This design comes from an exercise in tuning for small area on the open sky130 flow, not from production work.
RTL that was checked went through simulation tests only; none was proved equivalent to the original.
Not every run is shown, and edits may drop behaviour that the tests do not exercise.
The RTL of run 4 was laid out without a check of its function.
No driver is modelled on the clock port, so clocking that relies on it looks cheaper here than on a real chip.
Power figures rest on the tool's default switching activity, not on a simulated workload.

[config.mk]
export PLATFORM = sky130hd
export DESIGN_NAME = msrv32_integer_file
export DESIGN_NICKNAME = msrv32_integer_file
export VERILOG_FILES = /design/flow/design.v
export SDC_FILE = /design/flow/constraint.sdc
export NUM_CORES = 4
export LEC_CHECK = 0
export CAP_MARGIN = 20
export CORE_MARGIN = 2
export CORE_UTILIZATION = 40
export SLEW_MARGIN = 20
export SYNTH_HIERARCHICAL = 1
[constraint.sdc]
create_clock -name core_clock -period 8.0 [get_ports {ms_riscv32_mp_clk_in}]
set_input_delay 1.6000 -clock core_clock [delete_from_list [all_inputs] [get_ports {ms_riscv32_mp_clk_in}]]
set_output_delay 1.6000 -clock core_clock [all_outputs]
set_load 0.01 [all_outputs]
[design.v]
module msrv32_integer_file (
    input ms_riscv32_mp_clk_in,
    input ms_riscv32_mp_rst_in,
    input [4:0] rs1_addr_in,
    input [4:0] rs2_addr_in,
    input [4:0] rd_addr_in,
    input wr_en_in,
    input [31:0] rd_in,
    output [31:0] rs1_out,
    output [31:0] rs2_out
);
    wire clk = ms_riscv32_mp_clk_in;
    wire rst = ms_riscv32_mp_rst_in;
    wire wr_act = wr_en_in & (rd_addr_in != 5'd0);
    wire byp1 = wr_act & (rs1_addr_in == rd_addr_in);
    wire byp2 = wr_act & (rs2_addr_in == rd_addr_in);
    reg  [31:1] valid;
    reg  [31:0] q  [1:31];
    wire [31:0] nx [1:31];
    wire [31:0] s1, s2;
    wire [31:0] t  [0:31];
    assign s1[0] = byp1;
    assign s2[0] = byp2;
    assign t[0]  = rd_in;
    genvar i;
    generate
        for (i = 1; i < 32; i = i + 1) begin : g_reg
            wire hit = wr_en_in & (rd_addr_in == i);
            rf_wr u_wr (.we(hit & ~rst), .hold(~hit), .d(rd_in), .q(q[i]), .nx(nx[i]));
            always @(posedge clk)
                q[i] <= nx[i];
            always @(posedge clk or posedge rst)
                if (rst)
                    valid[i] <= 1'b0;
                else if (hit)
                    valid[i] <= 1'b1;
            assign s1[i] = valid[i] & (rs1_addr_in == i) & ~byp1;
            assign s2[i] = valid[i] & (rs2_addr_in == i) & ~byp2;
            assign t[i]  = q[i];
        end
    endgenerate
    rf_rd u_rd1 (.s(s1), .t0(t[0]), .t1(t[1]), .t2(t[2]), .t3(t[3]), .t4(t[4]), .t5(t[5]), .t6(t[6]), .t7(t[7]),
                 .t8(t[8]), .t9(t[9]), .t10(t[10]), .t11(t[11]), .t12(t[12]), .t13(t[13]), .t14(t[14]), .t15(t[15]),
                 .t16(t[16]), .t17(t[17]), .t18(t[18]), .t19(t[19]), .t20(t[20]), .t21(t[21]), .t22(t[22]), .t23(t[23]),
                 .t24(t[24]), .t25(t[25]), .t26(t[26]), .t27(t[27]), .t28(t[28]), .t29(t[29]), .t30(t[30]), .t31(t[31]),
                 .y(rs1_out));
    rf_rd u_rd2 (.s(s2), .t0(t[0]), .t1(t[1]), .t2(t[2]), .t3(t[3]), .t4(t[4]), .t5(t[5]), .t6(t[6]), .t7(t[7]),
                 .t8(t[8]), .t9(t[9]), .t10(t[10]), .t11(t[11]), .t12(t[12]), .t13(t[13]), .t14(t[14]), .t15(t[15]),
                 .t16(t[16]), .t17(t[17]), .t18(t[18]), .t19(t[19]), .t20(t[20]), .t21(t[21]), .t22(t[22]), .t23(t[23]),
                 .t24(t[24]), .t25(t[25]), .t26(t[26]), .t27(t[27]), .t28(t[28]), .t29(t[29]), .t30(t[30]), .t31(t[31]),
                 .y(rs2_out));
endmodule
module rf_wr (
    input we,
    input hold,
    input [31:0] d,
    input [31:0] q,
    output [31:0] nx
);
    assign nx = ({32{we}} & d) | ({32{hold}} & q);
endmodule
module rf_rd (
    input [31:0] s,
    input [31:0] t0, t1, t2, t3, t4, t5, t6, t7, t8, t9, t10, t11, t12, t13, t14, t15,
    input [31:0] t16, t17, t18, t19, t20, t21, t22, t23, t24, t25, t26, t27, t28, t29, t30, t31,
    output [31:0] y
);
    wire [31:0] n [0:10];
    rf_aoi3 a0 (.s0(s[0]),  .s1(s[1]),  .s2(s[2]),  .a(t0),  .b(t1),  .c(t2),  .y(n[0]));
    rf_aoi3 a1 (.s0(s[3]),  .s1(s[4]),  .s2(s[5]),  .a(t3),  .b(t4),  .c(t5),  .y(n[1]));
    rf_aoi3 a2 (.s0(s[6]),  .s1(s[7]),  .s2(s[8]),  .a(t6),  .b(t7),  .c(t8),  .y(n[2]));
    rf_aoi3 a3 (.s0(s[9]),  .s1(s[10]), .s2(s[11]), .a(t9),  .b(t10), .c(t11), .y(n[3]));
    rf_aoi3 a4 (.s0(s[12]), .s1(s[13]), .s2(s[14]), .a(t12), .b(t13), .c(t14), .y(n[4]));
    rf_aoi3 a5 (.s0(s[15]), .s1(s[16]), .s2(s[17]), .a(t15), .b(t16), .c(t17), .y(n[5]));
    rf_aoi3 a6 (.s0(s[18]), .s1(s[19]), .s2(s[20]), .a(t18), .b(t19), .c(t20), .y(n[6]));
    rf_aoi3 a7 (.s0(s[21]), .s1(s[22]), .s2(s[23]), .a(t21), .b(t22), .c(t23), .y(n[7]));
    rf_aoi3 a8 (.s0(s[24]), .s1(s[25]), .s2(s[26]), .a(t24), .b(t25), .c(t26), .y(n[8]));
    rf_aoi3 a9 (.s0(s[27]), .s1(s[28]), .s2(s[29]), .a(t27), .b(t28), .c(t29), .y(n[9]));
    rf_aoi2 a10 (.s0(s[30]), .s1(s[31]), .a(t30), .b(t31), .y(n[10]));
    rf_nand11 u_or (.n0(n[0]), .n1(n[1]), .n2(n[2]), .n3(n[3]), .n4(n[4]), .n5(n[5]), .n6(n[6]), .n7(n[7]),
                    .n8(n[8]), .n9(n[9]), .n10(n[10]), .y(y));
endmodule
module rf_aoi3 (
    input s0, s1, s2,
    input [31:0] a, b, c,
    output [31:0] y
);
    assign y = ~(({32{s0}} & a) | ({32{s1}} & b) | ({32{s2}} & c));
endmodule
module rf_aoi2 (
    input s0, s1,
    input [31:0] a, b,
    output [31:0] y
);
    assign y = ~(({32{s0}} & a) | ({32{s1}} & b));
endmodule
module rf_nand11 (
    input [31:0] n0, n1, n2, n3, n4, n5, n6, n7, n8, n9, n10,
    output [31:0] y
);
    assign y = ~(n0 & n1 & n2 & n3 & n4 & n5 & n6 & n7 & n8 & n9 & n10);
endmodule
[run.sh]
#!/bin/bash
# synth_recipe.tcl (not shown) runs the flow's synth.tcl, then flattens the netlist and writes it again
# the make line also repeats each setting of config.mk as NAME=value (left out here)
make -C /OpenROAD-flow-scripts/flow DESIGN_CONFIG=/design/flow/config.mk WORK_HOME=/design/flow/orfs CLKGATE_MAP_FILE= SYNTH_SCRIPT=/design/flow/synth_recipe.tcl finish
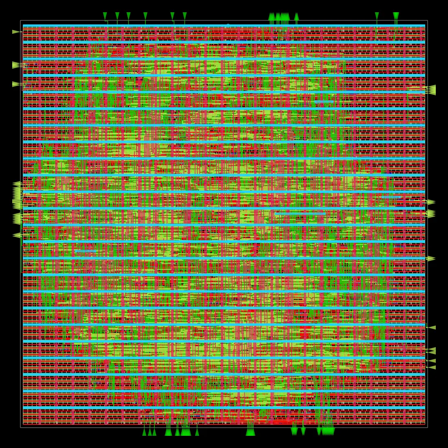
*Final layout, run 1*
io pins: 114
FP Rows: 120

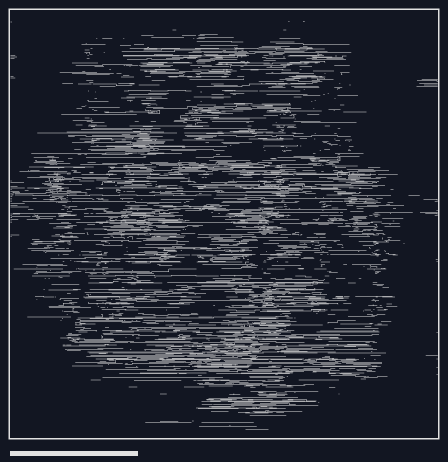
*Signal wires on met3, run 1*
Scale bar: 100 µm.
wire length on this layer: 29.9 mm
longest straight run: 121 µm
main direction: horizontal
share of all routed wire: 15%

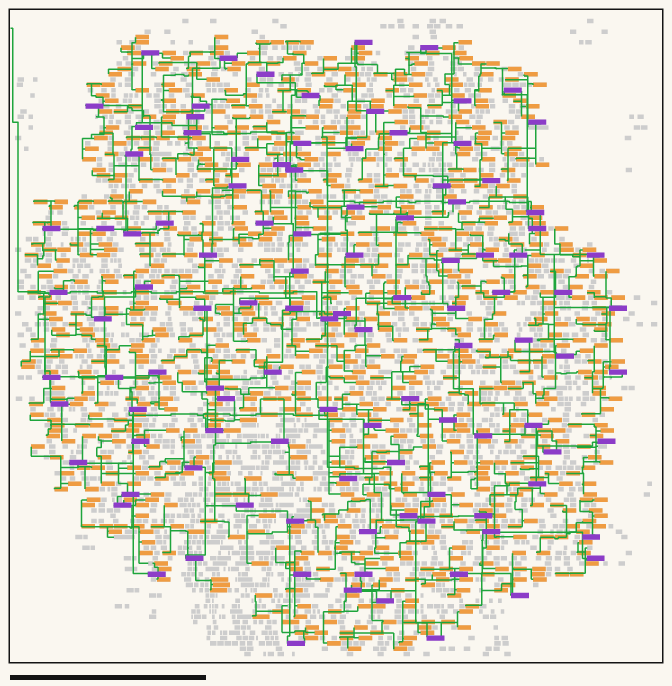
*Clock network drawn from the DEF, run 1*
Scale bar: 100 µm.
legend:
  clock wires:
    color: green
    length: 12800 µm
  clock drivers:
    color: purple
    count: 108
  flip-flops:
    color: orange
    count: 1023
routed clock nets: 109

==> qor.txt, run 1 <==
Reg clk slew, reported paths: 60 ps
Overall power: 12.9 mW
Clk network pwr share: 41.5%
Net Sw Power: 3.35 mW
Worst skew pair latency: 690 ps
Post-synth top cells: dfxtp_1 (992), a22o_1 (930), a222oi_1 (640)
CTS tree: built
Final instance area: 48600 µm²
Yosys reg bits: 1023
Period utilization: 94.8%
Layout cells sized above 1: 15.4%
GRT Overall Usage: 34.8%
FF-to-FF Start: valid[3]
Vias per cell: 7.88
RSZ-0062 raised after global routing: false
CTS Buf Count: 108
Most frequent cells in the layout: dfxtp_1 (992), a22o_1 (930), a222oi_1 (640), buf_4 (193), nand4_1 (129)
Final antenna-violating net count: 0
Part of the power in registers: 49.1%
HP Start: valid[16]
GPL Wtd Cong: 0.909
I/O Buffers: 113
CP required: 6400 ps
Power Density: 265 nW/µm²
Core Footprint: 107000 µm²
Leakage: 18.4 nW
Final core utilization: 45.3%
Placed inst area: 44900 µm²
Type of the worst min-delay path: flip-flop to flip-flop
CP startpoint: rd_addr_in[0]
Synth top area cells: dfxtp_1 (46%), a22o_1 (19%), a222oi_1 (15%), buf_6 (8.2%), nand4_1 (1.9%)
Startpoint types: primary input
Final slew viol count: 0
Mean Syn Cell Area: 11.9 µm²
Run status: complete, no violations
Crit path kind: primary input to output pin
DP HPWL: 113000 µm
Total negative slack: 0 ps
Post-cts sizing count: 0
Clock root buffer: clkbuf_16
FMAX: 132 MHz
Nature of the critical path endpoint: output pin
Final Hold Vio Count: 0
Setup bufs post-CTS: 0
Seq/Total Area, Yosys: 47.5%
Syn nets: 3706
Pint: 9.51 mW
Main synth FF type: dfxtp_1
R2r setup slk: 7270 ps
Mapped Cells: 3656
Die W: 333 µm
Post-synth ARST share: 3.03%
Cell variety after synth: 33
Iter 0 DRT Violations: 11398
Total number of yosys warnings: 10
Peak supply drop: 0.177 mV
Die Ht: 333 µm
Total Die Area: 111000 µm²
Largest net degree at the start of global routing: 35
Setup Viol. Count Final: 0
EDFF count, synth: 0
Worst-Margin Slew: 1310 ps
Via count: 40764
Share of the synthesized area in the top cell type: 45.8%
Max-cap violations: 0
Number of global-route vias before repair: 38669
-- run 1: final timing paths --
check | endpoint | depth (start not counted)
min reg2reg | valid[16] | 1
min in group asynchronous | valid[21] | 3
max reg2reg | valid[3] | 1
max | rs1_out[31] | 10
max in group asynchronous | valid[9] | 3
min | valid[16] | 1
-- run 1: through the flow --
stage	cells	hold WS, ps	worst slack [ps]
floorplan	3656	448	2480
global placement	4970	473	562
detailed placement	4973	474	634
CTS	5168	493	611
global route	5168	505	367
finish	5170	490	417
-- run 1: cell type report --
type	count	area (µm²)
well taps	1403	1760
clock inverters	40	551
diodes	2	5.00
inverters	1	3.75
repair buffers	323	2910
multi-input cells	2223	19600
flip-flops and latches	1023	20600
fillers	9770	58800
clock buffers	155	3170
-- run 1: per-module statistics from Yosys, one instance, submodules excluded, excerpt --
module	cells inside	flops+latches
msrv32_integer_file	1326	1023
rf_aoi2	38	0
rf_aoi3	41	0
rf_nand11	128	0
rf_wr	38	0
-- run 1: worst max-delay path, cell delays in order --
cell,delay [ps]
clkdlybuf4s50_1,570
or4_4,590
o21ai_4,240
nor4_4,110
nor4_4,1080
buf_4,550
a222oi_1,200
nand3_1,220
or3_1,220
clkdlybuf4s50_1,570
-- run 1: routing by layer --
metal / share of wire (%) / routed length (µm) / global-route usage [%]
met3: 15 / 29900 / 11.4
met5: 0.040 / 82 / 0
met2: 41 / 84400 / 50.6
met1: 36 / 74100 / 43.8
met4: 7.5 / 15300 / 23.3
-- run 1: state kept, by name, summed over array words and instances (netlist names) --
signal and cells:
q 992, valid 31
-- run 1: power by group through the flow --
stage / registers [mW] / clock network [mW] / logic, mW
after floorplan: 6.24 / 0 / 0.733
after CTS: 6.28 / 5.34 / 1.17
final: 6.32 / 5.34 / 1.20
after global routing: 6.38 / 5.54 / 1.27
after global placement: 6.37 / 0 / 1.14
after detailed placement: 6.37 / 0 / 1.17
-- run 1: kinds of logic (layout without fill, tap and decap cells) --
kind of cell           Yosys count  in the layout  share of synthesized area [%]
AO/OA/AOI/OAI                 1697           1697                           36.1
flip-flops                    1023           1023                           47.5
AND/OR/NAND/NOR                516            516                           6.95
buffers and inverters          410            519                           9.20
XOR/XNOR                        10             10                          0.202
other                            0              2                              0
==> run 1 -> run 2 <==
--- a/design.v
+++ b/design.v
@@ -15,4 +15,19 @@
     wire byp1 = wr_act & (rs1_addr_in == rd_addr_in);
     wire byp2 = wr_act & (rs2_addr_in == rd_addr_in);
+    wire [3:0] wlo, r1lo, r2lo;
+    wire [7:0] whi, r1hi, r2hi;
+    genvar k;
+    generate
+        for (k = 0; k < 4; k = k + 1) begin : g_lo
+            assign wlo[k]  = wr_en_in & (rd_addr_in[1:0] == k);
+            assign r1lo[k] = ~byp1 & (rs1_addr_in[1:0] == k);
+            assign r2lo[k] = ~byp2 & (rs2_addr_in[1:0] == k);
+        end
+        for (k = 0; k < 8; k = k + 1) begin : g_hi
+            assign whi[k]  = (rd_addr_in[4:2] == k);
+            assign r1hi[k] = (rs1_addr_in[4:2] == k);
+            assign r2hi[k] = (rs2_addr_in[4:2] == k);
+        end
+    endgenerate
     reg  [31:1] valid;
     reg  [31:0] q  [1:31];
@@ -26,5 +41,5 @@
     generate
         for (i = 1; i < 32; i = i + 1) begin : g_reg
-            wire hit = wr_en_in & (rd_addr_in == i);
+            wire hit = wlo[i % 4] & whi[i / 4];
             rf_wr u_wr (.we(hit & ~rst), .hold(~hit), .d(rd_in), .q(q[i]), .nx(nx[i]));
             always @(posedge clk)
@@ -35,6 +50,6 @@
                 else if (hit)
                     valid[i] <= 1'b1;
-            assign s1[i] = valid[i] & (rs1_addr_in == i) & ~byp1;
-            assign s2[i] = valid[i] & (rs2_addr_in == i) & ~byp2;
+            assign s1[i] = valid[i] & r1lo[i % 4] & r1hi[i / 4];
+            assign s2[i] = valid[i] & r2lo[i % 4] & r2hi[i / 4];
             assign t[i]  = q[i];
         end
--- a/config.mk
+++ b/config.mk
@@ -8,5 +8,8 @@
 export CAP_MARGIN = 20
 export CORE_MARGIN = 2
-export CORE_UTILIZATION = 40
+export CORE_UTILIZATION = 60
+export CTS_BUF_LIST = sky130_fd_sc_hd__clkbuf_8
+export CTS_CLUSTER_DIAMETER = 60
+export CTS_CLUSTER_SIZE = 16
 export SLEW_MARGIN = 20
 export SYNTH_HIERARCHICAL = 1
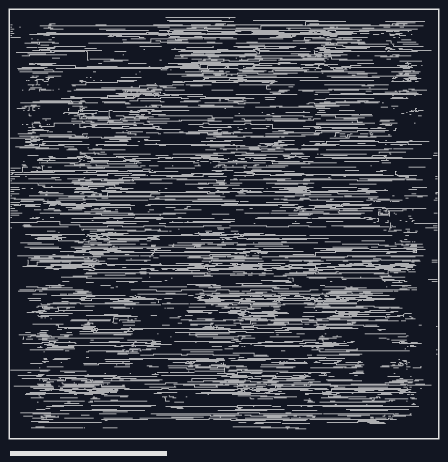
*Signal wires on met3, run 2*
Scale bar: 100 µm.
main direction: horizontal
longest straight run: 205 µm
share of all routed wire: 16%
nets with wire on the layer: 1005
wire length on this layer: 31.6 mm

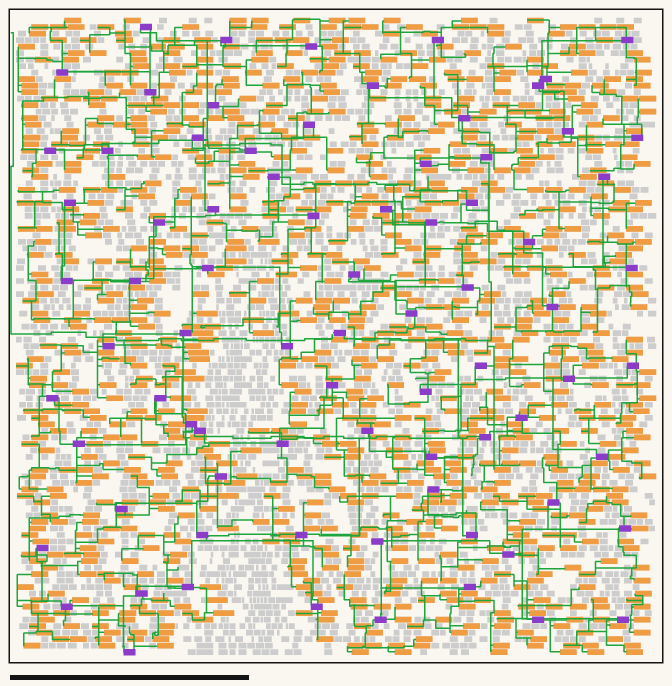
*Clock network drawn from the DEF, run 2*
Scale bar: 100 µm.
legend:
  clock wires:
    color: green
    length: 11500 µm
  flip-flops:
    color: orange
    count: 1023
  clock drivers:
    color: purple
    count: 79
routed clock nets: 80

==> run 2 against run 1 <==
Clock skew did not move; hold slack improved by 17 ps; clock power decreased by 44%; total power decreased by 18%; setup slack got worse by 290 ps; sequential power is essentially flat; sequential share of layout area is 2.7 points higher; via count rose by 2.8%; non-clock buffer count up 3; final cell count shrank 10%; largest power group unchanged; still clean on timing, DRC and antenna; critical path depth increased by 2.
==> qor.txt, run 2 <==
Period utilization: 98.4% (+3.7 points)
Syn nets: 3705 (-0.027%)
Most used cell, CP: buf_4
CP required: 6400 ps (about the same)
Post-cts sizing count: 0 (unchanged)
Most frequent cells in the layout: dfxtp_1 (992), a22o_1 (930), a222oi_1 (640), buf_4 (189), nand4_1 (128)
Biggest register: q
Slowest CP cell: nor4_4
Type of the worst min-delay path: flip-flop to flip-flop
FMAX: 127 MHz (-3.7%)
GPL Wtd Cong: 0.985 (+8.3%)
Final Hold Vio Count: 0 (unchanged)
Seq/Total Area, Yosys: 47.8% (+0.23 points)
Worst path max stage delay: 1090 ps (about the same)
Crit path kind: primary input to output pin
Share of the synthesized area in the top cell type: 46.0% (+0.22 points)
GRT Overall Usage: 51.2% (+16 points)
Layout cells sized above 1: 13.6% (-1.7 points)
FP Rows: 98 (-18%)
Peak supply drop: 0.163 mV (-8.0%)
Synth top area cells: dfxtp_1 (46%), a22o_1 (19%), a222oi_1 (15%), buf_6 (8.2%), nand4_1 (1.9%)
Worst skew pair latency: 800 ps (+110 ps)
Post-synth top cells: dfxtp_1 (992), a22o_1 (930), a222oi_1 (640)
Startpoint types: primary input
Leakage: 17.4 nW (-5.7%)
Net Sw Power: 3.03 mW (-9.5%)
I/O Buffers: 113 (unchanged)
Number of global-route vias before repair: 39427 (+2.0%)
Antenna violations before repair: 7
Max FFs per register: 992 (unchanged)
CTS tree: built
Io pins: 114 (unchanged)
Clock root buffer: clkbuf_8
Mean Syn Cell Area: 11.8 µm² (-0.45%)
Total number of yosys warnings: 10 (unchanged)
Final slew viol count: 0 (unchanged)
Worst path buffer plus inverter count: 5 (+2)
Main synth FF type: dfxtp_1
Final antenna-violating net count: 0 (unchanged)
Run status: complete, no violations
Top flop regs: q (992), valid (31)
Power Density: 231 nW/µm² (-13%)
Pint: 7.54 mW (-21%)
Setup Viol. Count Final: 0 (unchanged)
Iter 0 DRT Violations: 13013 (+14%)
Total negative slack: 0 ps (unchanged)
Hold Slack: 507 ps (+17.4 ps)
Reg clk slew, reported paths: 120 ps (+60 ps)
Clk network pwr share: 28.4% (-13 points)
Max-cap violations: 0 (unchanged)
RSZ-0062 raised after global routing: false
CP Cell Sequence: clkdlybuf4s50_1 > or4_1 > o21ai_2 > nor4_4 > buf_4 > buf_4 > nor4_4 > buf_4 > a222oi_1 > nand4_1 > or3_1 > clkdlybuf4s50_1
Largest net degree at the start of global routing: 35 (unchanged)
Cell variety after synth: 33 (unchanged)
Remaining global-route overflow: 0
DP HPWL: 116000 µm (+2.5%)
Post-Layout Cell Count: 4646 (-10%)
Placed Cells: 4518 (-9.1%)
Mapped Cells: 3655 (-0.027%)
Core Footprint: 71400 µm² (-34%)
Yosys reg bits: 1023 (unchanged)
Worst-Margin Slew: 1350 ps (+39.1 ps)
Post-synth ARST share: 3.03% (unchanged)
Die W: 272 µm (-18%)
Setup bufs post-CTS: 0 (unchanged)
Crit path max-delay family: simple AND/OR/NAND/NOR gates
Via count: 41914 (+2.8%)
Part of the power in registers: 60.0% (+11 points)
EDFF count, synth: 0 (unchanged)
CTS Buf Count: 79 (-27%)
Nature of the critical path endpoint: output pin
Vias per cell: 9.02 (+14%)
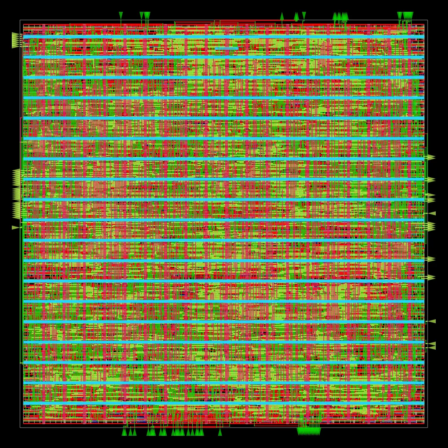
*Final layout, run 2*
final WL: 198000 µm
Total Die Area: 74200 µm²
Die Ht: 272 µm
final core utilization: 64.0%

-- run 2: changes by cell type after synthesis, moves of 5 or more --
| cell | before | now |
|---|---|---|
| clkbuf_1 | 19 | 10 |
| nand2_1 | 73 | 86 |
| nand2b_1 | 40 | 35 |
| nand3_1 | 89 | 79 |
| nor3_1 | 20 | 46 |
| nor4_1 | 10 | 2 |
| nor4_2 | 31 | 10 |
-- run 2: kinds of logic after synthesis --
kind of cell    Yosys count  share of synthesized area (%)
buf+inv                 406                           9.18
simple gates            519                           6.58
compound gates         1697                           36.3
flops                  1023                           47.8
xor+xnor                 10                          0.203
-- run 2: Yosys stat by module (local to each module, per instance), excerpt --
module / cells / times used
rf_nand11: 128 / 2
rf_aoi3: 41 / 20
msrv32_integer_file: 1325 / 1
rf_wr: 38 / 31
rf_aoi2: 38 / 2
-- run 2: power groups by stage --
stage	registers (mW)	clock network (mW)	logic (mW)
after global placement	6.37	0	1.12
final	6.35	3.01	1.22
after floorplan	6.24	0	0.725
after CTS	6.30	2.95	1.17
after global routing	6.40	3.16	1.27
after detailed placement	6.40	0	1.16
-- run 2: final timing paths --
check	slack, ps	endpoint	cells past startpoint	start
min in group asynchronous	1540	valid[7]	4	ms_riscv32_mp_rst_in
max in group asynchronous	6100	valid[29]	4	ms_riscv32_mp_rst_in
min reg2reg	510	valid[16]	1	valid[16]
min	510	valid[16]	1	valid[16]
max	120	rs1_out[4]	12	rd_addr_in[1]
max reg2reg	7270	q[16][25]	1	q[16][25]
-- run 2: layout make-up --
type,instances,area (µm²)
flip-flops and latches,1023,20600
fillers,5619,25700
repair buffers,326,3060
diodes,7,17.5
multi-input cells,2226,19300
inverters,1,3.75
clock buffers,88,1210
clock inverters,25,285
well taps,950,1190
-- run 2: metal layers --
metal | wire [µm] | global-route usage (%)
met3 | 31600 | 18.1
met5 | 13 | 0.128
met1 | 66200 | 62.7
met2 | 79800 | 71.8
met4 | 20500 | 42.8
-- run 2: metrics by stage --
stage	cell area, µm²	setup slack (ps)	power (mW)	util, %
6_report	45700	124	10.6	64.0
5_1_grt	45700	90.5	10.8	64.0
4_1_cts	45500	320	10.4	63.7
3_5_place_dp	44000	357	7.57	61.6
3_3_place_gp	43900	383	7.49	61.5
2_1_floorplan	43200	2520	6.97	-
==> run 2 -> run 3 <==
==> flow/run.sh (new file) <==
#!/bin/bash
# The standard ORFS layout (standard.sh, unchanged synthesis), with changes that only make it
# smaller: plain buf_1 cells as the port buffers, and a clock tree of clkbuf_8 cells without
# dummy loads, whose slowest leaf buffers clkfix.tcl upsizes.
set -euo pipefail
bash standard.sh \
  "BUFFER_PORTS_ARGS=-buffer_cell sky130_fd_sc_hd__buf_1" \
  "CTS_ARGS=-sink_clustering_enable -repair_clock_nets -dont_use_dummy_load -buf_list sky130_fd_sc_hd__clkbuf_8 -sink_clustering_size 16 -sink_clustering_max_diameter 60" \
  "POST_CTS_TCL=$(pwd)/flow/clkfix.tcl" \
  finish > standard_flow.log 2>&1
==> flow/clkfix.tcl (new file) <==
# Upsize clock-tree buffers whose sinks see a slow clock edge.
proc clkfix_pass { thr } {
  estimate_parasitics -placement
  set n 0
  foreach inst [[ord::get_db_block] getInsts] {
    set mname [[$inst getMaster] getName]
    if {![regexp {^sky130_fd_sc_hd__clkbuf_(\d+)$} $mname -> sz]} { continue }
    set onet ""
    foreach it [$inst getITerms] {
      if {[$it isOutputSignal]} { set onet [$it getNet] }
    }
    if {$onet eq "" || [$onet getSigType] ne "CLOCK"} { continue }
    set worst 0
    foreach it [$onet getITerms] {
      if {[$it isInputSignal]} {
        set p [get_pins [[$it getInst] getName]/[[$it getMTerm] getName]]
        set s [get_property $p slew_max]
        if {$s > $worst} { set worst $s }
      }
    }
    if {$worst > $thr} {
      set next [dict get {1 2 2 4 4 8 8 16 16 16} $sz]
      if {$next != $sz} {
        replace_cell [$inst getName] sky130_fd_sc_hd__clkbuf_$next
        incr n
      }
    }
  }
  return $n
}
set thr [expr {[info exists ::env(CLKFIX_SLEW)] ? $::env(CLKFIX_SLEW) : 0.105}]
for {set i 0} {$i < 4} {incr i} {
  set n [clkfix_pass $thr]
  puts "clkfix: pass $i upsized $n clock buffers"
  if {$n == 0} { break }
}
detailed_placement
check_placement -verbose
estimate_parasitics -placement
==> standard.sh (new file) <==
#!/bin/bash
# synth_recipe.tcl (not shown) runs the flow's synth.tcl, then flattens the netlist and writes it again
# the make line also repeats each setting of config.mk as NAME=value (left out here)
make -C /OpenROAD-flow-scripts/flow DESIGN_CONFIG=/design/flow/config.mk WORK_HOME=/design/flow/orfs CLKGATE_MAP_FILE= SYNTH_SCRIPT=/design/flow/synth_recipe.tcl "${@:-finish}"
--- a/config.mk
+++ b/config.mk
@@ -9,7 +9,4 @@
 export CORE_MARGIN = 2
 export CORE_UTILIZATION = 60
-export CTS_BUF_LIST = sky130_fd_sc_hd__clkbuf_8
-export CTS_CLUSTER_DIAMETER = 60
-export CTS_CLUSTER_SIZE = 16
 export SLEW_MARGIN = 20
 export SYNTH_HIERARCHICAL = 1
removed: run.sh
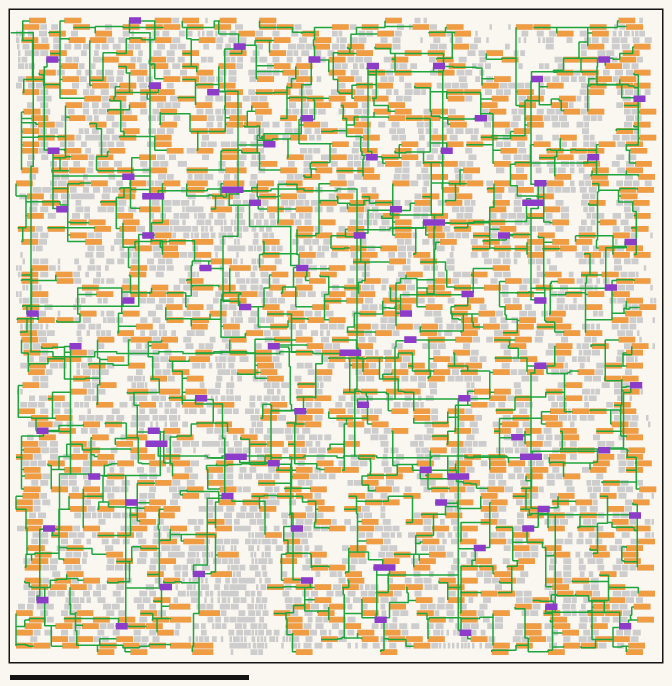
*Clock network drawn from the DEF, run 3*
Scale bar: 100 µm.
legend:
  flip-flops:
    color: orange
    count: 1023
  clock wires:
    color: green
    length: 11200 µm
  clock drivers:
    color: purple
    count: 80
flops lie: spread over the die

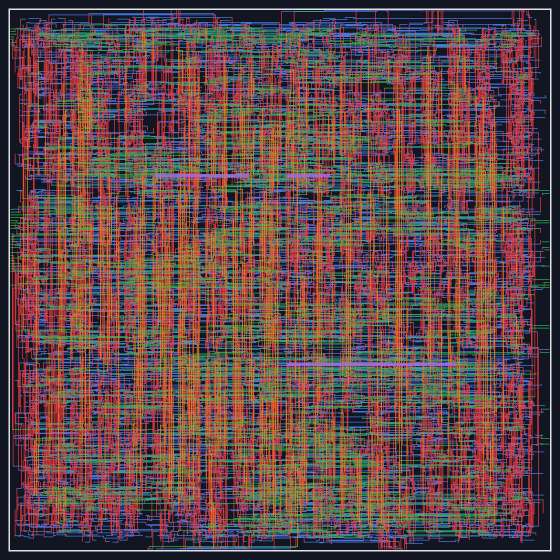
*Signal wires by layer, run 3*
legend:
  metal 3:
    color: green
    wire_length: 27.8 mm
  metal 1:
    color: blue
    wire_length: 63.6 mm
  metal 4:
    color: orange
    wire_length: 16500 µm
  metal 2:
    color: red
    wire_length: 74.3 mm
  metal 5:
    color: purple
    wire_length: 150 µm

==> run 3 against run 2 <==
Sequential cell count unchanged; final cell count fell by 2.2%; highest routed layer unchanged; via count fell by 4.6%; critical endpoint is now rs2_out[6]; design area down 3.6%; sequential power about the same; critical path depth shrank 1; largest power group unchanged; register-to-register slack lost 20 ps; still clean; synthesized cell count did not move.
==> qor.txt, run 3 <==
Nature of the critical path endpoint: output pin
Total number of yosys warnings: 10 (unchanged)
Largest net degree at the start of global routing: 42 (+20%)
Reg area: 20600 µm² (unchanged)
DP HPWL: 106000 µm (-8.8%)
Worst-Margin Slew: 1300 ps (-57.2 ps)
Total negative slack: 0 ps (unchanged)
FMAX: 143 MHz (+13%)
Crit path kind: primary input to output pin
RSZ-0062 raised after global routing: false
Clk network pwr share: 26.7% (-1.7 points)
Post-synth ARST share: 3.03% (unchanged)
Max-cap violations: 0 (unchanged)
Final slew viol count: 0 (unchanged)
Final Hold Vio Count: 0 (unchanged)
CTS tree: built
Setup Viol. Count Final: 0 (unchanged)
Period utilization: 87.4% (-11 points)
Type of the worst min-delay path: flip-flop to flip-flop
Startpoint types: primary input
Hold Slack: 504 ps (-2.76 ps)
Seq/Total Area, Yosys: 47.8% (unchanged)
Core Footprint: 71400 µm² (unchanged)
CP required: 6400 ps (about the same)
Worst skew pair latency: 620 ps (-180 ps)
Power Density: 231 nW/µm² (-0.20%)
WHS Path Cells: 1 (unchanged)
I/O Buffers: 113 (unchanged)
FF-to-FF path depth: 1 (unchanged)
Yosys reg bits: 1023 (unchanged)
Peak supply drop: 0.160 mV (-1.9%)
Net Sw Power: 2.85 mW (-5.9%)
Synth top area cells: dfxtp_1 (46%), a22o_1 (19%), a222oi_1 (15%), buf_6 (8.2%), nand4_1 (1.9%)
Pint: 7.32 mW (-3.0%)
Biggest register: q
Reg clk slew, reported paths: 70 ps (-50 ps)
Cell variety after synth: 33 (unchanged)
Vias per cell: 8.80 (-2.5%)
Filler cell count: 5776 (+2.8%)
EDFF count, synth: 0 (unchanged)
Run status: complete, no violations
Most frequent cells in the layout: dfxtp_1 (992), a22o_1 (930), a222oi_1 (640), buf_4 (138), nand4_1 (128)
Share of the synthesized area in the top cell type: 46.0% (unchanged)
Max FFs per register: 992 (unchanged)
Part of the power in registers: 62.1% (+2.1 points)
Syn nets: 3705 (unchanged)
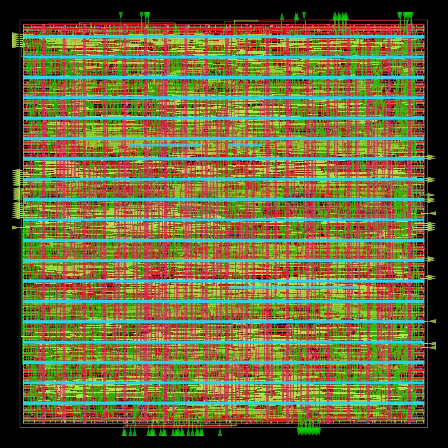
*Final layout, run 3*
FP Rows: 98
final WL: 182000 µm
Die W: 272 µm
final instance area: 44000 µm²
Post-Layout Cell Count: 4545

## run 3: per-module statistics from Yosys (local to each module, per instance), excerpt
module	area (µm²)	flip-flops and latches
msrv32_integer_file	22200	1023
rf_aoi2	289	0
rf_aoi3	403	0
rf_nand11	761	0
rf_wr	350	0
## run 3: final timing paths
check                                          start          to  slack [ps]
worst max-delay path                  rs2_addr_in[2]  rs2_out[6]        1010
worst min-delay path                       q[13][26]   q[13][26]         500
worst max register to register              valid[3]    valid[3]        7250
worst min register to register             q[13][26]   q[13][26]         500
max in group asynchronous       ms_riscv32_mp_rst_in   valid[31]        5870
min in group asynchronous       ms_riscv32_mp_rst_in    valid[5]        1570
## run 3: power by group through the flow
stage | logic, mW | registers, mW | clock network, mW
final | 1.13 | 6.32 | 2.72
after global routing | 1.18 | 6.38 | 2.89
after detailed placement | 1.08 | 6.38 | 0
after global placement | 1.04 | 6.33 | 0
after floorplan | 0.725 | 6.24 | 0
## run 3: cell families (layout without fill, tap and decap cells)
family / Yosys count / count (layout) / synth area share, %
compound gates: 1697 / 1697 / 36.3
xor+xnor: 10 / 10 / 0.203
flops: 1023 / 1023 / 47.8
simple gates: 519 / 519 / 6.58
buf+inv: 406 / 343 / 9.18
other cells: 0 / 3 / 0
## run 3: area by class of cell
class	count	area share, %
clock buffer	80	2.76
antenna	3	0.0170
tap	950	2.70
multi-input combinational	2226	43.8
timing repair buffer	262	3.91
inverter	1	0.00852
sequential	1023	46.8
## run 3: worst max-delay path: stages
cell and delay, ps:
buf_1 390, xnor2_1 180, nand3_1 120, nor4_4 470, buf_12 330, nor2_4 250
buf_4 260, a222oi_1 420, nand4_1 550, or3_1 580, buf_1 160
## run 3: metrics by stage
step / std cells / util, % / total power, mW / setup slack, ps / instance area [µm²]
floorplan: 3655 / - / 6.97 / 2520 / 43200
global placement: 4453 / 59.7 / 7.38 / 1110 / 42600
detailed placement: 4454 / 59.8 / 7.46 / 942 / 42600
global route: 4542 / 61.7 / 10.4 / 998 / 44000
finish: 4545 / 61.7 / 10.2 / 1010 / 44000
## run 3: routing by layer
metal  track usage [%]  routed length, µm  vias to the layer above
met4              36.5              16500                        6
li1                  -                  -                    15710
met2              65.8              74300                     4131
met5             0.770                149                        -
met1              59.9              63600                    19320
met3              14.2              27800                      831
==> run 3 -> run 4 <==
==> design.v (replaced) <==
module msrv32_integer_file (
    input ms_riscv32_mp_clk_in,
    input ms_riscv32_mp_rst_in,
    input [4:0] rs1_addr_in,
    input [4:0] rs2_addr_in,
    input [4:0] rd_addr_in,
    input wr_en_in,
    input [31:0] rd_in,
    output reg [31:0] rs1_out,
    output reg [31:0] rs2_out
);
    reg [31:0] register_file [31:0];
    always @(posedge ms_riscv32_mp_clk_in or posedge ms_riscv32_mp_rst_in) begin
        if (ms_riscv32_mp_rst_in) begin
            for (integer i = 0; i < 32; i = i + 1) begin
                register_file[i] <= 32'b0;
            end
        end else if (wr_en_in && rd_addr_in != 5'b00000) begin
            register_file[rd_addr_in] <= rd_in;
        end
    end
    always @(*) begin
        if (wr_en_in && rd_addr_in != 5'b00000 && rs1_addr_in == rd_addr_in) 
            rs1_out = rd_in;
        else
            rs1_out = register_file[rs1_addr_in];
        if (wr_en_in && rd_addr_in != 5'b00000 && rs2_addr_in == rd_addr_in) 
            rs2_out = rd_in;
        else
            rs2_out = register_file[rs2_addr_in];
    end
endmodule
==> run.sh (new file) <==
#!/bin/bash
# synth_recipe.tcl (not shown) runs the flow's synth.tcl, then flattens the netlist and writes it again
# the make line also repeats each setting of config.mk as NAME=value (left out here)
make -C /OpenROAD-flow-scripts/flow DESIGN_CONFIG=/design/flow/config.mk WORK_HOME=/design/flow/orfs CLKGATE_MAP_FILE= SYNTH_SCRIPT=/design/flow/synth_recipe.tcl finish
--- a/config.mk
+++ b/config.mk
@@ -8,5 +8,4 @@
 export CAP_MARGIN = 20
 export CORE_MARGIN = 2
-export CORE_UTILIZATION = 60
+export CORE_UTILIZATION = 40
 export SLEW_MARGIN = 20
-export SYNTH_HIERARCHICAL = 1
removed: flow/run.sh
removed: flow/clkfix.tcl
removed: standard.sh
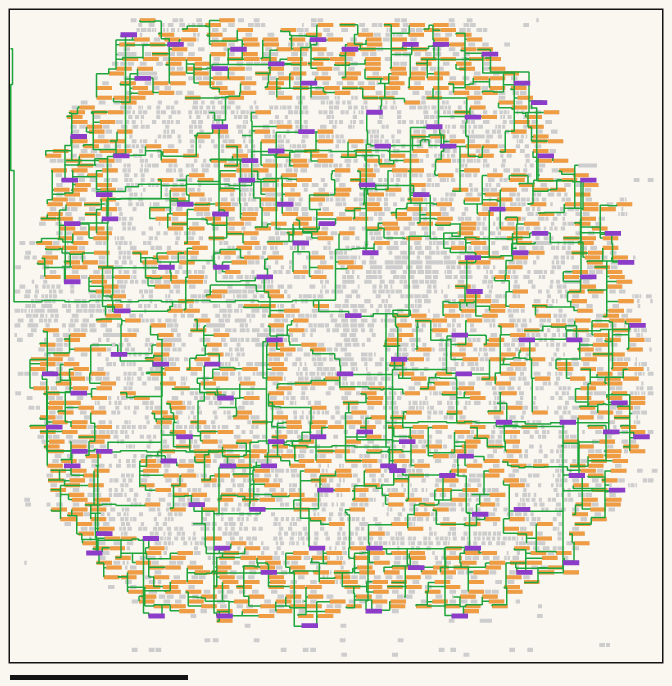
*Clock network drawn from the DEF, run 4*
Scale bar: 100 µm.
legend:
  clock wires:
    color: green
    length: 14000 µm
  clock drivers:
    color: purple
    count: 112
  flip-flops:
    color: orange
    count: 1024
routed clock nets: 113
flops lie: spread over the die

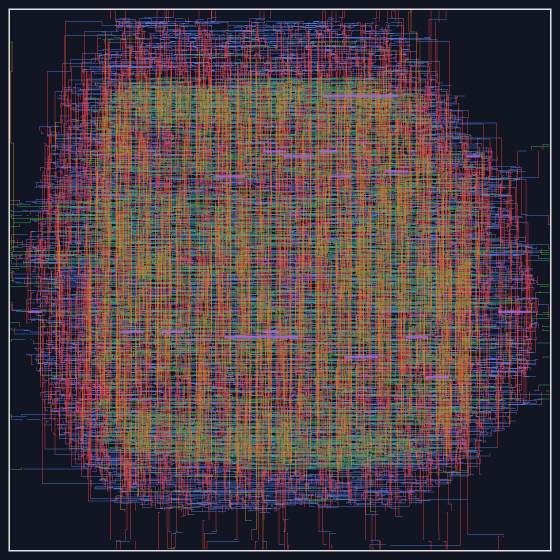
*Signal wires by layer, run 4*
legend:
  metal 5:
    color: purple
    wire_length: 302 µm
  metal 3:
    color: green
    wire_length: 47.9 mm
  metal 1:
    color: blue
    wire_length: 103 mm
  metal 2:
    color: red
    wire_length: 110 mm
  metal 4:
    color: orange
    wire_length: 24.9 mm

==> run 4 against run 3 <==
Critical path depth is 2 lower; highest routed layer unchanged; hold slack worse by 110 ps; setup slack worse by 310 ps; clock skew stayed put; synthesized cell count is 24% higher; via count is 22% higher; sequential cell count is 1 higher; synthesized area is 21% higher; sequential power is 15% higher; fmax is 4.2% lower.
==> qor.txt, run 4 <==
Run status: complete, no violations
Remaining global-route overflow: 0
Leakage: 26.7 nW
Max FFs per register: 1024 (+3.2%)
Reg clk slew, reported paths: 60 ps (about the same)
Power Density: 252 nW/µm² (+9.1%)
RSZ-0062 raised after global routing: false
FP Rows: 132 (+35%)
Max Clock Skew: 0 ps
Leading cell type in the layout, fill and taps excluded: dfrtp_1
Final Hold Vio Count: 0 (unchanged)
Largest net degree at the start of global routing: 159 (+280%)
Most frequent cells in the layout: dfrtp_1 (1024), mux2_2 (982), a22oi_1 (676), and3_1 (278), buf_4 (229)
Hold Slack: 398 ps (-106 ps)
FF-to-FF path depth: 1 (unchanged)
Biggest register: register_file
Die W: 366 µm (+34%)
Synth top area cells: dfrtp_1 (49%), mux2_2 (21%), a22oi_1 (9.7%), and3_1 (3.3%), buf_2 (1.8%)
WHS Path Cells: 0 (-1)
Vias per cell: 7.65 (-13%)
Max-cap violations: 0 (unchanged)
Peak supply drop: 0.168 mV (+5.0%)
Residual DRC: 0
DP HPWL: 172000 µm (+63%)
Cell variety after synth: 77 (+130%)
I/O Buffers: 113 (unchanged)
CP required: 6400 ps (about the same)
P&R area growth vs syn: 15.2%
Yosys reg bits: 1024 (+0.098%)
Period utilization: 91.3% (+3.8 points)
Type of the worst min-delay path: flip-flop to flip-flop
CTS Hold Bufs: 0
Total number of yosys warnings: 2 (-8)
Clock sink count: 1024
FMAX: 137 MHz (-4.2%)
Critical path arrival: 5700 ps
First-pass GRT wire length: 384000 µm
Nature of the critical path endpoint: output pin
Mapped Cells: 4544
Setup Viol. Count Final: 0 (unchanged)
Filler cell count: 12055 (+110%)
Startpoint types: primary input
Post-synth ARST share: 100% (+97 points)
Io pins: 114
EDFF count, synth: 0 (unchanged)
Worst-Margin Slew: 1360 ps (+62.3 ps)
Core Footprint: 130000 µm² (+82%)
Syn nets: 4594 (+24%)
Share of the synthesized area in the top cell type: 48.8% (+2.9 points)
Seq/Total Area, Yosys: 48.8% (+1.1 points)
Worst skew pair latency: 760 ps (+140 ps)
CTS tree: built
Setup bufs post-CTS: 0
Overall power: 15.2 mW (+50%)
Crit path kind: primary input to output pin
Mean Syn Cell Area: 11.5 µm²
Via count: 48949
Final slew viol count: 0 (unchanged)
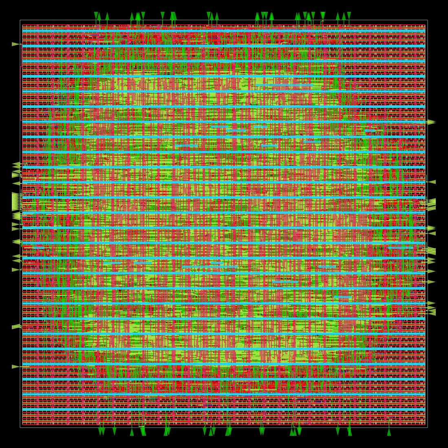
*Final layout, run 4*
Die Ht: 366 µm
final WL: 286000 µm
final instance area: 60400 µm²
Post-Layout Cell Count: 6397
Total Die Area: 134000 µm²

run 4: cell count changes after synthesis, sizes merged, moves of 93 or more:
cell,change
dfrtp,+993
and3,+280
a2111oi,+93
a22o,-968
a222oi,-631
dfxtp,-992
a22oi,+612
buf,-153
clkbuf,+231
mux2,+982
run 4: final cells by class:
type | count | area, µm² | share of cell area, %
well taps | 1742 | 2180 | 3.61
repair buffers | 365 | 3250 | 5.37
flip-flops and latches | 1024 | 25600 | 42.4
clock buffers | 162 | 3310 | 5.48
multi-input cells | 3026 | 25300 | 41.8
clock inverters | 45 | 714 | 1.18
inverters | 11 | 45.0 | 0.0745
diodes | 22 | 55.1 | 0.0911
run 4: path summary, 6_finish.rpt:
path                                      start                    end  slack (ps)
setup / recovery                 rs1_addr_in[0]             rs1_out[7]         700
setup reg to reg            register_file[9][4]    register_file[9][4]        7040
min in group asynchronous  ms_riscv32_mp_rst_in  register_file[29][28]        1340
hold reg to reg            register_file[0][26]   register_file[0][26]         400
hold / removal             register_file[0][26]   register_file[0][26]         400
max in group asynchronous  ms_riscv32_mp_rst_in  register_file[26][14]        4770
run 4: worst max-delay path, cell delays in order:
cell and delay (ps):
buf_2 590, or3b_1 660, nor2_4 1090, buf_4 390, a22oi_1 120, nand3_1 160
nor4_1 60, a21oi_1 340, clkdlybuf4s50_1 620
run 4: routing by layer:
layer	GRT usage, %	wire length (µm)
met5	0.142	302
met4	26.4	24900
met3	20.3	47900
met2	54.5	110000
met1	52.4	103000
run 4: cell families (layout without fill, tap and decap cells):
kind of cell	count (synthesis)	in the layout	share of synthesized area, %
compound gates	1038	1038	14.8
simple gates	984	984	10.6
buf+inv	494	583	4.27
other cells	0	22	0
mux	994	994	21.3
xor+xnor	10	10	0.167
flops	1024	1024	48.8
run 4: where the power goes:
group	internal, mW	switching [mW]	total [mW]
Combinational	1.11	1.13	2.24
Clock	3.39	2.34	5.73
Sequential	6.16	1.09	7.25
Total	10.7	4.56	15.2
run 4: stage by stage:
step	TNS, ps	setup WS (ps)	instance area, µm²	instances	utilization, %
2_1_floorplan	-7899070	-7710	52500	4544	-
3_3_place_gp	0	1030	56200	6160	43.3
3_5_place_dp	0	995	56300	6165	43.4
4_1_cts	0	981	60300	6372	46.5
5_1_grt	0	813	60400	6384	46.5
6_report	0	699	60400	6397	46.5
## Run 5: files that changed since run 4, shown whole
removed: run.sh
==> design.v <==
module msrv32_integer_file (
    input ms_riscv32_mp_clk_in,
    input ms_riscv32_mp_rst_in,
    input [4:0] rs1_addr_in,
    input [4:0] rs2_addr_in,
    input [4:0] rd_addr_in,
    input wr_en_in,
    input [31:0] rd_in,
    output [31:0] rs1_out,
    output [31:0] rs2_out
);
    wire clk = ms_riscv32_mp_clk_in;
    wire rst = ms_riscv32_mp_rst_in;
    wire [3:0] wlo, r1lo, r2lo;
    wire [7:0] whi, r1hi, r2hi;
    genvar k;
    generate
        for (k = 0; k < 4; k = k + 1) begin : g_lo
            assign wlo[k]  = wr_en_in & (rd_addr_in[1:0] == k);
            assign r1lo[k] = (rs1_addr_in[1:0] == k);
            assign r2lo[k] = (rs2_addr_in[1:0] == k);
        end
        for (k = 0; k < 8; k = k + 1) begin : g_hi
            assign whi[k]  = (rd_addr_in[4:2] == k);
            assign r1hi[k] = (rs1_addr_in[4:2] == k);
            assign r2hi[k] = (rs2_addr_in[4:2] == k);
        end
    endgenerate
    reg  [31:1] valid;
    reg  [31:0] q  [1:31];
    wire [31:0] nx [1:31];
    wire [31:1] s1, s2;
    genvar i;
    generate
        for (i = 1; i < 32; i = i + 1) begin : g_reg
            wire hit = wlo[i % 4] & whi[i / 4];
            wire live = valid[i] | hit;
            rf_wr u_wr (.we(hit), .hold(~hit), .d(rd_in), .q(q[i]), .nx(nx[i]));
            always @(posedge clk)
                q[i] <= nx[i];
            always @(posedge clk or posedge rst)
                if (rst)
                    valid[i] <= 1'b0;
                else
                    valid[i] <= live;
            assign s1[i] = live & r1lo[i % 4] & r1hi[i / 4];
            assign s2[i] = live & r2lo[i % 4] & r2hi[i / 4];
        end
    endgenerate
    rf_rd u_rd1 (.s(s1), .t1(nx[1]), .t2(nx[2]), .t3(nx[3]), .t4(nx[4]), .t5(nx[5]), .t6(nx[6]), .t7(nx[7]),
                 .t8(nx[8]), .t9(nx[9]), .t10(nx[10]), .t11(nx[11]), .t12(nx[12]), .t13(nx[13]), .t14(nx[14]), .t15(nx[15]),
                 .t16(nx[16]), .t17(nx[17]), .t18(nx[18]), .t19(nx[19]), .t20(nx[20]), .t21(nx[21]), .t22(nx[22]), .t23(nx[23]),
                 .t24(nx[24]), .t25(nx[25]), .t26(nx[26]), .t27(nx[27]), .t28(nx[28]), .t29(nx[29]), .t30(nx[30]), .t31(nx[31]),
                 .y(rs1_out));
    rf_rd u_rd2 (.s(s2), .t1(nx[1]), .t2(nx[2]), .t3(nx[3]), .t4(nx[4]), .t5(nx[5]), .t6(nx[6]), .t7(nx[7]),
                 .t8(nx[8]), .t9(nx[9]), .t10(nx[10]), .t11(nx[11]), .t12(nx[12]), .t13(nx[13]), .t14(nx[14]), .t15(nx[15]),
                 .t16(nx[16]), .t17(nx[17]), .t18(nx[18]), .t19(nx[19]), .t20(nx[20]), .t21(nx[21]), .t22(nx[22]), .t23(nx[23]),
                 .t24(nx[24]), .t25(nx[25]), .t26(nx[26]), .t27(nx[27]), .t28(nx[28]), .t29(nx[29]), .t30(nx[30]), .t31(nx[31]),
                 .y(rs2_out));
endmodule
module rf_wr (
    input we,
    input hold,
    input [31:0] d,
    input [31:0] q,
    output [31:0] nx
);
    assign nx = ({32{we}} & d) | ({32{hold}} & q);
endmodule
module rf_rd (
    input [31:1] s,
    input [31:0] t1, t2, t3, t4, t5, t6, t7, t8, t9, t10, t11, t12, t13, t14, t15,
    input [31:0] t16, t17, t18, t19, t20, t21, t22, t23, t24, t25, t26, t27, t28, t29, t30, t31,
    output [31:0] y
);
    wire [31:0] n [0:10];
    rf_aoi3 a0 (.s0(s[1]),  .s1(s[2]),  .s2(s[3]),  .a(t1),  .b(t2),  .c(t3),  .y(n[0]));
    rf_aoi3 a1 (.s0(s[4]),  .s1(s[5]),  .s2(s[6]),  .a(t4),  .b(t5),  .c(t6),  .y(n[1]));
    rf_aoi3 a2 (.s0(s[7]),  .s1(s[8]),  .s2(s[9]),  .a(t7),  .b(t8),  .c(t9),  .y(n[2]));
    rf_aoi3 a3 (.s0(s[10]), .s1(s[11]), .s2(s[12]), .a(t10), .b(t11), .c(t12), .y(n[3]));
    rf_aoi3 a4 (.s0(s[13]), .s1(s[14]), .s2(s[15]), .a(t13), .b(t14), .c(t15), .y(n[4]));
    rf_aoi3 a5 (.s0(s[16]), .s1(s[17]), .s2(s[18]), .a(t16), .b(t17), .c(t18), .y(n[5]));
    rf_aoi3 a6 (.s0(s[19]), .s1(s[20]), .s2(s[21]), .a(t19), .b(t20), .c(t21), .y(n[6]));
    rf_aoi3 a7 (.s0(s[22]), .s1(s[23]), .s2(s[24]), .a(t22), .b(t23), .c(t24), .y(n[7]));
    rf_aoi3 a8 (.s0(s[25]), .s1(s[26]), .s2(s[27]), .a(t25), .b(t26), .c(t27), .y(n[8]));
    rf_aoi3 a9 (.s0(s[28]), .s1(s[29]), .s2(s[30]), .a(t28), .b(t29), .c(t30), .y(n[9]));
    rf_nand1 a10 (.s0(s[31]), .a(t31), .y(n[10]));
    rf_nand11 u_or (.n0(n[0]), .n1(n[1]), .n2(n[2]), .n3(n[3]), .n4(n[4]), .n5(n[5]), .n6(n[6]), .n7(n[7]),
                    .n8(n[8]), .n9(n[9]), .n10(n[10]), .y(y));
endmodule
module rf_aoi3 (
    input s0, s1, s2,
    input [31:0] a, b, c,
    output [31:0] y
);
    assign y = ~(({32{s0}} & a) | ({32{s1}} & b) | ({32{s2}} & c));
endmodule
module rf_nand1 (
    input s0,
    input [31:0] a,
    output [31:0] y
);
    assign y = ~({32{s0}} & a);
endmodule
module rf_nand11 (
    input [31:0] n0, n1, n2, n3, n4, n5, n6, n7, n8, n9, n10,
    output [31:0] y
);
    assign y = ~(n0 & n1 & n2 & n3 & n4 & n5 & n6 & n7 & n8 & n9 & n10);
endmodule
==> flow/run.sh <==
#!/bin/bash
# The standard ORFS layout (standard.sh, unchanged synthesis), with changes that only make it
# smaller: plain buf_1 cells as the port buffers, and a clock tree of clkbuf_8 cells without
# dummy loads, whose slowest leaf buffers clkfix.tcl upsizes.
set -euo pipefail
bash standard.sh \
  "BUFFER_PORTS_ARGS=-buffer_cell sky130_fd_sc_hd__buf_1" \
  "CTS_ARGS=-sink_clustering_enable -repair_clock_nets -dont_use_dummy_load -buf_list sky130_fd_sc_hd__clkbuf_8 -sink_clustering_size 16 -sink_clustering_max_diameter 60" \
  "POST_CTS_TCL=$(pwd)/flow/clkfix.tcl" \
  finish > standard_flow.log 2>&1
==> flow/clkfix.tcl <==
# Upsize clock-tree buffers whose sinks see a slow clock edge.
proc clkfix_pass { thr } {
  estimate_parasitics -placement
  set n 0
  foreach inst [[ord::get_db_block] getInsts] {
    set mname [[$inst getMaster] getName]
    if {![regexp {^sky130_fd_sc_hd__clkbuf_(\d+)$} $mname -> sz]} { continue }
    set onet ""
    foreach it [$inst getITerms] {
      if {[$it isOutputSignal]} { set onet [$it getNet] }
    }
    if {$onet eq "" || [$onet getSigType] ne "CLOCK"} { continue }
    set worst 0
    foreach it [$onet getITerms] {
      if {[$it isInputSignal]} {
        set p [get_pins [[$it getInst] getName]/[[$it getMTerm] getName]]
        set s [get_property $p slew_max]
        if {$s > $worst} { set worst $s }
      }
    }
    if {$worst > $thr} {
      set next [dict get {1 2 2 4 4 8 8 16 16 16} $sz]
      if {$next != $sz} {
        replace_cell [$inst getName] sky130_fd_sc_hd__clkbuf_$next
        incr n
      }
    }
  }
  return $n
}
set thr [expr {[info exists ::env(CLKFIX_SLEW)] ? $::env(CLKFIX_SLEW) : 0.105}]
for {set i 0} {$i < 4} {incr i} {
  set n [clkfix_pass $thr]
  puts "clkfix: pass $i upsized $n clock buffers"
  if {$n == 0} { break }
}
detailed_placement
check_placement -verbose
estimate_parasitics -placement
==> standard.sh <==
#!/bin/bash
# synth_recipe.tcl (not shown) runs the flow's synth.tcl, then flattens the netlist and writes it again
# the make line also repeats each setting of config.mk as NAME=value (left out here)
make -C /OpenROAD-flow-scripts/flow DESIGN_CONFIG=/design/flow/config.mk WORK_HOME=/design/flow/orfs CLKGATE_MAP_FILE= SYNTH_SCRIPT=/design/flow/synth_recipe.tcl "${@:-finish}"
==> config.mk <==
export PLATFORM = sky130hd
export DESIGN_NAME = msrv32_integer_file
export DESIGN_NICKNAME = msrv32_integer_file
export VERILOG_FILES = /design/flow/design.v
export SDC_FILE = /design/flow/constraint.sdc
export NUM_CORES = 4
export LEC_CHECK = 0
export CAP_MARGIN = 20
export CORE_MARGIN = 2
export CORE_UTILIZATION = 60
export SLEW_MARGIN = 20
export SYNTH_HIERARCHICAL = 1
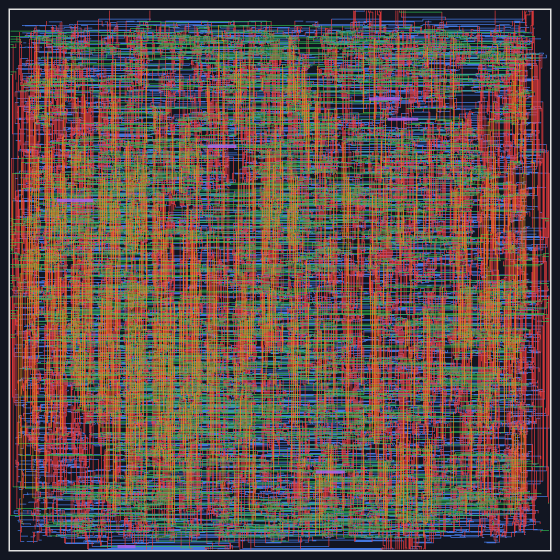
*Signal wires by layer, run 5*
legend:
  metal 5:
    color: purple
    wire_length: 77.3 µm
  metal 1:
    color: blue
    wire_length: 69.4 mm
  metal 4:
    color: orange
    wire_length: 18300 µm
  metal 3:
    color: green
    wire_length: 38.9 mm
  metal 2:
    color: red
    wire_length: 79.6 mm

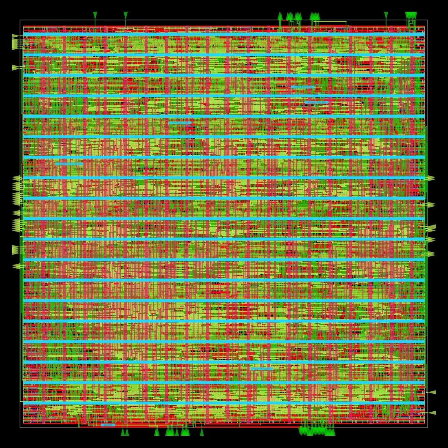
*Final layout, run 5*
Die W: 271 µm
final core utilization: 61.4%
Total Die Area: 73300 µm²

==> run 5 against run 4 <==
Synthesized area decreased by 19%; register-to-register slack lost 30 ps; critical path type unchanged; setup slack got worse by 290 ps; total power decreased by 26%; synthesized cell count shrank 21%; utilization is 15 points higher; hold slack better by 83 ps.
==> qor.txt, run 5 <==
WHS Path Cells: 2 (+2)
Final slew viol count: 0 (unchanged)
RSZ-0062 raised after global routing: false
Max FFs per register: 992 (-3.1%)
Final instance area: 43200 µm² (-29%)
Initial Util: 60.7%
GRT Overall Usage: 53.5%
Syn nets: 3647 (-21%)
Cell variety after synth: 34 (-56%)
Run status: complete, no violations
Post-route minimum period: 7590 ps
Setup Viol. Count Final: 0 (unchanged)
Setup ws final: 413 ps (-286 ps)
Seq/Total Area, Yosys: 48.4% (-0.48 points)
Final antenna-violating net count: 0
Power Density: 262 nW/µm² (+3.9%)
Type of the worst min-delay path: flip-flop to flip-flop
Max Clock Skew: 0 ps (unchanged)
Largest net degree at the start of global routing: 34 (-79%)
Top flop regs: q (992), valid (31)
Biggest register: q
Crit path kind: primary input to output pin
Most frequent cells in the layout: dfxtp_1 (992), a22o_1 (930), a222oi_1 (640), buf_4 (159), nand4_1 (129)
Antenna violations before repair: 16
Share of the synthesized area in the top cell type: 46.5% (-2.3 points)
Post-synth ARST share: 3.03% (-97 points)
Leading cell type in the layout, fill and taps excluded: dfxtp_1
M1 GR Usage: 65.7% (+13 points)
Yosys reg bits: 1023 (-0.098%)
Gr busiest metal: met2
Area leader, netlist: dfxtp_1
Period utilization: 94.8% (+3.6 points)
Max-cap violations: 0 (unchanged)
Relative slew slack: 7.69%
Residual DRC: 0 (unchanged)
GPL Wtd Cong: 0.965
Layout cells sized above 1: 11.8%
Mapped Cells: 3597 (-21%)
Synthesized cell area: 42700 µm²
Routed WL per cell: 45.8 µm
DP HPWL: 113000 µm (-35%)
Peak supply drop: 0.173 mV (+3.1%)
Met3 Usage GRT: 26.4% (+6.2 points)
Pre-CTS WS: 949 ps (-46.0 ps)
Placed inst area: 41900 µm² (-26%)
Final WL: 206000 µm (-28%)
Clock sink count: 1023 (-0.098%)
Iter 0 DRT Violations: 13235
First-pass GRT wire length: 287000 µm (-25%)
Reg clk slew, reported paths: 60 ps (about the same)
Leakage: 17.5 nW (-35%)
Total negative slack: 0 ps (unchanged)
Main synth FF type: dfxtp_1
CP required: 6400 ps (about the same)
Core Footprint: 70300 µm² (-46%)
Worst-path maximum fanout: 13
Via count: 41814 (-15%)
Hold Slack: 481 ps (+82.9 ps)
Number of global-route vias before repair: 39804
Critical path arrival: 5990 ps (+290 ps)
FMAX: 132 MHz (-3.8%)
Io pins: 114 (unchanged)
Most common cell in the netlist: dfxtp_1
P&R area growth vs syn: 1.19%
Worst skew pair latency: 620 ps (-140 ps)
Remaining global-route overflow: 0 (unchanged)
FF-to-FF path depth: 2 (+1)
Nature of the critical path endpoint: output pin
Vias per cell: 9.28 (+21%)
NumNets Final: 3609
Startpoint types: primary input
Grt met2 use: 71.6% (+17 points)
CTS tree: built
Total number of yosys warnings: 10 (+8)
Post-synth top cells: dfxtp_1 (992), a22o_1 (930), a222oi_1 (640)
Worst-Margin Slew: 1380 ps (+23.6 ps)
I/O Buffers: 113 (unchanged)
Synth top area cells: dfxtp_1 (47%), a22o_1 (19%), a222oi_1 (15%), buf_6 (8.3%), nand4_1 (1.9%)
FP Rows: 97 (-27%)
EDFF count, synth: 0 (unchanged)
DR pass1 iterations: 17
Mean Syn Cell Area: 11.9 µm² (+2.7%)
Final Hold Vio Count: 0 (unchanged)
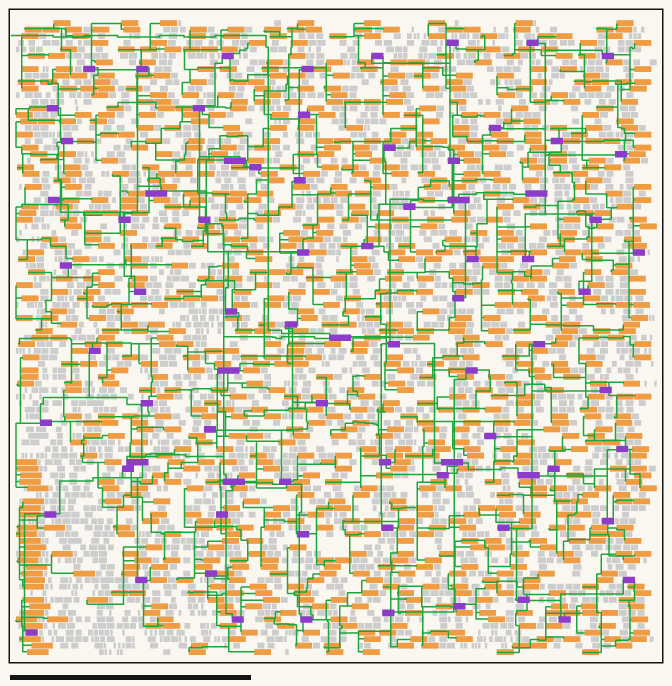
*Clock network drawn from the DEF, run 5*
Scale bar: 100 µm.
legend:
  clock wires:
    color: green
    length: 11200 µm
  clock drivers:
    color: purple
    count: 77
  flip-flops:
    color: orange
    count: 1023
flops lie: spread over the die

[run 5: changes by cell type after synthesis, moves of 304 or more]
cell	delta
a22o_1	+906
dfrtp_1	-993
a222oi_1	+631
buf_6	+304
dfxtp_1	+992
mux2_2	-982
a22oi_1	-676
[run 5: kinds of logic (layout without fill, tap and decap cells)]
family	Yosys count	after routing	share of synthesized area (%)
other	0	9	0
flip-flops	1023	1023	48.4
AND/OR/NAND/NOR	458	458	5.93
AO/OA/AOI/OAI	1663	1663	36.0
buffers and inverters	453	413	9.74
[run 5: Yosys stat by module (local to each module, per instance), excerpt]
module	flip-flops and latches	cells inside	area, µm²
msrv32_integer_file	1023	1273	21900
rf_nand11	0	128	761
rf_aoi3	0	41	403
rf_wr	0	38	350
rf_nand1	0	35	154
[run 5: final cells by class]
cell class	count	area [µm²]
Timing Repair Buffer	273	1670
Clock buffer	77	1170
Tap cell	940	1180
Sequential cell	1023	20600
Fill cell	5658	27100
Multi-Input combinational cell	2121	18300
Antenna cell	9	22.5
Inverter	63	239
[run 5: where the power goes]
part,internal [mW],switching [mW],leakage (nW)
Clock,0.985,1.72,0.605
Sequential,6.09,0.288,8.61
Combinational,0.835,1.37,8.28
Total,7.91,3.38,17.5
[run 5: per-stage QoR]
| stage | instances | power, mW |
|---|---|---|
| final | 4506 | 11.3 |
| after global routing | 4497 | 11.6 |
| after detailed placement | 4418 | 8.52 |
| after global placement | 4418 | 8.40 |
| after floorplan | 3597 | 7.85 |
[run 5: routing by layer]
metal | up-vias | part of all wire, %
met2 | 5087 | 39
met1 | 19958 | 34
met4 | 12 | 8.9
met5 | - | 0.037
met3 | 1343 | 19
li1 | 15414 | -
[run 5: worst max-delay path: stages]
cell and delay, ps:
buf_1 340, and4b_2 420, nand2_1 200, buf_4 310
inv_1 360, buf_4 340, a22o_1 270, a222oi_1 650
nand4_1 660, or3_1 620, buf_1 190
[run 5: path summary, 6_finish.rpt]
path / end / slack, ps / startpoint
min reg2reg: valid[7] / 480 / valid[7]
max: rs1_out[22] / 410 / rd_addr_in[4]
max in group asynchronous: valid[14] / 6410 / ms_riscv32_mp_rst_in
min in group asynchronous: valid[12] / 1140 / ms_riscv32_mp_rst_in
min: valid[7] / 480 / valid[7]
max reg2reg: valid[14] / 7010 / valid[14]
==> run 5 -> run 6 <==
--- a/design.v
+++ b/design.v
@@ -36,5 +36,8 @@
             wire hit = wlo[i % 4] & whi[i / 4];
             wire live = valid[i] | hit;
-            rf_wr u_wr (.we(hit), .hold(~hit), .d(rd_in), .q(q[i]), .nx(nx[i]));
+            wire we, hold;
+            rf_and2 u_we (.a(wlo[i % 4]), .b(whi[i / 4]), .y(we));
+            rf_or2 u_hold (.a(~wlo[i % 4]), .b(~whi[i / 4]), .y(hold));
+            rf_wr u_wr (.we(we), .hold(hold), .d(rd_in), .q(q[i]), .nx(nx[i]));
             always @(posedge clk)
                 q[i] <= nx[i];
@@ -44,6 +47,6 @@
                 else
                     valid[i] <= live;
-            assign s1[i] = live & r1lo[i % 4] & r1hi[i / 4];
-            assign s2[i] = live & r2lo[i % 4] & r2hi[i / 4];
+            rf_and3 u_s1 (.a(live), .b(r1lo[i % 4]), .c(r1hi[i / 4]), .y(s1[i]));
+            rf_and3 u_s2 (.a(live), .b(r2lo[i % 4]), .c(r2hi[i / 4]), .y(s2[i]));
         end
     endgenerate
@@ -58,4 +61,13 @@
                  .t24(nx[24]), .t25(nx[25]), .t26(nx[26]), .t27(nx[27]), .t28(nx[28]), .t29(nx[29]), .t30(nx[30]), .t31(nx[31]),
                  .y(rs2_out));
+endmodule
+module rf_and2 (input a, input b, output y);
+    assign y = a & b;
+endmodule
+module rf_or2 (input a, input b, output y);
+    assign y = a | b;
+endmodule
+module rf_and3 (input a, input b, input c, output y);
+    assign y = a & b & c;
 endmodule
 module rf_wr (
==> flow/run.sh (replaced) <==
#!/bin/bash
# The standard ORFS layout (standard.sh, unchanged synthesis), with changes that only make it
# smaller: plain buf_1 cells as the port buffers; a clock tree of clkbuf_8 cells without dummy
# loads, whose slowest leaf buffers clkfix.tcl upsizes; and, after the clock tree, downsize.tcl
# swaps logic cells for smaller ones of the same function where slew and slack allow.
set -euo pipefail
bash standard.sh \
  "BUFFER_PORTS_ARGS=-buffer_cell sky130_fd_sc_hd__buf_1" \
  "CTS_ARGS=-sink_clustering_enable -repair_clock_nets -dont_use_dummy_load -buf_list sky130_fd_sc_hd__clkbuf_8 -sink_clustering_size 16 -sink_clustering_max_diameter 60" \
  "POST_CTS_TCL=$(pwd)/flow/post_cts.tcl" \
  finish > standard_flow.log 2>&1
==> flow/downsize.tcl (new file) <==
# Greedy area recovery: swap each logic cell for a smaller-area cell of the same family
# (same function, lower drive) when the nets it drives and the nets feeding it keep their
# slew and capacitance well inside the library limits and setup slack stays positive.
set ds_frac [expr {[info exists ::env(DOWNSIZE_FRAC)] ? $::env(DOWNSIZE_FRAC) : 0.7}]
set ds_wns  [expr {[info exists ::env(DOWNSIZE_WNS)] ? $::env(DOWNSIZE_WNS) : 0.3}]
estimate_parasitics -placement

proc ds_area {m} { return [expr {[$m getWidth] * [$m getHeight]}] }

# checks slew and cap on all pins of the given nets against frac * limit
proc ds_check {nets frac} {
  foreach net $nets {
    foreach it [$net getITerms] {
      set pname "[[$it getInst] getName]/[[$it getMTerm] getName]"
      set pin [get_pins -quiet $pname]
      if {$pin eq ""} { continue }
      set s [get_property $pin slew_max]
      if {$s > $frac * 1.5} { return 0 }
    }
  }
  return 1
}

set block [ord::get_db_block]
set db [ord::get_db]
set changed 0
set saved 0.0
set insts [$block getInsts]
foreach inst $insts {
  set m [$inst getMaster]
  set mname [$m getName]
  if {![regexp {^(sky130_fd_sc_hd__[a-z0-9]+)_(\d+)$} $mname -> fam sz]} { continue }
  if {[regexp {__(df|ed|sd|dl|clk|tap|fill|decap|conb|diode)} $mname]} { continue }
  if {$sz <= 1} { continue }
  # nets touched: outputs and inputs
  set nets {}
  set isclk 0
  foreach it [$inst getITerms] {
    set n [$it getNet]
    if {$n eq "NULL"} { continue }
    if {[$n getSigType] eq "CLOCK"} { set isclk 1 }
    if {[$n getSigType] eq "SIGNAL"} { lappend nets $n }
  }
  if {$isclk} { continue }
  # candidates: smaller-area masters of the same family, largest first
  set cands {}
  foreach s {16 12 8 6 4 3 2 1 0} {
    if {$s >= $sz} { continue }
    set cm [$db findMaster "${fam}_$s"]
    if {$cm eq "NULL"} { continue }
    if {[ds_area $cm] >= [ds_area $m]} { continue }
    lappend cands $cm
  }
  if {[llength $cands] == 0} { continue }
  set best ""
  foreach cm [lsort -command {apply {{a b} {expr {[$a getWidth]*[$a getHeight] < [$b getWidth]*[$b getHeight] ? -1 : 1}}}} $cands] {
    replace_cell [$inst getName] [$cm getName]
    set ok [ds_check $nets $ds_frac]
    if {$ok} {
      set wns [expr {[sta::worst_slack_cmd max] * 1e9}]
      if {$wns < $ds_wns} { set ok 0 }
    }
    if {$ok} {
      set best $cm
      break
    }
  }
  if {$best eq ""} {
    replace_cell [$inst getName] $mname
  } else {
    incr changed
    set saved [expr {$saved + ([ds_area $m] - [ds_area $best]) / 1e6}]
  }
}
puts "downsize: $changed cells smaller, [format %.1f $saved] um2 saved"
==> flow/post_cts.tcl (new file) <==
source [file join [file dirname [info script]] clkfix.tcl]
source [file join [file dirname [info script]] downsize.tcl]
detailed_placement
check_placement -verbose
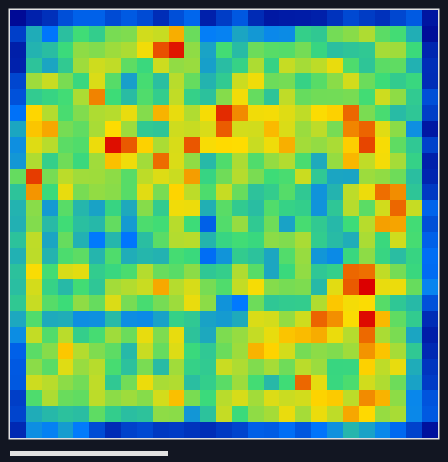
*Wire density map, run 6*
Scale bar: 100 µm. 27 x 27 tiles, from dark blue (low) to red (high), scaled to the fullest tile. Values are wire area over tile area, all layers added.
mean over tiles: 0.48
fullest tile: 0.92
tiles over half the peak: 59%

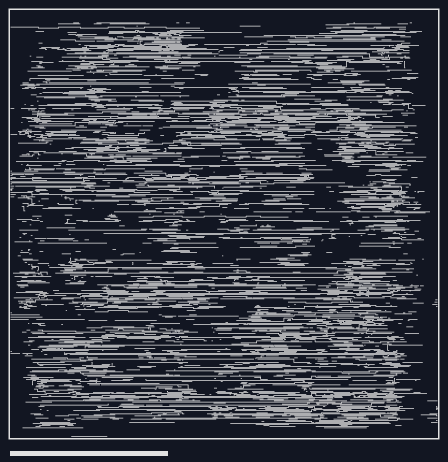
*Signal wires on met3, run 6*
Scale bar: 100 µm.
nets with wire on the layer: 954
wire length on this layer: 32.1 mm

==> run 6 against run 5 <==
Still clean on timing, DRC and antenna; synthesized area increased by 0.20%; sequential cell count unchanged; combinational power decreased by 2%; critical endpoint is now rs1_out[24].
==> qor.txt, run 6 <==
Mean Syn Cell Area: 12.0 µm² (+1.4%)
Final WL: 188000 µm (-9.0%)
Clock sink count: 1023 (unchanged)
Post-synth top cells: dfxtp_1 (992), a22o_1 (930), a222oi_1 (640)
Worst path max stage delay: 670 ps (about the same)
Peak supply drop: 0.174 mV (+0.88%)
Max-cap violations: 0 (unchanged)
CP Cell Sequence: buf_1 > nor3b_2 > inv_1 > or2_1 > buf_1 > a22o_1 > a222oi_1 > nand4_1 > or3_1 > buf_1
RSZ-0062 raised after global routing: false
WHS Path Cells: 1 (-1)
Crit Reg-Reg Endpoint: valid[25]
GPL Wtd Cong: 0.978 (+1.4%)
Final Hold Vio Count: 0 (unchanged)
Residual DRC: 0 (unchanged)
Layout cells sized above 1: 7.16% (-4.7 points)
Synthesized cell area: 42700 µm² (+0.20%)
Run status: complete, no violations
Synth top area cells: dfxtp_1 (46%), a22o_1 (19%), a222oi_1 (15%), buf_6 (8.2%), nand4_1 (1.9%)
Vias per cell: 8.91 (-4.0%)
CTS tree: built
Mapped Cells: 3556 (-1.1%)
Reg clk slew, reported paths: 70 ps (about the same)
Reg area: 20600 µm² (unchanged)
Post-route minimum period: 7490 ps (-96.6 ps)
Max Clock Skew: 0 ps (unchanged)
Startpoint types: primary input
Worst-path maximum fanout: 13 (unchanged)
Max FFs per register: 992 (unchanged)
Hold Path End: valid[19]
Remaining global-route overflow: 0 (unchanged)
Final instance area: 43000 µm² (-0.40%)
Iter 0 DRT Violations: 12247 (-7.5%)
FMAX: 133 MHz (+1.3%)
Most frequent cells in the layout: a22o_1 (992), dfxtp_1 (992), a222oi_1 (640), buf_1 (150), nand4_1 (128)
Routed WL per cell: 41.7 µm (-9.0%)
Largest net degree at the start of global routing: 33 (-2.9%)
Final antenna-violating net count: 0 (unchanged)
Crit path kind: primary input to output pin
R2r setup slk: 7240 ps (+230 ps)
Via count: 40159 (-4.0%)
Seq/Total Area, Yosys: 48.3% (-0.095 points)
EDFF count, synth: 0 (unchanged)
I/O Buffers: 113 (unchanged)
Total number of yosys warnings: 10 (unchanged)
First-pass GRT wire length: 265000 µm (-7.4%)
Area leader, netlist: dfxtp_1
Number of global-route vias before repair: 37973 (-4.6%)
Total negative slack: 0 ps (unchanged)
Syn nets: 3606 (-1.1%)
FF-to-FF Start: valid[25]
DP HPWL: 113000 µm (+0.72%)
P&R area growth vs syn: 0.585%
Area of the multi-input gates: 18200 µm² (-0.56%)
Io pins: 114 (unchanged)
Most used cell, CP: buf_1
Yosys reg bits: 1023 (unchanged)
Power Density: 261 nW/µm² (-0.26%)
Worst skew pair latency: 630 ps (about the same)
Final slew viol count: 0 (unchanged)
Initial Util: 60.8% (+0.12 points)
Core Footprint: 70300 µm² (unchanged)
Most common cell in the netlist: dfxtp_1
Crit path max-delay family: simple AND/OR/NAND/NOR gates
Cell variety after synth: 27 (-21%)
Top flop regs: q (992), valid (31)
Antenna violations before repair: 17 (+1)
Placed inst area: 41800 µm² (-0.30%)
DR pass1 iterations: 14 (-3)
Post-synth ARST share: 3.03% (unchanged)
Biggest register: q
Slowest CP cell: or2_1
Filler cell count: 5806 (+2.6%)
Main synth FF type: dfxtp_1
Nature of the critical path endpoint: output pin
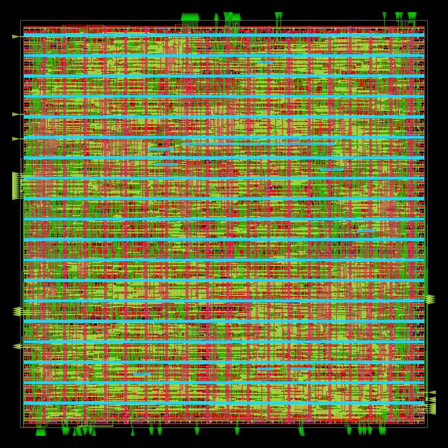
*Final layout, run 6*
FP Rows: 97
Die W: 271 µm
Total Die Area: 73400 µm²
Post-Layout Cell Count: 4506

run 6: changes by cell type after synthesis, moves of 5 or more:
cell / change
nand2b_1: -6
and3_1: +65
nor2_1: -11
and2_1: +32
nor3b_1: +6
inv_1: -50
a21oi_1: -27
a21o_1: +15
o21bai_1: +16
or2_1: +31
and3b_1: +6
nand2_1: -22
nor3_1: -59
buf_2: -5
run 6: worst max-delay path by stage:
stage	start	endpoint	slack [ps]	depth (start not counted)
floorplan	rd_addr_in[1]	rs1_out[21]	2750	8
global placement	rd_addr_in[1]	rs1_out[24]	1190	10
detailed placement	wr_en_in	rs1_out[24]	1030	10
global route	wr_en_in	rs1_out[24]	460	10
finish	wr_en_in	rs1_out[24]	510	10
run 6: cell type report:
type	instances	area share (%)
multi-input combinational	2145	42.2
sequential	1023	48.0
tap	940	2.74
inverter	13	0.113
timing repair buffer	301	4.17
antenna	6	0.0349
clock buffer	78	2.73
run 6: cell families (layout without fill, tap and decap cells):
logic type             after synthesis  in the layout  share of synthesized area, %
other                                0              6                             0
buffers and inverters              388            392                          9.07
AOI/OAI and AO/OA                 1663           1663                          36.0
and+or+nand+nor                    482            482                          6.62
DFF                               1023           1023                          48.3
run 6: per-module statistics from Yosys (local to each module, per instance), excerpt:
module,area [µm²],copies in the design,cells
rf_nand1,154,2,35
rf_and2,6.26,31,1
rf_nand11,761,2,128
msrv32_integer_file,21200,1,1108
rf_wr,350,31,38
rf_and3,6.26,62,1
rf_or2,6.26,31,1
rf_aoi3,403,20,41
run 6: report_power, final:
group	switching (mW)	internal [mW]	leakage, nW
Sequential	0.287	6.09	8.61
Clock	1.70	0.984	0.607
Combinational	1.33	0.826	8.35
run 6: layer usage:
layer | wire length, µm | vias to the layer above | track usage [%]
met5 | 192 | - | 2.17
met4 | 13100 | 18 | 29.0
met3 | 32100 | 943 | 20.6
met2 | 75700 | 4325 | 68.1
met1 | 66800 | 19434 | 61.5
li1 | - | 15439 | -
run 6: stage by stage:
step,hold WS [ps],total power [mW],util (%),cells,setup WS [ps]
floorplan,429,7.84,-,3556,2750
global placement,456,8.38,59.5,4394,1190
detailed placement,456,8.51,59.5,4394,1030
global route,499,11.5,61.2,4501,464
finish,480,11.2,61.2,4506,509

==> gallery <==
Signal wires on met3.
Scale bar: 100 µm.
image #1
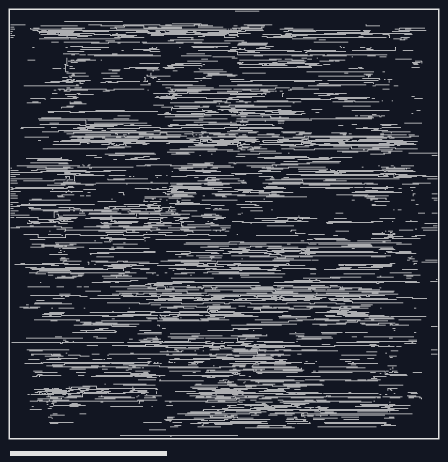
image #2
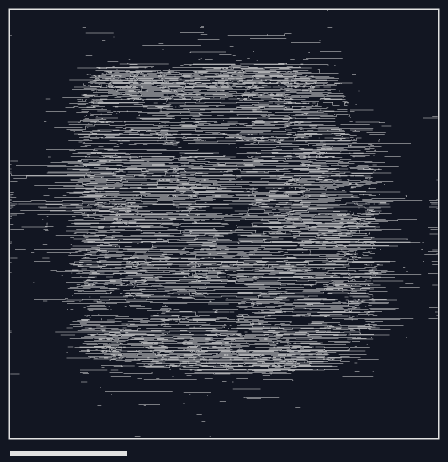
image #3
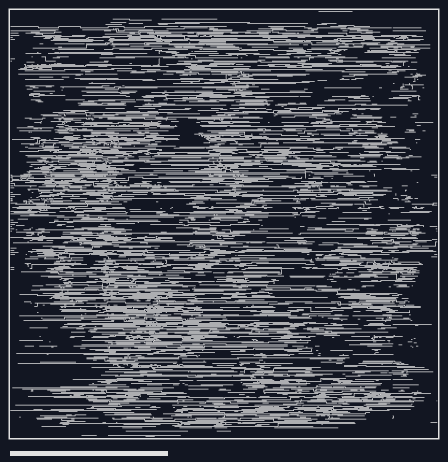
Image #2 comes from run 4.
Image #1 comes from run 3.
Image #3 comes from run 5.
- largest die: image #2


==> notes/layouts.md <==
Pictures saved along the way, in no particular order.

Signal wires by layer.
shot_01.png
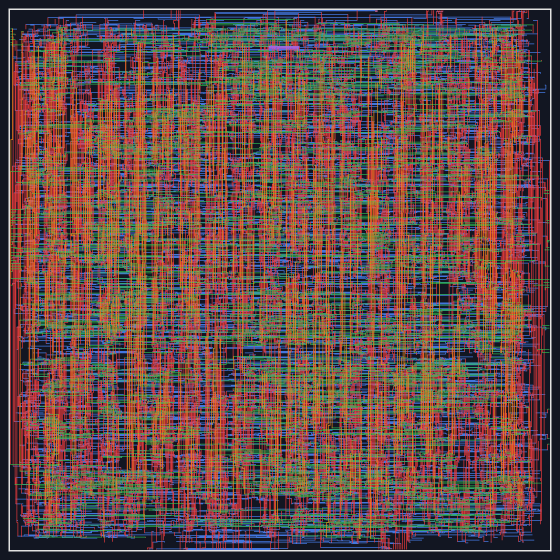
shot_02.png
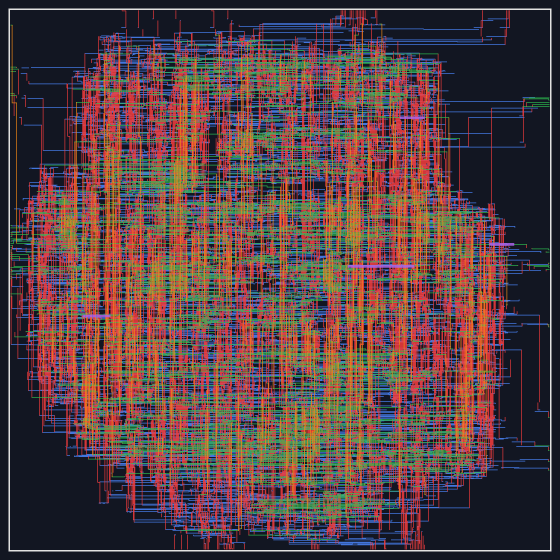
shot_03.png
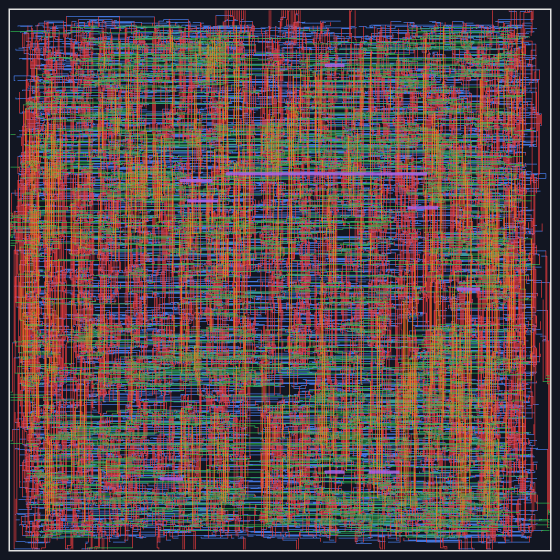
shot_01.png -> run 2
shot_03.png -> run 6
shot_02.png -> run 1

Key to shot_03.png:
legend:
  metal 2:
    color: red
    wire_length: 75.7 mm
  metal 3:
    color: green
    wire_length: 32.1 mm
  metal 4:
    color: orange
    wire_length: 13100 µm
  metal 5:
    color: purple
    wire_length: 192 µm
  metal 1:
    color: blue
    wire_length: 66.8 mm

-- separate check: timing with driven ports --
The results above use ideal ports. As a check the final layouts listed here were re-extracted and re-timed, cells and wires unchanged. Step 1, drivers: a clkbuf_16 drives ms_riscv32_mp_clk_in and a buf_2 each remaining input, both assumed. Step 2 adds t to the input delays and takes it off the output delays; t is the mean of the earliest and latest rising clock arrival at the registers after step 1. Input paths then give back, and output paths get back, about the clock's delay inside the block. Three values: ideal, step 1, step 2; two values: the first two.
| run | t, ns | slack for setup (ns) | worst slew at a driven data input, ns |
|---|---|---|---|
| run 1 | 0.772 | 0.417 / 0.395 / 0.395 | 0.06 |
| run 2 | 0.865 | 0.124 / 0.103 / 0.103 | 0.08 |
| run 3 | 0.691 | 1.006 / 0.978 / 0.978 | 0.10 |
| run 4 | 0.853 | 0.699 / 0.617 / 0.617 | 0.15 |
| run 5 | 0.699 | 0.413 / 0.383 / 0.383 | 0.11 |
| run 6 | 0.682 | 0.509 / 0.483 / 0.483 | 0.14 |
After both steps setup and hold are still met in every run listed. The setup slack of run 4, which loses most, moves by -0.082 ns with the drivers and by -0.082 ns with both steps.
